From an optimization exercise on the open Yosys and OpenROAD flow, aimed at small area, a short achievable clock period and few clock cycles; shortcuts taken in it are not production practice. The series may have gaps, and a smaller design here may also do less where the tests do not look. Function was not checked in any run shown here: the RTL went through the layout flow alone.

`design.v`:
```
`timescale 1ns/1ns
module FullAdder( input a,input b, input cin , output S, output cout);
wire  p,r,s,t;
	xor (p,a,b);
	xor (S,p,cin);
	or (t,a,b);
	and(r,t,cin);
	and(s,a,b);
	or(cout,r,s);
endmodule
`timescale 1ns/1ns
module mux2to1( input dataA, input dataB, input sel, output dataOut );
wire selb ;
wire output1 ;
wire output2 ;
wire out ;
and (output1, dataA, ~sel);
and (output2, dataB, sel);
or (out, output1, output2);
assign dataOut = out ;
endmodule
`timescale 1ns/1ns
module mux4to1( input dataA, input dataB, input dataC, input dataD, input [1:0]control, output dataOut );
wire Jmux1 ;  
wire Jmux2 ;  
wire out;
mux2to1 mux1( .dataA(dataA), .dataB(dataB), .sel(control[0]), .dataOut(Jmux1) ) ;  
mux2to1 mux2( .dataA(dataC), .dataB(dataD), .sel(control[0]), .dataOut(Jmux2) ) ;  
mux2to1 mux3( .dataA(Jmux1), .dataB(Jmux2), .sel(control[1]), .dataOut(out) ) ;  
assign dataOut = out;
endmodule
`timescale 1ns/1ns
module ALU1bit( input dataA, input dataB, input carryin, input [2:0]control, input less, output dataOut, output carryOut );
wire  Tand ;  
wire  Tor ;  
wire  Tadder ;  
wire  Tslt ;  
wire  temp ;  
wire  Tless  ;  
wire  selB  ;  
assign temp = 1'b0 ;
wire out;
buf( Tless, less) ;
mux2to1 mux1( .dataA(dataB), .dataB(~dataB), .sel(control[2]), .dataOut(selB) ) ;  
and ( Tand, dataA, selB ) ;
or ( Tor, dataA, selB);
FullAdder al( .a(dataA), .b(selB), .cin(carryin), .S(Tadder), .cout(carryOut) ) ;  
mux2to1 mux2(  .dataA(temp), .dataB(Tless), .sel(control[2]), .dataOut(Tslt) );  
mux4to1 mux3( .dataA(Tand), .dataB(Tor), .dataC(Tadder), .dataD(Tslt), .control(control[1:0]), .dataOut(out) );  
assign dataOut = out;
endmodule
`timescale 1ns/1ns
module ALU( input [31:0]dataA, input [31:0]dataB, input [2:0]control, output [31:0]sum, output Cout );
wire [30:0]tempCout ;
wire Cin=1'b0;
wire Cinsel ;
wire Tless ;
wire [31:0]tempsum ;
assign Tless = 1'b0 ;
mux2to1 mux87(Cin,~Cin,control[2],Cinsel);
ALU1bit ALUbit1( .dataA(dataA[0]), .dataB(dataB[0]), .carryin(Cinsel),      .control(control[2:0]),.less(~Cout), .dataOut(tempsum[0]), .carryOut(tempCout[0]));
ALU1bit ALUbit2( .dataA(dataA[1]), .dataB(dataB[1]), .carryin(tempCout[0]), .control(control[2:0]),.less(Tless), .dataOut(tempsum[1]), .carryOut(tempCout[1]));
ALU1bit ALUbit3( .dataA(dataA[2]), .dataB(dataB[2]), .carryin(tempCout[1]), .control(control[2:0]),.less(Tless), .dataOut(tempsum[2]), .carryOut(tempCout[2]));
ALU1bit ALUbit4( .dataA(dataA[3]), .dataB(dataB[3]), .carryin(tempCout[2]), .control(control[2:0]),.less(Tless), .dataOut(tempsum[3]), .carryOut(tempCout[3]));
ALU1bit ALUbit5( .dataA(dataA[4]), .dataB(dataB[4]), .carryin(tempCout[3]), .control(control[2:0]),.less(Tless), .dataOut(tempsum[4]), .carryOut(tempCout[4]));
ALU1bit ALUbit6( .dataA(dataA[5]), .dataB(dataB[5]), .carryin(tempCout[4]), .control(control[2:0]),.less(Tless), .dataOut(tempsum[5]), .carryOut(tempCout[5]));
ALU1bit ALUbit7( .dataA(dataA[6]), .dataB(dataB[6]), .carryin(tempCout[5]), .control(control[2:0]),.less(Tless), .dataOut(tempsum[6]), .carryOut(tempCout[6]));
ALU1bit ALUbit8( .dataA(dataA[7]), .dataB(dataB[7]), .carryin(tempCout[6]), .control(control[2:0]),.less(Tless), .dataOut(tempsum[7]), .carryOut(tempCout[7]));
ALU1bit ALUbit9( .dataA(dataA[8]), .dataB(dataB[8]), .carryin(tempCout[7]), .control(control[2:0]),.less(Tless), .dataOut(tempsum[8]), .carryOut(tempCout[8]));
ALU1bit ALUbit10(.dataA(dataA[9]), .dataB(dataB[9]), .carryin(tempCout[8]), .control(control[2:0]),.less(Tless), .dataOut(tempsum[9]), .carryOut(tempCout[9]));
ALU1bit ALUbit11(.dataA(dataA[10]),.dataB(dataB[10]),.carryin(tempCout[9]), .control(control[2:0]),.less(Tless), .dataOut(tempsum[10]),.carryOut(tempCout[10]));
ALU1bit ALUbit12(.dataA(dataA[11]),.dataB(dataB[11]),.carryin(tempCout[10]),.control(control[2:0]),.less(Tless), .dataOut(tempsum[11]),.carryOut(tempCout[11]));
ALU1bit ALUbit13(.dataA(dataA[12]),.dataB(dataB[12]),.carryin(tempCout[11]),.control(control[2:0]),.less(Tless), .dataOut(tempsum[12]),.carryOut(tempCout[12]));
ALU1bit ALUbit14(.dataA(dataA[13]),.dataB(dataB[13]),.carryin(tempCout[12]),.control(control[2:0]),.less(Tless), .dataOut(tempsum[13]),.carryOut(tempCout[13]));
ALU1bit ALUbit15(.dataA(dataA[14]),.dataB(dataB[14]),.carryin(tempCout[13]),.control(control[2:0]),.less(Tless), .dataOut(tempsum[14]),.carryOut(tempCout[14]));
ALU1bit ALUbit16(.dataA(dataA[15]),.dataB(dataB[15]),.carryin(tempCout[14]),.control(control[2:0]),.less(Tless), .dataOut(tempsum[15]),.carryOut(tempCout[15]));
ALU1bit ALUbit17(.dataA(dataA[16]),.dataB(dataB[16]),.carryin(tempCout[15]),.control(control[2:0]),.less(Tless), .dataOut(tempsum[16]),.carryOut(tempCout[16]));
ALU1bit ALUbit18(.dataA(dataA[17]),.dataB(dataB[17]),.carryin(tempCout[16]),.control(control[2:0]),.less(Tless), .dataOut(tempsum[17]),.carryOut(tempCout[17]));
ALU1bit ALUbit19(.dataA(dataA[18]),.dataB(dataB[18]),.carryin(tempCout[17]),.control(control[2:0]),.less(Tless), .dataOut(tempsum[18]),.carryOut(tempCout[18]));
ALU1bit ALUbit20(.dataA(dataA[19]),.dataB(dataB[19]),.carryin(tempCout[18]),.control(control[2:0]),.less(Tless), .dataOut(tempsum[19]),.carryOut(tempCout[19]));
ALU1bit ALUbit21(.dataA(dataA[20]),.dataB(dataB[20]),.carryin(tempCout[19]),.control(control[2:0]),.less(Tless), .dataOut(tempsum[20]),.carryOut(tempCout[20]));
ALU1bit ALUbit22(.dataA(dataA[21]),.dataB(dataB[21]),.carryin(tempCout[20]),.control(control[2:0]),.less(Tless), .dataOut(tempsum[21]),.carryOut(tempCout[21]));
ALU1bit ALUbit23(.dataA(dataA[22]),.dataB(dataB[22]),.carryin(tempCout[21]),.control(control[2:0]),.less(Tless), .dataOut(tempsum[22]),.carryOut(tempCout[22]));
ALU1bit ALUbit24(.dataA(dataA[23]),.dataB(dataB[23]),.carryin(tempCout[22]),.control(control[2:0]),.less(Tless), .dataOut(tempsum[23]),.carryOut(tempCout[23]));
ALU1bit ALUbit25(.dataA(dataA[24]),.dataB(dataB[24]),.carryin(tempCout[23]),.control(control[2:0]),.less(Tless), .dataOut(tempsum[24]),.carryOut(tempCout[24]));
ALU1bit ALUbit26(.dataA(dataA[25]),.dataB(dataB[25]),.carryin(tempCout[24]),.control(control[2:0]),.less(Tless), .dataOut(tempsum[25]),.carryOut(tempCout[25]));
ALU1bit ALUbit27(.dataA(dataA[26]),.dataB(dataB[26]),.carryin(tempCout[25]),.control(control[2:0]),.less(Tless), .dataOut(tempsum[26]),.carryOut(tempCout[26]));
ALU1bit ALUbit28(.dataA(dataA[27]),.dataB(dataB[27]),.carryin(tempCout[26]),.control(control[2:0]),.less(Tless), .dataOut(tempsum[27]),.carryOut(tempCout[27]));
ALU1bit ALUbit29(.dataA(dataA[28]),.dataB(dataB[28]),.carryin(tempCout[27]),.control(control[2:0]),.less(Tless), .dataOut(tempsum[28]),.carryOut(tempCout[28]));
ALU1bit ALUbit30(.dataA(dataA[29]),.dataB(dataB[29]),.carryin(tempCout[28]),.control(control[2:0]),.less(Tless), .dataOut(tempsum[29]),.carryOut(tempCout[29]));
ALU1bit ALUbit31(.dataA(dataA[30]),.dataB(dataB[30]),.carryin(tempCout[29]),.control(control[2:0]),.less(Tless), .dataOut(tempsum[30]),.carryOut(tempCout[30]));
ALU1bit ALUbit32(.dataA(dataA[31]),.dataB(dataB[31]),.carryin(tempCout[30]),.control(control[2:0]),.less(Tless), .dataOut(tempsum[31]),.carryOut(Cout));
assign sum = tempsum ;
endmodule
`timescale 1ns/1ns
module shifter ( input[31:0]datain, input[31:0] shiftnum, output[31:0] dataout ) ;
wire[4:0] shift_num ;
wire[31:0] temp1 ;
wire[31:0] temp2 ;
wire[31:0] temp3 ;
wire[31:0] temp4 ;
assign shift_num = shiftnum[4:0] ;
mux2to1 a0 (datain[0], 1'b0, shift_num[0], temp1[0]); 
mux2to1 a1 (datain[1], datain[0], shift_num[0], temp1[1]); 
mux2to1 a2 (datain[2], datain[1], shift_num[0], temp1[2]); 
mux2to1 a3 (datain[3], datain[2], shift_num[0], temp1[3]); 
mux2to1 a4 (datain[4], datain[3], shift_num[0], temp1[4]); 
mux2to1 a5 (datain[5], datain[4], shift_num[0], temp1[5]); 
mux2to1 a6 (datain[6], datain[5], shift_num[0], temp1[6]); 
mux2to1 a7 (datain[7], datain[6], shift_num[0], temp1[7]); 
mux2to1 a8 (datain[8], datain[7], shift_num[0], temp1[8]);
mux2to1 a9 (datain[9], datain[8], shift_num[0], temp1[9]);
mux2to1 a10 (datain[10], datain[9], shift_num[0], temp1[10]);
mux2to1 a11 (datain[11], datain[10], shift_num[0], temp1[11]);
mux2to1 a12 (datain[12], datain[11], shift_num[0], temp1[12]);
mux2to1 a13 (datain[13], datain[12], shift_num[0], temp1[13]);
mux2to1 a14 (datain[14], datain[13], shift_num[0], temp1[14]);
mux2to1 a15 (datain[15], datain[14], shift_num[0], temp1[15]);
mux2to1 a16 (datain[16], datain[15], shift_num[0], temp1[16]);
mux2to1 a17 (datain[17], datain[16], shift_num[0], temp1[17]);
mux2to1 a18 (datain[18], datain[17], shift_num[0], temp1[18]);
mux2to1 a19 (datain[19], datain[18], shift_num[0], temp1[19]);
mux2to1 a20 (datain[20], datain[19], shift_num[0], temp1[20]);
mux2to1 a21 (datain[21], datain[20], shift_num[0], temp1[21]);
mux2to1 a22 (datain[22], datain[21], shift_num[0], temp1[22]);
mux2to1 a23 (datain[23], datain[22], shift_num[0], temp1[23]);
mux2to1 a24 (datain[24], datain[23], shift_num[0], temp1[24]);
mux2to1 a25 (datain[25], datain[24], shift_num[0], temp1[25]);
mux2to1 a26 (datain[26], datain[25], shift_num[0], temp1[26]);
mux2to1 a27 (datain[27], datain[26], shift_num[0], temp1[27]);
mux2to1 a28 (datain[28], datain[27], shift_num[0], temp1[28]);
mux2to1 a29 (datain[29], datain[28], shift_num[0], temp1[29]);
mux2to1 a30 (datain[30], datain[29], shift_num[0], temp1[30]);
mux2to1 a31 (datain[31], datain[30], shift_num[0], temp1[31]);
mux2to1 b0 (temp1[0], 1'b0, shift_num[1], temp2[0]); 
mux2to1 b1 (temp1[1], 1'b0, shift_num[1], temp2[1]); 
mux2to1 b2 (temp1[2], temp1[0], shift_num[1], temp2[2]); 
mux2to1 b3 (temp1[3], temp1[1], shift_num[1], temp2[3]); 
mux2to1 b4 (temp1[4], temp1[2], shift_num[1], temp2[4]); 
mux2to1 b5 (temp1[5], temp1[3], shift_num[1], temp2[5]); 
mux2to1 b6 (temp1[6], temp1[4], shift_num[1], temp2[6]); 
mux2to1 b7 (temp1[7], temp1[5], shift_num[1], temp2[7]);
mux2to1 b8 (temp1[8], temp1[6], shift_num[1], temp2[8]);
mux2to1 b9 (temp1[9], temp1[7], shift_num[1], temp2[9]);
mux2to1 b10 (temp1[10], temp1[8], shift_num[1], temp2[10]);
mux2to1 b11 (temp1[11], temp1[9], shift_num[1], temp2[11]);
mux2to1 b12 (temp1[12], temp1[10], shift_num[1], temp2[12]);
mux2to1 b13 (temp1[13], temp1[11], shift_num[1], temp2[13]);
mux2to1 b14 (temp1[14], temp1[12], shift_num[1], temp2[14]);
mux2to1 b15 (temp1[15], temp1[13], shift_num[1], temp2[15]);
mux2to1 b16 (temp1[16], temp1[14], shift_num[1], temp2[16]);
mux2to1 b17 (temp1[17], temp1[15], shift_num[1], temp2[17]);
mux2to1 b18 (temp1[18], temp1[16], shift_num[1], temp2[18]);
mux2to1 b19 (temp1[19], temp1[17], shift_num[1], temp2[19]);
mux2to1 b20 (temp1[20], temp1[18], shift_num[1], temp2[20]);
mux2to1 b21 (temp1[21], temp1[19], shift_num[1], temp2[21]);
mux2to1 b22 (temp1[22], temp1[20], shift_num[1], temp2[22]);
mux2to1 b23 (temp1[23], temp1[21], shift_num[1], temp2[23]);
mux2to1 b24 (temp1[24], temp1[22], shift_num[1], temp2[24]);
mux2to1 b25 (temp1[25], temp1[23], shift_num[1], temp2[25]);
mux2to1 b26 (temp1[26], temp1[24], shift_num[1], temp2[26]);
mux2to1 b27 (temp1[27], temp1[25], shift_num[1], temp2[27]);
mux2to1 b28 (temp1[28], temp1[26], shift_num[1], temp2[28]);
mux2to1 b29 (temp1[29], temp1[27], shift_num[1], temp2[29]);
mux2to1 b30 (temp1[30], temp1[28], shift_num[1], temp2[30]);
mux2to1 b31 (temp1[31], temp1[29], shift_num[1], temp2[31]);
mux2to1 c0 ( temp2[0], 1'b0, shift_num[2], temp3[0]); 
mux2to1 c1 ( temp2[1], 1'b0, shift_num[2], temp3[1]); 
mux2to1 c2 ( temp2[2], 1'b0, shift_num[2], temp3[2]); 
mux2to1 c3 ( temp2[3], 1'b0, shift_num[2], temp3[3]); 
mux2to1 c4 (temp2[4], temp2[0], shift_num[2], temp3[4]); 
mux2to1 c5 (temp2[5], temp2[1], shift_num[2], temp3[5]); 
mux2to1 c6 (temp2[6], temp2[2], shift_num[2], temp3[6]); 
mux2to1 c7 (temp2[7], temp2[3], shift_num[2], temp3[7]);
mux2to1 c8 (temp2[8], temp2[4], shift_num[2], temp3[8]);
mux2to1 c9 (temp2[9], temp2[5], shift_num[2], temp3[9]);
mux2to1 c10 (temp2[10], temp2[6], shift_num[2], temp3[10]);
mux2to1 c11 (temp2[11], temp2[7], shift_num[2], temp3[11]);
mux2to1 c12 (temp2[12], temp2[8], shift_num[2], temp3[12]);
mux2to1 c13 (temp2[13], temp2[9], shift_num[2], temp3[13]);
mux2to1 c14 (temp2[14], temp2[10], shift_num[2], temp3[14]);
mux2to1 c15 (temp2[15], temp2[11], shift_num[2], temp3[15]);
mux2to1 c16 (temp2[16], temp2[12], shift_num[2], temp3[16]);
mux2to1 c17 (temp2[17], temp2[13], shift_num[2], temp3[17]);
mux2to1 c18 (temp2[18], temp2[14], shift_num[2], temp3[18]);
mux2to1 c19 (temp2[19], temp2[15], shift_num[2], temp3[19]);
mux2to1 c20 (temp2[20], temp2[16], shift_num[2], temp3[20]);
mux2to1 c21 (temp2[21], temp2[17], shift_num[2], temp3[21]);
mux2to1 c22 (temp2[22], temp2[18], shift_num[2], temp3[22]);
mux2to1 c23 (temp2[23], temp2[19], shift_num[2], temp3[23]);
mux2to1 c24 (temp2[24], temp2[20], shift_num[2], temp3[24]);
mux2to1 c25 (temp2[25], temp2[21], shift_num[2], temp3[25]);
mux2to1 c26 (temp2[26], temp2[22], shift_num[2], temp3[26]);
mux2to1 c27 (temp2[27], temp2[23], shift_num[2], temp3[27]);
mux2to1 c28 (temp2[28], temp2[24], shift_num[2], temp3[28]);
mux2to1 c29 (temp2[29], temp2[25], shift_num[2], temp3[29]);
mux2to1 c30 (temp2[30], temp2[26], shift_num[2], temp3[30]);
mux2to1 c31 (temp2[31], temp2[27], shift_num[2], temp3[31]);
mux2to1 d0 (temp3[0], 1'b0, shift_num[3], temp4[0]); 
mux2to1 d1 (temp3[1], 1'b0, shift_num[3], temp4[1]); 
mux2to1 d2 (temp3[2], 1'b0, shift_num[3], temp4[2]); 
mux2to1 d3 (temp3[3], 1'b0, shift_num[3], temp4[3]); 
mux2to1 d4 (temp3[4], 1'b0, shift_num[3], temp4[4]); 
mux2to1 d5 (temp3[5], 1'b0, shift_num[3], temp4[5]); 
mux2to1 d6 (temp3[6], 1'b0, shift_num[3], temp4[6]); 
mux2to1 d7 (temp3[7], 1'b0, shift_num[3], temp4[7]);
mux2to1 d8 (temp3[8], temp3[0], shift_num[3], temp4[8]);
mux2to1 d9 (temp3[9], temp3[1], shift_num[3], temp4[9]);
mux2to1 d10 (temp3[10], temp3[2], shift_num[3], temp4[10]);
mux2to1 d11 (temp3[11], temp3[3], shift_num[3], temp4[11]);
mux2to1 d12 (temp3[12], temp3[4], shift_num[3], temp4[12]);
mux2to1 d13 (temp3[13], temp3[5], shift_num[3], temp4[13]);
mux2to1 d14 (temp3[14], temp3[6], shift_num[3], temp4[14]);
mux2to1 d15 (temp3[15], temp3[7], shift_num[3], temp4[15]);
mux2to1 d16 (temp3[16], temp3[8], shift_num[3], temp4[16]);
mux2to1 d17 (temp3[17], temp3[9], shift_num[3], temp4[17]);
mux2to1 d18 (temp3[18], temp3[10], shift_num[3], temp4[18]);
mux2to1 d19 (temp3[19], temp3[11], shift_num[3], temp4[19]);
mux2to1 d20 (temp3[20], temp3[12], shift_num[3], temp4[20]);
mux2to1 d21 (temp3[21], temp3[13], shift_num[3], temp4[21]);
mux2to1 d22 (temp3[22], temp3[14], shift_num[3], temp4[22]);
mux2to1 d23 (temp3[23], temp3[15], shift_num[3], temp4[23]);
mux2to1 d24 (temp3[24], temp3[16], shift_num[3], temp4[24]);
mux2to1 d25 (temp3[25], temp3[17], shift_num[3], temp4[25]);
mux2to1 d26 (temp3[26], temp3[18], shift_num[3], temp4[26]);
mux2to1 d27 (temp3[27], temp3[19], shift_num[3], temp4[27]);
mux2to1 d28 (temp3[28], temp3[20], shift_num[3], temp4[28]);
mux2to1 d29 (temp3[29], temp3[21], shift_num[3], temp4[29]);
mux2to1 d30 (temp3[30], temp3[22], shift_num[3], temp4[30]);
mux2to1 d31 (temp3[31], temp3[23], shift_num[3], temp4[31]);
mux2to1 e0 (temp4[0], 1'b0, shift_num[4], dataout[0]); 
mux2to1 e1 (temp4[1], 1'b0, shift_num[4], dataout[1]); 
mux2to1 e2 (temp4[2], 1'b0, shift_num[4], dataout[2]); 
mux2to1 e3 (temp4[3], 1'b0, shift_num[4], dataout[3]); 
mux2to1 e4 (temp4[4], 1'b0, shift_num[4], dataout[4]); 
mux2to1 e5 (temp4[5], 1'b0, shift_num[4], dataout[5]); 
mux2to1 e6 (temp4[6], 1'b0, shift_num[4], dataout[6]); 
mux2to1 e7 (temp4[7], 1'b0, shift_num[4], dataout[7]);
mux2to1 e8 (temp4[8], 1'b0, shift_num[4], dataout[8]);
mux2to1 e9 (temp4[9], 1'b0, shift_num[4], dataout[9]);
mux2to1 e10 (temp4[10], 1'b0, shift_num[4], dataout[10]);
mux2to1 e11 (temp4[11], 1'b0, shift_num[4], dataout[11]);
mux2to1 e12 (temp4[12], 1'b0, shift_num[4], dataout[12]);
mux2to1 e13 (temp4[13], 1'b0, shift_num[4], dataout[13]);
mux2to1 e14 (temp4[14], 1'b0, shift_num[4], dataout[14]);
mux2to1 e15 (temp4[15], 1'b0, shift_num[4], dataout[15]);
mux2to1 e16 (temp4[16], temp4[0], shift_num[4], dataout[16]);
mux2to1 e17 (temp4[17], temp4[1], shift_num[4], dataout[17]);
mux2to1 e18 (temp4[18], temp4[2], shift_num[4], dataout[18]);
mux2to1 e19 (temp4[19], temp4[3], shift_num[4], dataout[19]);
mux2to1 e20 (temp4[20], temp4[4], shift_num[4], dataout[20]);
mux2to1 e21 (temp4[21], temp4[5], shift_num[4], dataout[21]);
mux2to1 e22 (temp4[22], temp4[6], shift_num[4], dataout[22]);
mux2to1 e23 (temp4[23], temp4[7], shift_num[4], dataout[23]);
mux2to1 e24 (temp4[24], temp4[8], shift_num[4], dataout[24]);
mux2to1 e25 (temp4[25], temp4[9], shift_num[4], dataout[25]);
mux2to1 e26 (temp4[26], temp4[10], shift_num[4], dataout[26]);
mux2to1 e27 (temp4[27], temp4[11], shift_num[4], dataout[27]);
mux2to1 e28 (temp4[28], temp4[12], shift_num[4], dataout[28]);
mux2to1 e29 (temp4[29], temp4[13], shift_num[4], dataout[29]);
mux2to1 e30 (temp4[30], temp4[14], shift_num[4], dataout[30]);
mux2to1 e31 (temp4[31], temp4[15], shift_num[4], dataout[31]);
endmodule
`timescale 1ns/1ns
module multiplier ( input[31:0] multiplicand, input[31:0] multiplier, input clk, input start, output[63:0] dataout, input reset ) ;
	reg [63:0]    tempproduct;
	reg [31:0]    multiplier_copy;
	reg [63:0]    multiplicand_copy;
	reg [5:0]     nowbit;
	always @( posedge clk )
	begin
		if ( reset )
		begin
			tempproduct <= 64'b0 ;
			nowbit <= 6'd0;
		end
		else
		begin
			if ( start )
				begin
					nowbit <= 6'd32;
					tempproduct <= 64'd0;
					multiplicand_copy <= { 32'd0, multiplicand };
					multiplier_copy <= multiplier;
				end
			else if ( nowbit != 6'd0 )
				begin
					if ( multiplier_copy[0] == 1'b1 )
						tempproduct <= tempproduct + multiplicand_copy;
					multiplier_copy <= multiplier_copy >> 1;
					multiplicand_copy <= multiplicand_copy << 1;
					nowbit <= nowbit - 6'd1;
				end
		end
	end
	assign dataout = tempproduct ;
endmodule
`timescale 1ns/1ns
module HiLo( clk, MulAns, HiOut, LoOut, reset );
input clk ;
input reset ;
input [63:0] MulAns ;
output [31:0] HiOut ;
output [31:0] LoOut ;
reg [63:0] HiLo ;
always@( posedge clk )
begin
  if ( reset )
    HiLo <= 64'b0 ;
  else
    HiLo <= MulAns ;
end
assign HiOut = HiLo[63:32] ;
assign LoOut = HiLo[31:0] ;
endmodule
`timescale 1ns/1ns
module MUX( ALUOut, HiOut, LoOut, Shifter, Cout, Signal, dataOut );
input [31:0] ALUOut ;
input [31:0] HiOut ;
input [31:0] LoOut ;
input [31:0] Shifter ;
input Cout ;
input [5:0] Signal ;
output [31:0] dataOut ;
reg [31:0] temp ;
reg[31:0] tempSlt ;
parameter AND = 6'b100100;
parameter OR  = 6'b100101;
parameter ADD = 6'b100000;
parameter SUB = 6'b100010;
parameter SLT = 6'b101010;
parameter SLL = 6'b000000;
parameter MULTU= 6'b011001;
parameter MFHI= 6'b010000;
parameter MFLO= 6'b010010;
always@( ALUOut or HiOut or LoOut or Shifter or Signal or Cout )
begin
	tempSlt = 32'd0 ;
	tempSlt[0] = ~Cout ;
	case ( Signal )
	AND:  temp = ALUOut ;
	OR:   temp = ALUOut ;
	ADD:  temp = ALUOut ;
	SUB:  temp = ALUOut ;
	SLT:  temp = tempSlt ;
	MFHI: temp = HiOut ;
	MFLO: temp = LoOut ;
	SLL:  temp = Shifter ;
	default: temp = 32'b0 ;
	endcase
end
assign dataOut = temp ;
endmodule
`timescale 1ns/1ns
module ALUControl( clk, reset, Signal, busy, mulStart, SignaltoMUX );
input clk ;
input reset ;
input [5:0] Signal ;
output busy ;
output mulStart ;
output [5:0] SignaltoMUX ;
reg [6:0] counter ;
parameter MULTU= 6'b011001;
always@( posedge clk )
begin
  if ( reset )
    counter <= 7'd0 ;
  else if ( counter != 7'd0 )
    counter <= counter - 7'd1 ;
  else if ( Signal == MULTU )
    counter <= 7'd33 ;
end
assign busy = ( counter != 7'd0 ) ;
assign mulStart = ( Signal == MULTU ) && !busy ;
assign SignaltoMUX = Signal ;
endmodule
`timescale 1ns/1ns
module TotalALU( clk, dataA, dataB, Signal, control, Output, Busy, reset );
input reset ;
input clk ;
input[2:0] control ;
input [31:0] dataA ;
input [31:0] dataB ;
input [5:0] Signal ;
output [31:0] Output ;
output Busy ;
wire Cout ;
wire mulStart ;
wire [5:0]  SignaltoMUX ;
wire [31:0] ALUOut, HiOut, LoOut, ShifterOut ;
wire [31:0] dataOut ;
wire [63:0] MulAns ;
ALUControl ALUControl( .clk(clk), .reset(reset), .Signal(Signal), .busy(Busy), .mulStart(mulStart), .SignaltoMUX(SignaltoMUX) );
ALU alu( .dataA(dataA), .dataB(dataB), .control(control), .sum(ALUOut), .Cout(Cout) );
multiplier multiplier( .multiplicand(dataA), .multiplier(dataB), .clk(clk), .start(mulStart), .dataout(MulAns), .reset(reset) ) ;
shifter shifter( .datain(dataA), .shiftnum(dataB), .dataout(ShifterOut) ) ;
HiLo HiLo( .clk(clk), .MulAns(MulAns), .HiOut(HiOut), .LoOut(LoOut), .reset(reset) );
MUX MUX( .ALUOut(ALUOut), .HiOut(HiOut), .LoOut(LoOut), .Shifter(ShifterOut), .Cout(Cout), .Signal(SignaltoMUX), .dataOut(dataOut) );
assign Output = dataOut ;
endmodule
```
`config.mk`:
```
export PLATFORM = sky130hd
export DESIGN_NAME = TotalALU
export DESIGN_NICKNAME = TotalALU
export VERILOG_FILES = /design/flow/design.v
export SDC_FILE = /design/flow/constraint.sdc
export NUM_CORES = 4
export LEC_CHECK = 0
export CAP_MARGIN = 20
export CORE_MARGIN = 2
export CORE_UTILIZATION = 40
export SLEW_MARGIN = 20
```
`constraint.sdc`:
```
create_clock -name core_clock -period 24.0 [get_ports {clk}]
set_input_delay 4.8000 -clock core_clock [delete_from_list [all_inputs] [get_ports {clk}]]
set_output_delay 4.8000 -clock core_clock [all_outputs]
set_load 0.01 [all_outputs]
```
`run.sh`:
```
#!/bin/bash
# synth_recipe.tcl (not shown) runs the flow's synth.tcl, then flattens the netlist and writes it again
# the make line also repeats each setting of config.mk as NAME=value (left out here)
make -C /OpenROAD-flow-scripts/flow DESIGN_CONFIG=/design/flow/config.mk WORK_HOME=/design/flow/orfs CLKGATE_MAP_FILE= SYNTH_SCRIPT=/design/flow/synth_recipe.tcl finish
```
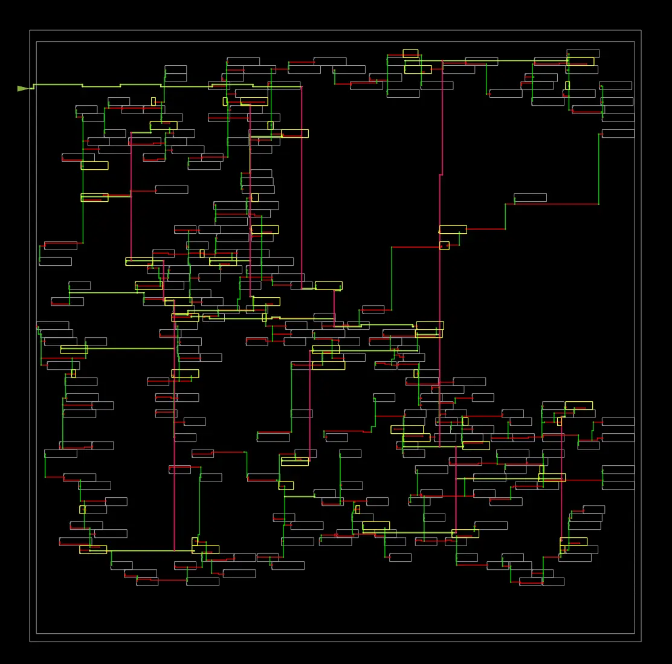
(run_1/final_clocks.png)
clkbuf count: 44
Inserted Clock Buffers: 28
Clock Skew: 0.0190 ns

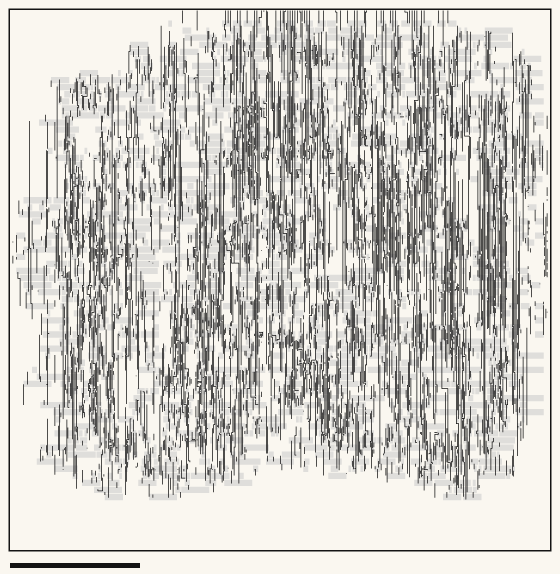
(run_1/met2.png)
Bar = 50 um.
nets with wire on the layer = 1762
wire length on this layer = 24.6 mm
routed wire length: 52700 um
vias: 14100
met2 Usage GRT: 39.4%

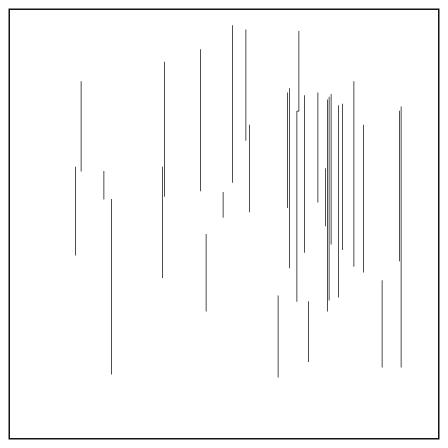
(run_1/met4.png)
nets with wire on the layer = 24
share of all routed wire = 3.7%
wire length on this layer = 1940 um
longest straight run = 127 um

==> impl_metrics.tcl, run 1 <==
set metrics [dict create \
    min_path_type "reg -> reg" \
    antenna_found_initial 0 \
    synth_fa_ha_area_share_pct 13.6 \
    min_path_cells 2 \
    layout-drive-gt1-share_pct 6.08 \
    synthArstFlopShare_pct 0 \
    synth_top_family_by_area "compound AO/OA/AOI/OAI gates" \
    dieHeight_um 208 \
    num_io_pins 108 \
    critPathLaunchType "input port" \
    grt_pass1_wl_um 81700 \
    arrival_ns 18.73 \
    grt-busiest-layer "met2" \
    post-cts-setup-buffers 0 \
    synth_simple_gate_area_share_pct 17.7 \
    cts_htree_levels 1 \
    ant_nets 0 \
    globalRouteMet3Util_pct 2.84 \
    met2_length_um 24600 \
    regToRegEndpoint "multiplier.tempproduct[57]" \
    synth_compound_area_share_pct 18.2 \
    coreArea_sq_um 40900 \
    syn_inst 1885 \
    die_w_um 208 \
    fillCellCount 4037 \
    synth.area.mux_share_pct 6.50 \
    hold_viol_final 0 \
    outcome "no timing/DRC/antenna violations" \
    hold_path_end "multiplier.tempproduct[60]" \
    final_common_cell "nand2_1" \
    holdWs_ns 0.471 \
    yosys-top-cells-count "309 x nand2_1, 141 x dfxtp_1, 129 x ha_1, 128 x a21oi_1, 102 x clkbuf_1" \
    setup-violations-final 0 \
    ys_warn_count 4 \
    seq_area_frac_synth_pct 34.3 \
    min_from "multiplier.tempproduct[60]" \
]
==> run_1/registers.png <==
Bar = 50 um. Other sequential cells in the stronger gray, the rest of the logic in the fainter gray.
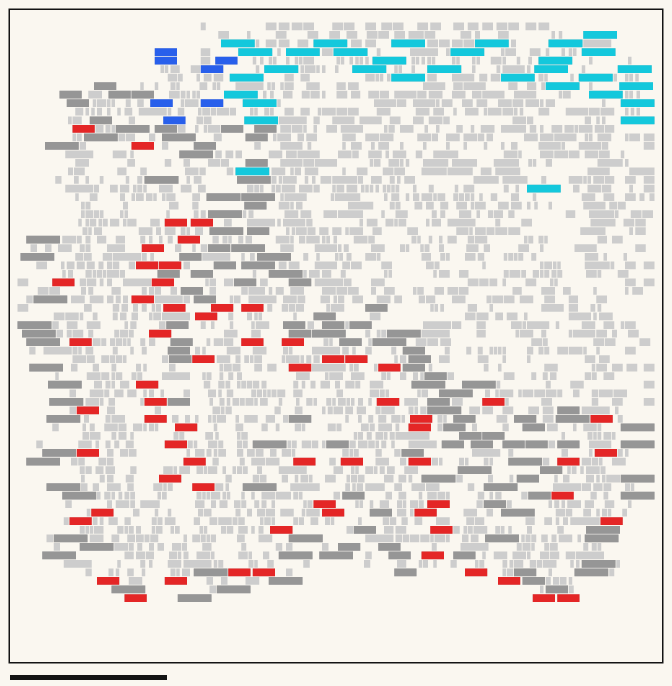

--- run 2 (changed files replaced; the others as in run 1) ---
removed: run.sh
==> design.v <==
`timescale 1ns/1ns
module FullAdder( input a, input b, input cin, output S, output cout );
assign S = a ^ b ^ cin;
assign cout = ( a & b ) | ( a & cin ) | ( b & cin );
endmodule
module HalfAdder( input a, input b, output S, output cout );
assign S = a ^ b;
assign cout = a & b;
endmodule
`timescale 1ns/1ns
module TotalALU( clk, dataA, dataB, Signal, control, Output, Busy, reset );
input reset ;
input clk ;
input [2:0] control ;
input [31:0] dataA ;
input [31:0] dataB ;
input [5:0] Signal ;
output [31:0] Output ;
output Busy ;
wire sub = control[2];
wire subH = Signal[1];
wire [31:0] bx = dataB ^ { {16{subH}}, {16{sub}} };
wire [31:0] sum;
wire cout;
wire [31:0] a_g = dataA & bx;
wire [31:0] a_p = dataA ^ bx;
wire a_g0c = sub ? ( dataA[0] | ~dataB[0] ) : ( dataA[0] & dataB[0] );
wire a_G1 = a_g[1] | (a_p[1] & a_g0c);
wire a_G2 = a_g[3] | (a_p[3] & a_g[2]);
wire a_P2 = a_p[3] & a_p[2];
wire a_G3 = a_g[5] | (a_p[5] & a_g[4]);
wire a_P3 = a_p[5] & a_p[4];
wire a_G4 = a_g[7] | (a_p[7] & a_g[6]);
wire a_P4 = a_p[7] & a_p[6];
wire a_G5 = a_g[9] | (a_p[9] & a_g[8]);
wire a_P5 = a_p[9] & a_p[8];
wire a_G6 = a_g[11] | (a_p[11] & a_g[10]);
wire a_P6 = a_p[11] & a_p[10];
wire a_G7 = a_g[13] | (a_p[13] & a_g[12]);
wire a_P7 = a_p[13] & a_p[12];
wire a_G8 = a_g[15] | (a_p[15] & a_g[14]);
wire a_P8 = a_p[15] & a_p[14];
wire a_G9 = a_g[17] | (a_p[17] & a_g[16]);
wire a_P9 = a_p[17] & a_p[16];
wire a_G10 = a_g[19] | (a_p[19] & a_g[18]);
wire a_P10 = a_p[19] & a_p[18];
wire a_G11 = a_g[21] | (a_p[21] & a_g[20]);
wire a_P11 = a_p[21] & a_p[20];
wire a_G12 = a_g[23] | (a_p[23] & a_g[22]);
wire a_P12 = a_p[23] & a_p[22];
wire a_G13 = a_g[25] | (a_p[25] & a_g[24]);
wire a_P13 = a_p[25] & a_p[24];
wire a_G14 = a_g[27] | (a_p[27] & a_g[26]);
wire a_P14 = a_p[27] & a_p[26];
wire a_G15 = a_g[29] | (a_p[29] & a_g[28]);
wire a_P15 = a_p[29] & a_p[28];
wire a_G16 = a_g[31] | (a_p[31] & a_g[30]);
wire a_P16 = a_p[31] & a_p[30];
wire a_G17 = a_g[2] | (a_p[2] & a_G1);
wire a_G18 = a_G2 | (a_P2 & a_G1);
wire a_G19 = a_g[6] | (a_p[6] & a_G3);
wire a_P19 = a_p[6] & a_P3;
wire a_G20 = a_G4 | (a_P4 & a_G3);
wire a_P20 = a_P4 & a_P3;
wire a_G21 = a_g[10] | (a_p[10] & a_G5);
wire a_P21 = a_p[10] & a_P5;
wire a_G22 = a_G6 | (a_P6 & a_G5);
wire a_P22 = a_P6 & a_P5;
wire a_G23 = a_g[14] | (a_p[14] & a_G7);
wire a_P23 = a_p[14] & a_P7;
wire a_G24 = a_G8 | (a_P8 & a_G7);
wire a_P24 = a_P8 & a_P7;
wire a_G25 = a_g[18] | (a_p[18] & a_G9);
wire a_P25 = a_p[18] & a_P9;
wire a_G26 = a_G10 | (a_P10 & a_G9);
wire a_P26 = a_P10 & a_P9;
wire a_G27 = a_g[22] | (a_p[22] & a_G11);
wire a_P27 = a_p[22] & a_P11;
wire a_G28 = a_G12 | (a_P12 & a_G11);
wire a_P28 = a_P12 & a_P11;
wire a_G29 = a_g[26] | (a_p[26] & a_G13);
wire a_P29 = a_p[26] & a_P13;
wire a_G30 = a_G14 | (a_P14 & a_G13);
wire a_P30 = a_P14 & a_P13;
wire a_G31 = a_g[30] | (a_p[30] & a_G15);
wire a_P31 = a_p[30] & a_P15;
wire a_G32 = a_G16 | (a_P16 & a_G15);
wire a_P32 = a_P16 & a_P15;
wire a_G33 = a_g[4] | (a_p[4] & a_G18);
wire a_G34 = a_G3 | (a_P3 & a_G18);
wire a_G35 = a_G19 | (a_P19 & a_G18);
wire a_G36 = a_G20 | (a_P20 & a_G18);
wire a_G37 = a_g[12] | (a_p[12] & a_G22);
wire a_P37 = a_p[12] & a_P22;
wire a_G38 = a_G7 | (a_P7 & a_G22);
wire a_P38 = a_P7 & a_P22;
wire a_G39 = a_G23 | (a_P23 & a_G22);
wire a_P39 = a_P23 & a_P22;
wire a_G40 = a_G24 | (a_P24 & a_G22);
wire a_P40 = a_P24 & a_P22;
wire a_G41 = a_g[20] | (a_p[20] & a_G26);
wire a_P41 = a_p[20] & a_P26;
wire a_G42 = a_G11 | (a_P11 & a_G26);
wire a_P42 = a_P11 & a_P26;
wire a_G43 = a_G27 | (a_P27 & a_G26);
wire a_P43 = a_P27 & a_P26;
wire a_G44 = a_G28 | (a_P28 & a_G26);
wire a_P44 = a_P28 & a_P26;
wire a_G45 = a_g[28] | (a_p[28] & a_G30);
wire a_P45 = a_p[28] & a_P30;
wire a_G46 = a_G15 | (a_P15 & a_G30);
wire a_P46 = a_P15 & a_P30;
wire a_G47 = a_G31 | (a_P31 & a_G30);
wire a_P47 = a_P31 & a_P30;
wire a_G48 = a_G32 | (a_P32 & a_G30);
wire a_P48 = a_P32 & a_P30;
wire a_G49 = a_g[8] | (a_p[8] & a_G36);
wire a_G50 = a_G5 | (a_P5 & a_G36);
wire a_G51 = a_G21 | (a_P21 & a_G36);
wire a_G52 = a_G22 | (a_P22 & a_G36);
wire a_G53 = a_G37 | (a_P37 & a_G36);
wire a_G54 = a_G38 | (a_P38 & a_G36);
wire a_G55 = a_G39 | (a_P39 & a_G36);
wire a_G56 = a_G40 | (a_P40 & a_G36);
wire a_G57 = a_g[24] | (a_p[24] & a_G44);
wire a_P57 = a_p[24] & a_P44;
wire a_G58 = a_G13 | (a_P13 & a_G44);
wire a_P58 = a_P13 & a_P44;
wire a_G59 = a_G29 | (a_P29 & a_G44);
wire a_P59 = a_P29 & a_P44;
wire a_G60 = a_G30 | (a_P30 & a_G44);
wire a_P60 = a_P30 & a_P44;
wire a_G61 = a_G45 | (a_P45 & a_G44);
wire a_P61 = a_P45 & a_P44;
wire a_G62 = a_G46 | (a_P46 & a_G44);
wire a_P62 = a_P46 & a_P44;
wire a_G63 = a_G47 | (a_P47 & a_G44);
wire a_P63 = a_P47 & a_P44;
wire a_G64 = a_G48 | (a_P48 & a_G44);
wire a_P64 = a_P48 & a_P44;
wire a_G65 = a_g[16] | (a_p[16] & a_G56);
wire a_G66 = a_G9 | (a_P9 & a_G56);
wire a_G67 = a_G25 | (a_P25 & a_G56);
wire a_G68 = a_G26 | (a_P26 & a_G56);
wire a_G69 = a_G41 | (a_P41 & a_G56);
wire a_G70 = a_G42 | (a_P42 & a_G56);
wire a_G71 = a_G43 | (a_P43 & a_G56);
wire a_G72 = a_G44 | (a_P44 & a_G56);
wire a_G73 = a_G57 | (a_P57 & a_G56);
wire a_G74 = a_G58 | (a_P58 & a_G56);
wire a_G75 = a_G59 | (a_P59 & a_G56);
wire a_G76 = a_G60 | (a_P60 & a_G56);
wire a_G77 = a_G61 | (a_P61 & a_G56);
wire a_G78 = a_G62 | (a_P62 & a_G56);
wire a_G79 = a_G63 | (a_P63 & a_G56);
wire a_G80 = a_G64 | (a_P64 & a_G56);
wire [31:0] a_c = {a_G79, a_G78, a_G77, a_G76, a_G75, a_G74, a_G73, a_G72, a_G71, a_G70, a_G69, a_G68, a_G67, a_G66, a_G65, a_G56, a_G55, a_G54, a_G53, a_G52, a_G51, a_G50, a_G49, a_G36, a_G35, a_G34, a_G33, a_G18, a_G17, a_G1, a_g0c, sub};
assign sum = a_p ^ a_c;
assign cout = a_G80;
wire lt = ~cout;
wire [31:0] shl = dataA << dataB[4:0];
reg [64:0] P;
reg [31:0] A;
reg [1:0]  cnt;
assign Busy = cnt != 2'd0;
wire accept = ( Signal == 6'd25 ) & ~Busy;
wire [31:0] mc = accept ? dataA : A;
wire [8:0] mb = Busy ? { P[8] & ( cnt != 2'd1 ), P[7:0] } : { dataB[8:1], 1'b0 };
wire [32:0] acc = Busy ? P[64:32] : { 1'b0, mc & {32{dataB[0]}} };
wire neg0 = mb[2];
wire one0 = mb[1] ^ mb[0];
wire two0 = ( mb[2] & ~mb[1] & ~mb[0] ) | ( ~mb[2] & mb[1] & mb[0] );
wire [32:0] x0 = ( ( {1'b0, mc} & {33{one0}} ) | ( {mc, 1'b0} & {33{two0}} ) ) ^ {33{neg0}};
wire neg1 = mb[4];
wire one1 = mb[3] ^ mb[2];
wire two1 = ( mb[4] & ~mb[3] & ~mb[2] ) | ( ~mb[4] & mb[3] & mb[2] );
wire [32:0] x1 = ( ( {1'b0, mc} & {33{one1}} ) | ( {mc, 1'b0} & {33{two1}} ) ) ^ {33{neg1}};
wire neg2 = mb[6];
wire one2 = mb[5] ^ mb[4];
wire two2 = ( mb[6] & ~mb[5] & ~mb[4] ) | ( ~mb[6] & mb[5] & mb[4] );
wire [32:0] x2 = ( ( {1'b0, mc} & {33{one2}} ) | ( {mc, 1'b0} & {33{two2}} ) ) ^ {33{neg2}};
wire neg3 = mb[8];
wire one3 = mb[7] ^ mb[6];
wire two3 = ( mb[8] & ~mb[7] & ~mb[6] ) | ( ~mb[8] & mb[7] & mb[6] );
wire [32:0] x3 = ( ( {1'b0, mc} & {33{one3}} ) | ( {mc, 1'b0} & {33{two3}} ) ) ^ {33{neg3}};
wire [23:0] rest = Busy ? P[31:8] : dataB[31:8];
wire s1;
wire c2;
wire s3;
wire c4;
wire s5;
wire c6;
wire s7;
wire c8;
wire s9;
wire c10;
wire s11;
wire c12;
wire s13;
wire c14;
wire s15;
wire c16;
wire s17;
wire c18;
wire s19;
wire c20;
wire s21;
wire c22;
wire s23;
wire c24;
wire s25;
wire c26;
wire s27;
wire c28;
wire s29;
wire c30;
wire s31;
wire c32;
wire s33;
wire c34;
wire s35;
wire c36;
wire s37;
wire c38;
wire s39;
wire c40;
wire s41;
wire c42;
wire s43;
wire c44;
wire s45;
wire c46;
wire s47;
wire c48;
wire s49;
wire c50;
wire s51;
wire c52;
wire s53;
wire c54;
wire s55;
wire c56;
wire s57;
wire c58;
wire s59;
wire c60;
wire s61;
wire c62;
wire s63;
wire c64;
wire s65;
wire c66;
wire s67;
wire c68;
wire s69;
wire c70;
wire s71;
wire c72;
wire s73;
wire c74;
wire s75;
wire c76;
wire s77;
wire c78;
wire s79;
wire c80;
wire s81;
wire c82;
wire s83;
wire c84;
wire s85;
wire c86;
wire s87;
wire c88;
wire s89;
wire c90;
wire s91;
wire c92;
wire s93;
wire c94;
wire s95;
wire c96;
wire s97;
wire c98;
wire s99;
wire c100;
wire s101;
wire c102;
wire s103;
wire c104;
wire s105;
wire c106;
wire s107;
wire c108;
wire s109;
wire c110;
wire s111;
wire c112;
wire s113;
wire c114;
wire s115;
wire c116;
wire s117;
wire c118;
wire s119;
wire c120;
wire s121;
wire c122;
wire s123;
wire c124;
wire s125;
wire c126;
wire s127;
wire c128;
wire s129;
wire c130;
wire s131;
wire c132;
wire s133;
wire c134;
wire s135;
wire c136;
wire s137;
wire c138;
wire s139;
wire c140;
wire s141;
wire c142;
wire s143;
wire c144;
wire s145;
wire c146;
wire s147;
wire c148;
wire s149;
wire c150;
wire s151;
wire c152;
wire s153;
wire c154;
wire s155;
wire c156;
wire s157;
wire c158;
wire s159;
wire c160;
wire s161;
wire c162;
wire s163;
wire c164;
wire s165;
wire c166;
wire s167;
wire c168;
wire s169;
wire c170;
wire s171;
wire c172;
wire s173;
wire c174;
wire s175;
wire c176;
wire s177;
wire c178;
wire s179;
wire c180;
wire s181;
wire c182;
wire s183;
wire c184;
wire s185;
wire c186;
wire s187;
wire c188;
wire s189;
wire c190;
wire s191;
wire c192;
wire s193;
wire c194;
wire s195;
wire c196;
wire s197;
wire c198;
wire s199;
wire c200;
wire s201;
wire c202;
wire s203;
wire c204;
wire s205;
wire c206;
wire s207;
wire c208;
wire s209;
wire c210;
wire s211;
wire c212;
wire s213;
wire c214;
wire s215;
wire c216;
wire s217;
wire c218;
wire s219;
wire c220;
wire s221;
wire c222;
wire s223;
wire c224;
wire s225;
wire c226;
wire s227;
wire c228;
wire s229;
wire c230;
wire s231;
wire c232;
wire s233;
wire c234;
wire s235;
wire c236;
wire s237;
wire c238;
wire s239;
wire c240;
wire s241;
wire c242;
wire s243;
wire c244;
wire s245;
wire c246;
wire s247;
wire c248;
wire s249;
wire c250;
wire s251;
wire c252;
wire s253;
wire c254;
wire s255;
wire c256;
wire s257;
wire c258;
wire s259;
wire c260;
wire s261;
wire c262;
wire s263;
wire c264;
wire s265;
wire c266;
wire s267;
wire c268;
wire s269;
wire c270;
wire s271;
wire c272;
HalfAdder u_s1 ( .a(acc[5]), .b(x0[4]), .S(s1), .cout(c2) );
HalfAdder u_s3 ( .a(acc[6]), .b(x0[5]), .S(s3), .cout(c4) );
FullAdder u_s5 ( .a(acc[7]), .b(x0[6]), .cin(x1[4]), .S(s5), .cout(c6) );
HalfAdder u_s7 ( .a(x2[2]), .b(x3[0]), .S(s7), .cout(c8) );
FullAdder u_s9 ( .a(acc[8]), .b(x0[7]), .cin(x1[5]), .S(s9), .cout(c10) );
HalfAdder u_s11 ( .a(x2[3]), .b(x3[1]), .S(s11), .cout(c12) );
FullAdder u_s13 ( .a(acc[9]), .b(x0[8]), .cin(x1[6]), .S(s13), .cout(c14) );
HalfAdder u_s15 ( .a(x2[4]), .b(x3[2]), .S(s15), .cout(c16) );
FullAdder u_s17 ( .a(acc[10]), .b(x0[9]), .cin(x1[7]), .S(s17), .cout(c18) );
HalfAdder u_s19 ( .a(x2[5]), .b(x3[3]), .S(s19), .cout(c20) );
FullAdder u_s21 ( .a(acc[11]), .b(x0[10]), .cin(x1[8]), .S(s21), .cout(c22) );
HalfAdder u_s23 ( .a(x2[6]), .b(x3[4]), .S(s23), .cout(c24) );
FullAdder u_s25 ( .a(acc[12]), .b(x0[11]), .cin(x1[9]), .S(s25), .cout(c26) );
HalfAdder u_s27 ( .a(x2[7]), .b(x3[5]), .S(s27), .cout(c28) );
FullAdder u_s29 ( .a(acc[13]), .b(x0[12]), .cin(x1[10]), .S(s29), .cout(c30) );
HalfAdder u_s31 ( .a(x2[8]), .b(x3[6]), .S(s31), .cout(c32) );
FullAdder u_s33 ( .a(acc[14]), .b(x0[13]), .cin(x1[11]), .S(s33), .cout(c34) );
HalfAdder u_s35 ( .a(x2[9]), .b(x3[7]), .S(s35), .cout(c36) );
FullAdder u_s37 ( .a(acc[15]), .b(x0[14]), .cin(x1[12]), .S(s37), .cout(c38) );
HalfAdder u_s39 ( .a(x2[10]), .b(x3[8]), .S(s39), .cout(c40) );
FullAdder u_s41 ( .a(acc[16]), .b(x0[15]), .cin(x1[13]), .S(s41), .cout(c42) );
HalfAdder u_s43 ( .a(x2[11]), .b(x3[9]), .S(s43), .cout(c44) );
FullAdder u_s45 ( .a(acc[17]), .b(x0[16]), .cin(x1[14]), .S(s45), .cout(c46) );
HalfAdder u_s47 ( .a(x2[12]), .b(x3[10]), .S(s47), .cout(c48) );
FullAdder u_s49 ( .a(acc[18]), .b(x0[17]), .cin(x1[15]), .S(s49), .cout(c50) );
HalfAdder u_s51 ( .a(x2[13]), .b(x3[11]), .S(s51), .cout(c52) );
FullAdder u_s53 ( .a(acc[19]), .b(x0[18]), .cin(x1[16]), .S(s53), .cout(c54) );
HalfAdder u_s55 ( .a(x2[14]), .b(x3[12]), .S(s55), .cout(c56) );
FullAdder u_s57 ( .a(acc[20]), .b(x0[19]), .cin(x1[17]), .S(s57), .cout(c58) );
HalfAdder u_s59 ( .a(x2[15]), .b(x3[13]), .S(s59), .cout(c60) );
FullAdder u_s61 ( .a(acc[21]), .b(x0[20]), .cin(x1[18]), .S(s61), .cout(c62) );
HalfAdder u_s63 ( .a(x2[16]), .b(x3[14]), .S(s63), .cout(c64) );
FullAdder u_s65 ( .a(acc[22]), .b(x0[21]), .cin(x1[19]), .S(s65), .cout(c66) );
HalfAdder u_s67 ( .a(x2[17]), .b(x3[15]), .S(s67), .cout(c68) );
FullAdder u_s69 ( .a(acc[23]), .b(x0[22]), .cin(x1[20]), .S(s69), .cout(c70) );
HalfAdder u_s71 ( .a(x2[18]), .b(x3[16]), .S(s71), .cout(c72) );
FullAdder u_s73 ( .a(acc[24]), .b(x0[23]), .cin(x1[21]), .S(s73), .cout(c74) );
HalfAdder u_s75 ( .a(x2[19]), .b(x3[17]), .S(s75), .cout(c76) );
FullAdder u_s77 ( .a(acc[25]), .b(x0[24]), .cin(x1[22]), .S(s77), .cout(c78) );
HalfAdder u_s79 ( .a(x2[20]), .b(x3[18]), .S(s79), .cout(c80) );
FullAdder u_s81 ( .a(acc[26]), .b(x0[25]), .cin(x1[23]), .S(s81), .cout(c82) );
HalfAdder u_s83 ( .a(x2[21]), .b(x3[19]), .S(s83), .cout(c84) );
FullAdder u_s85 ( .a(acc[27]), .b(x0[26]), .cin(x1[24]), .S(s85), .cout(c86) );
HalfAdder u_s87 ( .a(x2[22]), .b(x3[20]), .S(s87), .cout(c88) );
FullAdder u_s89 ( .a(acc[28]), .b(x0[27]), .cin(x1[25]), .S(s89), .cout(c90) );
HalfAdder u_s91 ( .a(x2[23]), .b(x3[21]), .S(s91), .cout(c92) );
FullAdder u_s93 ( .a(acc[29]), .b(x0[28]), .cin(x1[26]), .S(s93), .cout(c94) );
HalfAdder u_s95 ( .a(x2[24]), .b(x3[22]), .S(s95), .cout(c96) );
FullAdder u_s97 ( .a(acc[30]), .b(x0[29]), .cin(x1[27]), .S(s97), .cout(c98) );
HalfAdder u_s99 ( .a(x2[25]), .b(x3[23]), .S(s99), .cout(c100) );
FullAdder u_s101 ( .a(acc[31]), .b(x0[30]), .cin(x1[28]), .S(s101), .cout(c102) );
HalfAdder u_s103 ( .a(x2[26]), .b(x3[24]), .S(s103), .cout(c104) );
FullAdder u_s105 ( .a(~acc[32]), .b(x0[31]), .cin(x1[29]), .S(s105), .cout(c106) );
HalfAdder u_s107 ( .a(x2[27]), .b(~x3[25]), .S(s107), .cout(c108) );
FullAdder u_s109 ( .a(x0[32]), .b(x1[30]), .cin(x2[28]), .S(s109), .cout(c110) );
HalfAdder u_s111 ( .a(x3[26]), .b(~x3[25]), .S(s111), .cout(c112) );
FullAdder u_s113 ( .a(~neg0), .b(x1[31]), .cin(x2[29]), .S(s113), .cout(c114) );
HalfAdder u_s115 ( .a(x3[27]), .b(x3[25]), .S(s115), .cout(c116) );
HalfAdder u_s117 ( .a(x1[32]), .b(x2[30]), .S(s117), .cout(c118) );
HalfAdder u_s119 ( .a(~neg1), .b(x2[31]), .S(s119), .cout(c120) );
HalfAdder u_s121 ( .a(acc[3]), .b(x0[2]), .S(s121), .cout(c122) );
HalfAdder u_s123 ( .a(acc[4]), .b(x0[3]), .S(s123), .cout(c124) );
FullAdder u_s125 ( .a(x1[2]), .b(x2[0]), .cin(neg2), .S(s125), .cout(c126) );
FullAdder u_s127 ( .a(x1[3]), .b(x2[1]), .cin(c2), .S(s127), .cout(c128) );
FullAdder u_s129 ( .a(neg3), .b(c4), .cin(s5), .S(s129), .cout(c130) );
FullAdder u_s131 ( .a(c6), .b(c8), .cin(s9), .S(s131), .cout(c132) );
FullAdder u_s133 ( .a(c10), .b(c12), .cin(s13), .S(s133), .cout(c134) );
FullAdder u_s135 ( .a(c14), .b(c16), .cin(s17), .S(s135), .cout(c136) );
FullAdder u_s137 ( .a(c18), .b(c20), .cin(s21), .S(s137), .cout(c138) );
FullAdder u_s139 ( .a(c22), .b(c24), .cin(s25), .S(s139), .cout(c140) );
FullAdder u_s141 ( .a(c26), .b(c28), .cin(s29), .S(s141), .cout(c142) );
FullAdder u_s143 ( .a(c30), .b(c32), .cin(s33), .S(s143), .cout(c144) );
FullAdder u_s145 ( .a(c34), .b(c36), .cin(s37), .S(s145), .cout(c146) );
FullAdder u_s147 ( .a(c38), .b(c40), .cin(s41), .S(s147), .cout(c148) );
FullAdder u_s149 ( .a(c42), .b(c44), .cin(s45), .S(s149), .cout(c150) );
FullAdder u_s151 ( .a(c46), .b(c48), .cin(s49), .S(s151), .cout(c152) );
FullAdder u_s153 ( .a(c50), .b(c52), .cin(s53), .S(s153), .cout(c154) );
FullAdder u_s155 ( .a(c54), .b(c56), .cin(s57), .S(s155), .cout(c156) );
FullAdder u_s157 ( .a(c58), .b(c60), .cin(s61), .S(s157), .cout(c158) );
FullAdder u_s159 ( .a(c62), .b(c64), .cin(s65), .S(s159), .cout(c160) );
FullAdder u_s161 ( .a(c66), .b(c68), .cin(s69), .S(s161), .cout(c162) );
FullAdder u_s163 ( .a(c70), .b(c72), .cin(s73), .S(s163), .cout(c164) );
FullAdder u_s165 ( .a(c74), .b(c76), .cin(s77), .S(s165), .cout(c166) );
FullAdder u_s167 ( .a(c78), .b(c80), .cin(s81), .S(s167), .cout(c168) );
FullAdder u_s169 ( .a(c82), .b(c84), .cin(s85), .S(s169), .cout(c170) );
FullAdder u_s171 ( .a(c86), .b(c88), .cin(s89), .S(s171), .cout(c172) );
FullAdder u_s173 ( .a(c90), .b(c92), .cin(s93), .S(s173), .cout(c174) );
FullAdder u_s175 ( .a(c94), .b(c96), .cin(s97), .S(s175), .cout(c176) );
FullAdder u_s177 ( .a(c98), .b(c100), .cin(s101), .S(s177), .cout(c178) );
FullAdder u_s179 ( .a(c102), .b(c104), .cin(s105), .S(s179), .cout(c180) );
FullAdder u_s181 ( .a(c106), .b(c108), .cin(s109), .S(s181), .cout(c182) );
FullAdder u_s183 ( .a(c110), .b(c112), .cin(s113), .S(s183), .cout(c184) );
FullAdder u_s185 ( .a(~x3[28]), .b(c114), .cin(c116), .S(s185), .cout(c186) );
FullAdder u_s187 ( .a(x3[29]), .b(x3[28]), .cin(c118), .S(s187), .cout(c188) );
HalfAdder u_s189 ( .a(x2[32]), .b(~x3[30]), .S(s189), .cout(c190) );
HalfAdder u_s191 ( .a(~neg2), .b(x3[31]), .S(s191), .cout(c192) );
HalfAdder u_s193 ( .a(acc[1]), .b(x0[0]), .S(s193), .cout(c194) );
HalfAdder u_s195 ( .a(acc[2]), .b(x0[1]), .S(s195), .cout(c196) );
FullAdder u_s197 ( .a(x1[0]), .b(neg1), .cin(s121), .S(s197), .cout(c198) );
FullAdder u_s199 ( .a(x1[1]), .b(c122), .cin(s123), .S(s199), .cout(c200) );
FullAdder u_s201 ( .a(s1), .b(c124), .cin(s125), .S(s201), .cout(c202) );
FullAdder u_s203 ( .a(s3), .b(c126), .cin(s127), .S(s203), .cout(c204) );
FullAdder u_s205 ( .a(s7), .b(c128), .cin(s129), .S(s205), .cout(c206) );
FullAdder u_s207 ( .a(s11), .b(c130), .cin(s131), .S(s207), .cout(c208) );
FullAdder u_s209 ( .a(s15), .b(c132), .cin(s133), .S(s209), .cout(c210) );
FullAdder u_s211 ( .a(s19), .b(c134), .cin(s135), .S(s211), .cout(c212) );
FullAdder u_s213 ( .a(s23), .b(c136), .cin(s137), .S(s213), .cout(c214) );
FullAdder u_s215 ( .a(s27), .b(c138), .cin(s139), .S(s215), .cout(c216) );
FullAdder u_s217 ( .a(s31), .b(c140), .cin(s141), .S(s217), .cout(c218) );
FullAdder u_s219 ( .a(s35), .b(c142), .cin(s143), .S(s219), .cout(c220) );
FullAdder u_s221 ( .a(s39), .b(c144), .cin(s145), .S(s221), .cout(c222) );
FullAdder u_s223 ( .a(s43), .b(c146), .cin(s147), .S(s223), .cout(c224) );
FullAdder u_s225 ( .a(s47), .b(c148), .cin(s149), .S(s225), .cout(c226) );
FullAdder u_s227 ( .a(s51), .b(c150), .cin(s151), .S(s227), .cout(c228) );
FullAdder u_s229 ( .a(s55), .b(c152), .cin(s153), .S(s229), .cout(c230) );
FullAdder u_s231 ( .a(s59), .b(c154), .cin(s155), .S(s231), .cout(c232) );
FullAdder u_s233 ( .a(s63), .b(c156), .cin(s157), .S(s233), .cout(c234) );
FullAdder u_s235 ( .a(s67), .b(c158), .cin(s159), .S(s235), .cout(c236) );
FullAdder u_s237 ( .a(s71), .b(c160), .cin(s161), .S(s237), .cout(c238) );
FullAdder u_s239 ( .a(s75), .b(c162), .cin(s163), .S(s239), .cout(c240) );
FullAdder u_s241 ( .a(s79), .b(c164), .cin(s165), .S(s241), .cout(c242) );
FullAdder u_s243 ( .a(s83), .b(c166), .cin(s167), .S(s243), .cout(c244) );
FullAdder u_s245 ( .a(s87), .b(c168), .cin(s169), .S(s245), .cout(c246) );
FullAdder u_s247 ( .a(s91), .b(c170), .cin(s171), .S(s247), .cout(c248) );
FullAdder u_s249 ( .a(s95), .b(c172), .cin(s173), .S(s249), .cout(c250) );
FullAdder u_s251 ( .a(s99), .b(c174), .cin(s175), .S(s251), .cout(c252) );
FullAdder u_s253 ( .a(s103), .b(c176), .cin(s177), .S(s253), .cout(c254) );
FullAdder u_s255 ( .a(s107), .b(c178), .cin(s179), .S(s255), .cout(c256) );
FullAdder u_s257 ( .a(s111), .b(c180), .cin(s181), .S(s257), .cout(c258) );
FullAdder u_s259 ( .a(s115), .b(c182), .cin(s183), .S(s259), .cout(c260) );
FullAdder u_s261 ( .a(s117), .b(c184), .cin(s185), .S(s261), .cout(c262) );
FullAdder u_s263 ( .a(s119), .b(c186), .cin(s187), .S(s263), .cout(c264) );
FullAdder u_s265 ( .a(c120), .b(c188), .cin(s189), .S(s265), .cout(c266) );
FullAdder u_s267 ( .a(x3[30]), .b(c190), .cin(s191), .S(s267), .cout(c268) );
HalfAdder u_s269 ( .a(~x3[32]), .b(c192), .S(s269), .cout(c270) );
HalfAdder u_s271 ( .a(~neg3), .b(x3[32]), .S(s271), .cout(c272) );
wire [40:0] ra = {c270, c268, c266, c264, c262, c260, c258, c256, c254, c252, c250, c248, c246, c244, c242, c240, c238, c236, c234, c232, c230, c228, c226, c224, c222, c220, c218, c216, c214, c212, c210, c208, c206, c204, c202, c200, c198, c196, c194, neg0, acc[0]};
wire [40:0] rb = {s271, s269, s267, s265, s263, s261, s259, s257, s255, s253, s251, s249, s247, s245, s243, s241, s239, s237, s235, s233, s231, s229, s227, s225, s223, s221, s219, s217, s215, s213, s211, s209, s207, s205, s203, s201, s199, s197, s195, s193, 1'b0};
wire [40:0] t;
wire [40:0] m_g = ra & rb;
wire [40:0] m_p = ra ^ rb;
wire m_G1 = m_g[1] | (m_p[1] & m_g[0]);
wire m_G2 = m_g[3] | (m_p[3] & m_g[2]);
wire m_P2 = m_p[3] & m_p[2];
wire m_G3 = m_g[5] | (m_p[5] & m_g[4]);
wire m_P3 = m_p[5] & m_p[4];
wire m_G4 = m_g[7] | (m_p[7] & m_g[6]);
wire m_P4 = m_p[7] & m_p[6];
wire m_G5 = m_g[9] | (m_p[9] & m_g[8]);
wire m_P5 = m_p[9] & m_p[8];
wire m_G6 = m_g[11] | (m_p[11] & m_g[10]);
wire m_P6 = m_p[11] & m_p[10];
wire m_G7 = m_g[13] | (m_p[13] & m_g[12]);
wire m_P7 = m_p[13] & m_p[12];
wire m_G8 = m_g[15] | (m_p[15] & m_g[14]);
wire m_P8 = m_p[15] & m_p[14];
wire m_G9 = m_g[17] | (m_p[17] & m_g[16]);
wire m_P9 = m_p[17] & m_p[16];
wire m_G10 = m_g[19] | (m_p[19] & m_g[18]);
wire m_P10 = m_p[19] & m_p[18];
wire m_G11 = m_g[21] | (m_p[21] & m_g[20]);
wire m_P11 = m_p[21] & m_p[20];
wire m_G12 = m_g[23] | (m_p[23] & m_g[22]);
wire m_P12 = m_p[23] & m_p[22];
wire m_G13 = m_g[25] | (m_p[25] & m_g[24]);
wire m_P13 = m_p[25] & m_p[24];
wire m_G14 = m_g[27] | (m_p[27] & m_g[26]);
wire m_P14 = m_p[27] & m_p[26];
wire m_G15 = m_g[29] | (m_p[29] & m_g[28]);
wire m_P15 = m_p[29] & m_p[28];
wire m_G16 = m_g[31] | (m_p[31] & m_g[30]);
wire m_P16 = m_p[31] & m_p[30];
wire m_G17 = m_g[33] | (m_p[33] & m_g[32]);
wire m_P17 = m_p[33] & m_p[32];
wire m_G18 = m_g[35] | (m_p[35] & m_g[34]);
wire m_P18 = m_p[35] & m_p[34];
wire m_G19 = m_g[37] | (m_p[37] & m_g[36]);
wire m_P19 = m_p[37] & m_p[36];
wire m_G20 = m_g[39] | (m_p[39] & m_g[38]);
wire m_P20 = m_p[39] & m_p[38];
wire m_G21 = m_g[2] | (m_p[2] & m_G1);
wire m_G22 = m_G2 | (m_P2 & m_G1);
wire m_G23 = m_g[6] | (m_p[6] & m_G3);
wire m_P23 = m_p[6] & m_P3;
wire m_G24 = m_G4 | (m_P4 & m_G3);
wire m_P24 = m_P4 & m_P3;
wire m_G25 = m_g[10] | (m_p[10] & m_G5);
wire m_P25 = m_p[10] & m_P5;
wire m_G26 = m_G6 | (m_P6 & m_G5);
wire m_P26 = m_P6 & m_P5;
wire m_G27 = m_g[14] | (m_p[14] & m_G7);
wire m_P27 = m_p[14] & m_P7;
wire m_G28 = m_G8 | (m_P8 & m_G7);
wire m_P28 = m_P8 & m_P7;
wire m_G29 = m_g[18] | (m_p[18] & m_G9);
wire m_P29 = m_p[18] & m_P9;
wire m_G30 = m_G10 | (m_P10 & m_G9);
wire m_P30 = m_P10 & m_P9;
wire m_G31 = m_g[22] | (m_p[22] & m_G11);
wire m_P31 = m_p[22] & m_P11;
wire m_G32 = m_G12 | (m_P12 & m_G11);
wire m_P32 = m_P12 & m_P11;
wire m_G33 = m_g[26] | (m_p[26] & m_G13);
wire m_P33 = m_p[26] & m_P13;
wire m_G34 = m_G14 | (m_P14 & m_G13);
wire m_P34 = m_P14 & m_P13;
wire m_G35 = m_g[30] | (m_p[30] & m_G15);
wire m_P35 = m_p[30] & m_P15;
wire m_G36 = m_G16 | (m_P16 & m_G15);
wire m_P36 = m_P16 & m_P15;
wire m_G37 = m_g[34] | (m_p[34] & m_G17);
wire m_P37 = m_p[34] & m_P17;
wire m_G38 = m_G18 | (m_P18 & m_G17);
wire m_P38 = m_P18 & m_P17;
wire m_G39 = m_g[38] | (m_p[38] & m_G19);
wire m_P39 = m_p[38] & m_P19;
wire m_G40 = m_G20 | (m_P20 & m_G19);
wire m_P40 = m_P20 & m_P19;
wire m_G41 = m_g[4] | (m_p[4] & m_G22);
wire m_G42 = m_G3 | (m_P3 & m_G22);
wire m_G43 = m_G23 | (m_P23 & m_G22);
wire m_G44 = m_G24 | (m_P24 & m_G22);
wire m_G45 = m_g[12] | (m_p[12] & m_G26);
wire m_P45 = m_p[12] & m_P26;
wire m_G46 = m_G7 | (m_P7 & m_G26);
wire m_P46 = m_P7 & m_P26;
wire m_G47 = m_G27 | (m_P27 & m_G26);
wire m_P47 = m_P27 & m_P26;
wire m_G48 = m_G28 | (m_P28 & m_G26);
wire m_P48 = m_P28 & m_P26;
wire m_G49 = m_g[20] | (m_p[20] & m_G30);
wire m_P49 = m_p[20] & m_P30;
wire m_G50 = m_G11 | (m_P11 & m_G30);
wire m_P50 = m_P11 & m_P30;
wire m_G51 = m_G31 | (m_P31 & m_G30);
wire m_P51 = m_P31 & m_P30;
wire m_G52 = m_G32 | (m_P32 & m_G30);
wire m_P52 = m_P32 & m_P30;
wire m_G53 = m_g[28] | (m_p[28] & m_G34);
wire m_P53 = m_p[28] & m_P34;
wire m_G54 = m_G15 | (m_P15 & m_G34);
wire m_P54 = m_P15 & m_P34;
wire m_G55 = m_G35 | (m_P35 & m_G34);
wire m_P55 = m_P35 & m_P34;
wire m_G56 = m_G36 | (m_P36 & m_G34);
wire m_P56 = m_P36 & m_P34;
wire m_G57 = m_g[36] | (m_p[36] & m_G38);
wire m_P57 = m_p[36] & m_P38;
wire m_G58 = m_G19 | (m_P19 & m_G38);
wire m_P58 = m_P19 & m_P38;
wire m_G59 = m_G39 | (m_P39 & m_G38);
wire m_P59 = m_P39 & m_P38;
wire m_G60 = m_G40 | (m_P40 & m_G38);
wire m_P60 = m_P40 & m_P38;
wire m_G61 = m_g[8] | (m_p[8] & m_G44);
wire m_G62 = m_G5 | (m_P5 & m_G44);
wire m_G63 = m_G25 | (m_P25 & m_G44);
wire m_G64 = m_G26 | (m_P26 & m_G44);
wire m_G65 = m_G45 | (m_P45 & m_G44);
wire m_G66 = m_G46 | (m_P46 & m_G44);
wire m_G67 = m_G47 | (m_P47 & m_G44);
wire m_G68 = m_G48 | (m_P48 & m_G44);
wire m_G69 = m_g[24] | (m_p[24] & m_G52);
wire m_P69 = m_p[24] & m_P52;
wire m_G70 = m_G13 | (m_P13 & m_G52);
wire m_P70 = m_P13 & m_P52;
wire m_G71 = m_G33 | (m_P33 & m_G52);
wire m_P71 = m_P33 & m_P52;
wire m_G72 = m_G34 | (m_P34 & m_G52);
wire m_P72 = m_P34 & m_P52;
wire m_G73 = m_G53 | (m_P53 & m_G52);
wire m_P73 = m_P53 & m_P52;
wire m_G74 = m_G54 | (m_P54 & m_G52);
wire m_P74 = m_P54 & m_P52;
wire m_G75 = m_G55 | (m_P55 & m_G52);
wire m_P75 = m_P55 & m_P52;
wire m_G76 = m_G56 | (m_P56 & m_G52);
wire m_P76 = m_P56 & m_P52;
wire m_G77 = m_g[40] | (m_p[40] & m_G60);
wire m_P77 = m_p[40] & m_P60;
wire m_G78 = m_g[16] | (m_p[16] & m_G68);
wire m_G79 = m_G9 | (m_P9 & m_G68);
wire m_G80 = m_G29 | (m_P29 & m_G68);
wire m_G81 = m_G30 | (m_P30 & m_G68);
wire m_G82 = m_G49 | (m_P49 & m_G68);
wire m_G83 = m_G50 | (m_P50 & m_G68);
wire m_G84 = m_G51 | (m_P51 & m_G68);
wire m_G85 = m_G52 | (m_P52 & m_G68);
wire m_G86 = m_G69 | (m_P69 & m_G68);
wire m_G87 = m_G70 | (m_P70 & m_G68);
wire m_G88 = m_G71 | (m_P71 & m_G68);
wire m_G89 = m_G72 | (m_P72 & m_G68);
wire m_G90 = m_G73 | (m_P73 & m_G68);
wire m_G91 = m_G74 | (m_P74 & m_G68);
wire m_G92 = m_G75 | (m_P75 & m_G68);
wire m_G93 = m_G76 | (m_P76 & m_G68);
wire m_G94 = m_g[32] | (m_p[32] & m_G93);
wire m_G95 = m_G17 | (m_P17 & m_G93);
wire m_G96 = m_G37 | (m_P37 & m_G93);
wire m_G97 = m_G38 | (m_P38 & m_G93);
wire m_G98 = m_G57 | (m_P57 & m_G93);
wire m_G99 = m_G58 | (m_P58 & m_G93);
wire m_G100 = m_G59 | (m_P59 & m_G93);
wire m_G101 = m_G60 | (m_P60 & m_G93);
wire m_G102 = m_G77 | (m_P77 & m_G93);
wire [40:0] m_c = {m_G101, m_G100, m_G99, m_G98, m_G97, m_G96, m_G95, m_G94, m_G93, m_G92, m_G91, m_G90, m_G89, m_G88, m_G87, m_G86, m_G85, m_G84, m_G83, m_G82, m_G81, m_G80, m_G79, m_G78, m_G68, m_G67, m_G66, m_G65, m_G64, m_G63, m_G62, m_G61, m_G44, m_G43, m_G42, m_G41, m_G22, m_G21, m_G1, m_g[0], 1'b0};
assign t = m_p ^ m_c;
always @( posedge clk ) begin
  A <= mc;
  if ( reset ) begin
    P <= 65'd0;
    cnt <= 2'd0;
  end else if ( accept | Busy ) begin
    P <= { t, rest };
    cnt <= cnt - 2'd1;
  end
end
wire isAND = Signal == 6'd36;
wire isOR  = Signal == 6'd37;
wire isAS  = ( Signal == 6'd32 ) | ( Signal == 6'd34 );
wire isSLT = Signal == 6'd42;
wire isSLL = Signal == 6'd0;
wire isHI  = Signal == 6'd16;
wire isLO  = Signal == 6'd18;
assign Output = ( {32{isAND}} & ( dataA & dataB ) )
              | ( {32{isOR}}  & ( dataA | dataB ) )
              | ( {32{isAS}}  & sum )
              | { 31'd0, isSLT & lt }
              | ( {32{isSLL}} & shl )
              | ( {32{isHI}}  & P[63:32] )
              | ( {32{isLO}}  & P[31:0] );
endmodule
==> flow/run.sh <==
#!/bin/bash
# Layout: the standard flow (standard.sh: standard synthesis, floorplan,
# placement, CTS, routing), with two changes:
#  - the port buffers are buf_1 cells (repair_timing upsizes the critical ones) rather than the delay cells buffer_ports
#    picks by default (every input and output port still gets a buffer);
#  - repair_timing aims for SETUP_SLACK_MARGIN ns more setup slack than the
#    clock needs, so it shortens the port-to-port paths that set the period.
# The clock, its period and the I/O constraints are the standard flow's, unchanged.
set -euo pipefail
MARGIN=${MARGIN:-11}
bash standard.sh "SETUP_SLACK_MARGIN=$MARGIN" \
  "BUFFER_PORTS_ARGS=-buffer_cell sky130_fd_sc_hd__buf_1" REMOVE_ABC_BUFFERS=1 finish > standard_flow.log 2>&1
==> standard.sh <==
#!/bin/bash
# synth_recipe.tcl (not shown) runs the flow's synth.tcl, then flattens the netlist and writes it again
# the make line also repeats each setting of config.mk as NAME=value (left out here)
make -C /OpenROAD-flow-scripts/flow DESIGN_CONFIG=/design/flow/config.mk WORK_HOME=/design/flow/orfs CLKGATE_MAP_FILE= SYNTH_SCRIPT=/design/flow/synth_recipe.tcl "${@:-finish}"
==> config.mk <==
export PLATFORM = sky130hd
export DESIGN_NAME = TotalALU
export DESIGN_NICKNAME = TotalALU
export VERILOG_FILES = /design/flow/design.v
export SDC_FILE = /design/flow/constraint.sdc
export NUM_CORES = 4
export LEC_CHECK = 0
export CAP_MARGIN = 20
export CORE_MARGIN = 2
export CORE_UTILIZATION = 40
export SLEW_MARGIN = 20
export SYNTH_HIERARCHICAL = 1
export SYNTH_MINIMUM_KEEP_SIZE = 0
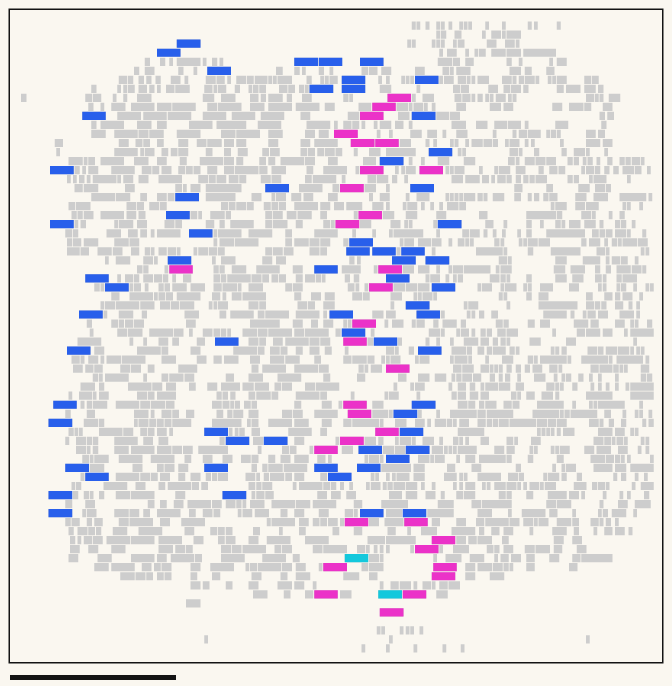
(run_2/registers.png)
Bar = 50 um. Other cells in gray.
P -> blue  # flops 65
A -> magenta  # flops 32, where a column down the middle
cnt -> cyan  # flops 2
final design utilization: 45.1%
Seq/total area: 12.0%

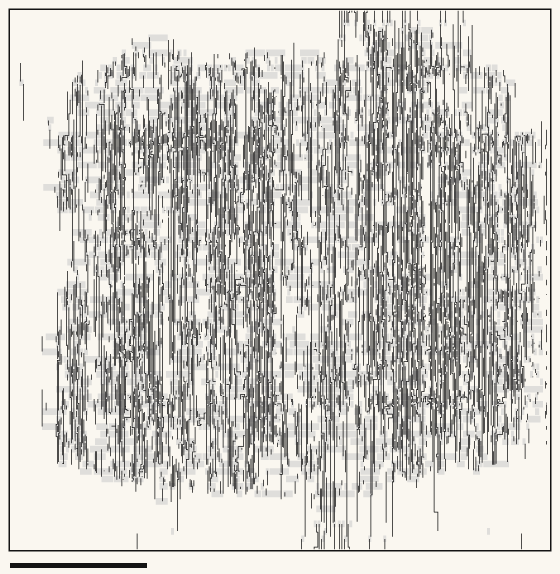
(run_2/met2.png)
Bar = 50 um.
share of all routed wire = 46%
main direction = vertical
wire length on this layer = 25.8 mm
nets with wire on the layer = 1765
longest straight run = 72.4 um
routed wire length: 56200 um
vias: 14600
met2 Usage GRT: 46.6%

==> run 2 against run 1 <==
- core utilization fell by 1.3 points
- synthesized area fell by 11%
- first-iteration DRC count up 63%
==> impl_metrics.tcl, run 2 <==
set metrics [dict create \
    holdWs_ns 0.453 \
    cts_htree_levels 3 \
    yosys-top-cells-count "214 x nand2_1, 149 x xnor2_1, 137 x o22ai_1, 114 x ha_1, 107 x a21oi_1" \
    dp_slack_ns 10.28 \
    synthXorXnorAreaFrac_pct 11.6 \
    synth_simple_gate_area_share_pct 12.9 \
    period_share_pct 53.9 \
    post-cts-setup-buffers 3 \
    globalRouteMet3Util_pct 3.92 \
    path_delay_family "compound AO/OA/AOI/OAI gates" \
    setup-violations-final 0 \
    synth_compound_area_share_pct 23.7 \
    min_path_cells 2 \
    layout-drive-gt1-share_pct 9.12 \
    critPathLaunchType "input port" \
    final_cell_mix "212 x nand2_1, 146 x xnor2_1, 137 x o22ai_1, 112 x ha_1, 105 x fa_1" \
    hold_path_end "P[42]" \
    synth_fa_ha_area_share_pct 23.9 \
    post_dp_cell_area_sq_um 15700 \
    antenna_found_initial 1 \
    arrival_ns 8.14 \
    largest_cell_class "multi-input gates" \
    regToRegEndpoint "P[63]" \
    wl_met1_um 23700 \
    layout_setup_ws_ns 11.06 \
    syn_inst 1783 \
    synthArstFlopShare_pct 0 \
    grt_pass1_wl_um 85400 \
    fillCellCount 3634 \
    num-multi-input-gates 1482 \
    clkbuf_count 11 \
    die_w_um 196 \
    outcome "no timing/DRC/antenna violations" \
    ys_warn_count 7 \
    met2_length_um 25800 \
    synth_top_family_by_area "adder cells" \
    seq_area_frac_synth_pct 13.4 \
    grt-busiest-layer "met2" \
    min_path_type "reg -> reg" \
    dp_hpwl_um 41200 \
    ant_nets 0 \
    final_common_cell "nand2_1" \
    min_from "P[42]" \
    cts_tree "done" \
    coreArea_sq_um 36500 \
    num_io_pins 108 \
    cts_buffers 9 \
    synth.area.mux_share_pct 9.28 \
    hold_viol_final 0 \
    clk_pin_slew_ns 0.07 \
]
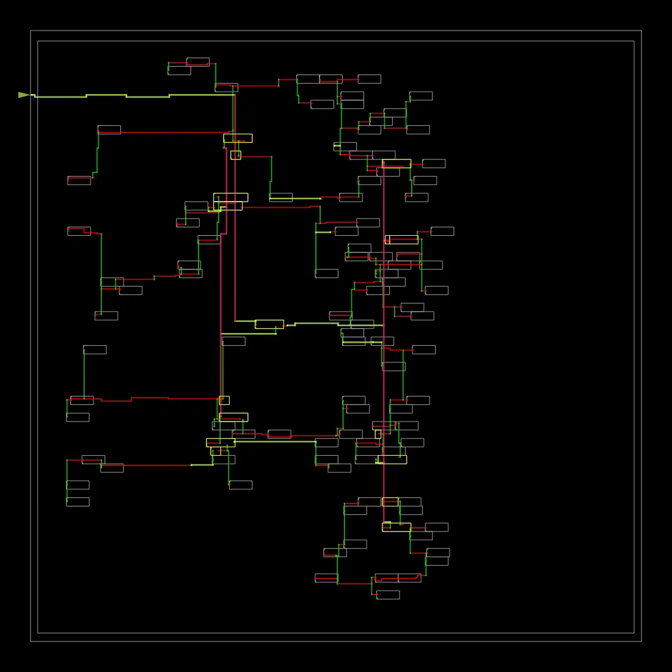
(run_2/final_clocks.png)
Seq Cell Count: 99
Skew-Pair Late Insertion Delay: 0.38 ns
Clock Skew: 0.0159 ns
clk sinks: 99

-- re-timing with driven ports --
The results above use ideal ports. As a check the final layouts listed here were re-extracted and re-timed, cells and wires unchanged.
Step 1: set_driving_cell puts a clkbuf_16 on clk and a buf_2 on each other input, an assumption about the parent block.
Step 2 adds t to the input delays and takes it off the output delays; t is the mean of the earliest and latest rising clock arrival at the registers after step 1. Input paths then give back, and output paths get back, about the clock's delay inside the block.
Slacks: no drivers / after step 1 / after step 2; pairs: no drivers / after step 1.
run | t (ns) | slack for setup (ns) | worst register clock-pin slew, ns
run 1 | 0.605 | 0.468 / 0.439 / 0.439 | 0.06 / 0.06
run 2 | 0.419 | 11.064 / 11.037 / 11.037 | 0.08 / 0.08
After both steps every run listed still meets setup and hold. The setup slack of run 1, which loses most, moves by -0.029 ns with the drivers and by -0.029 ns with both steps.
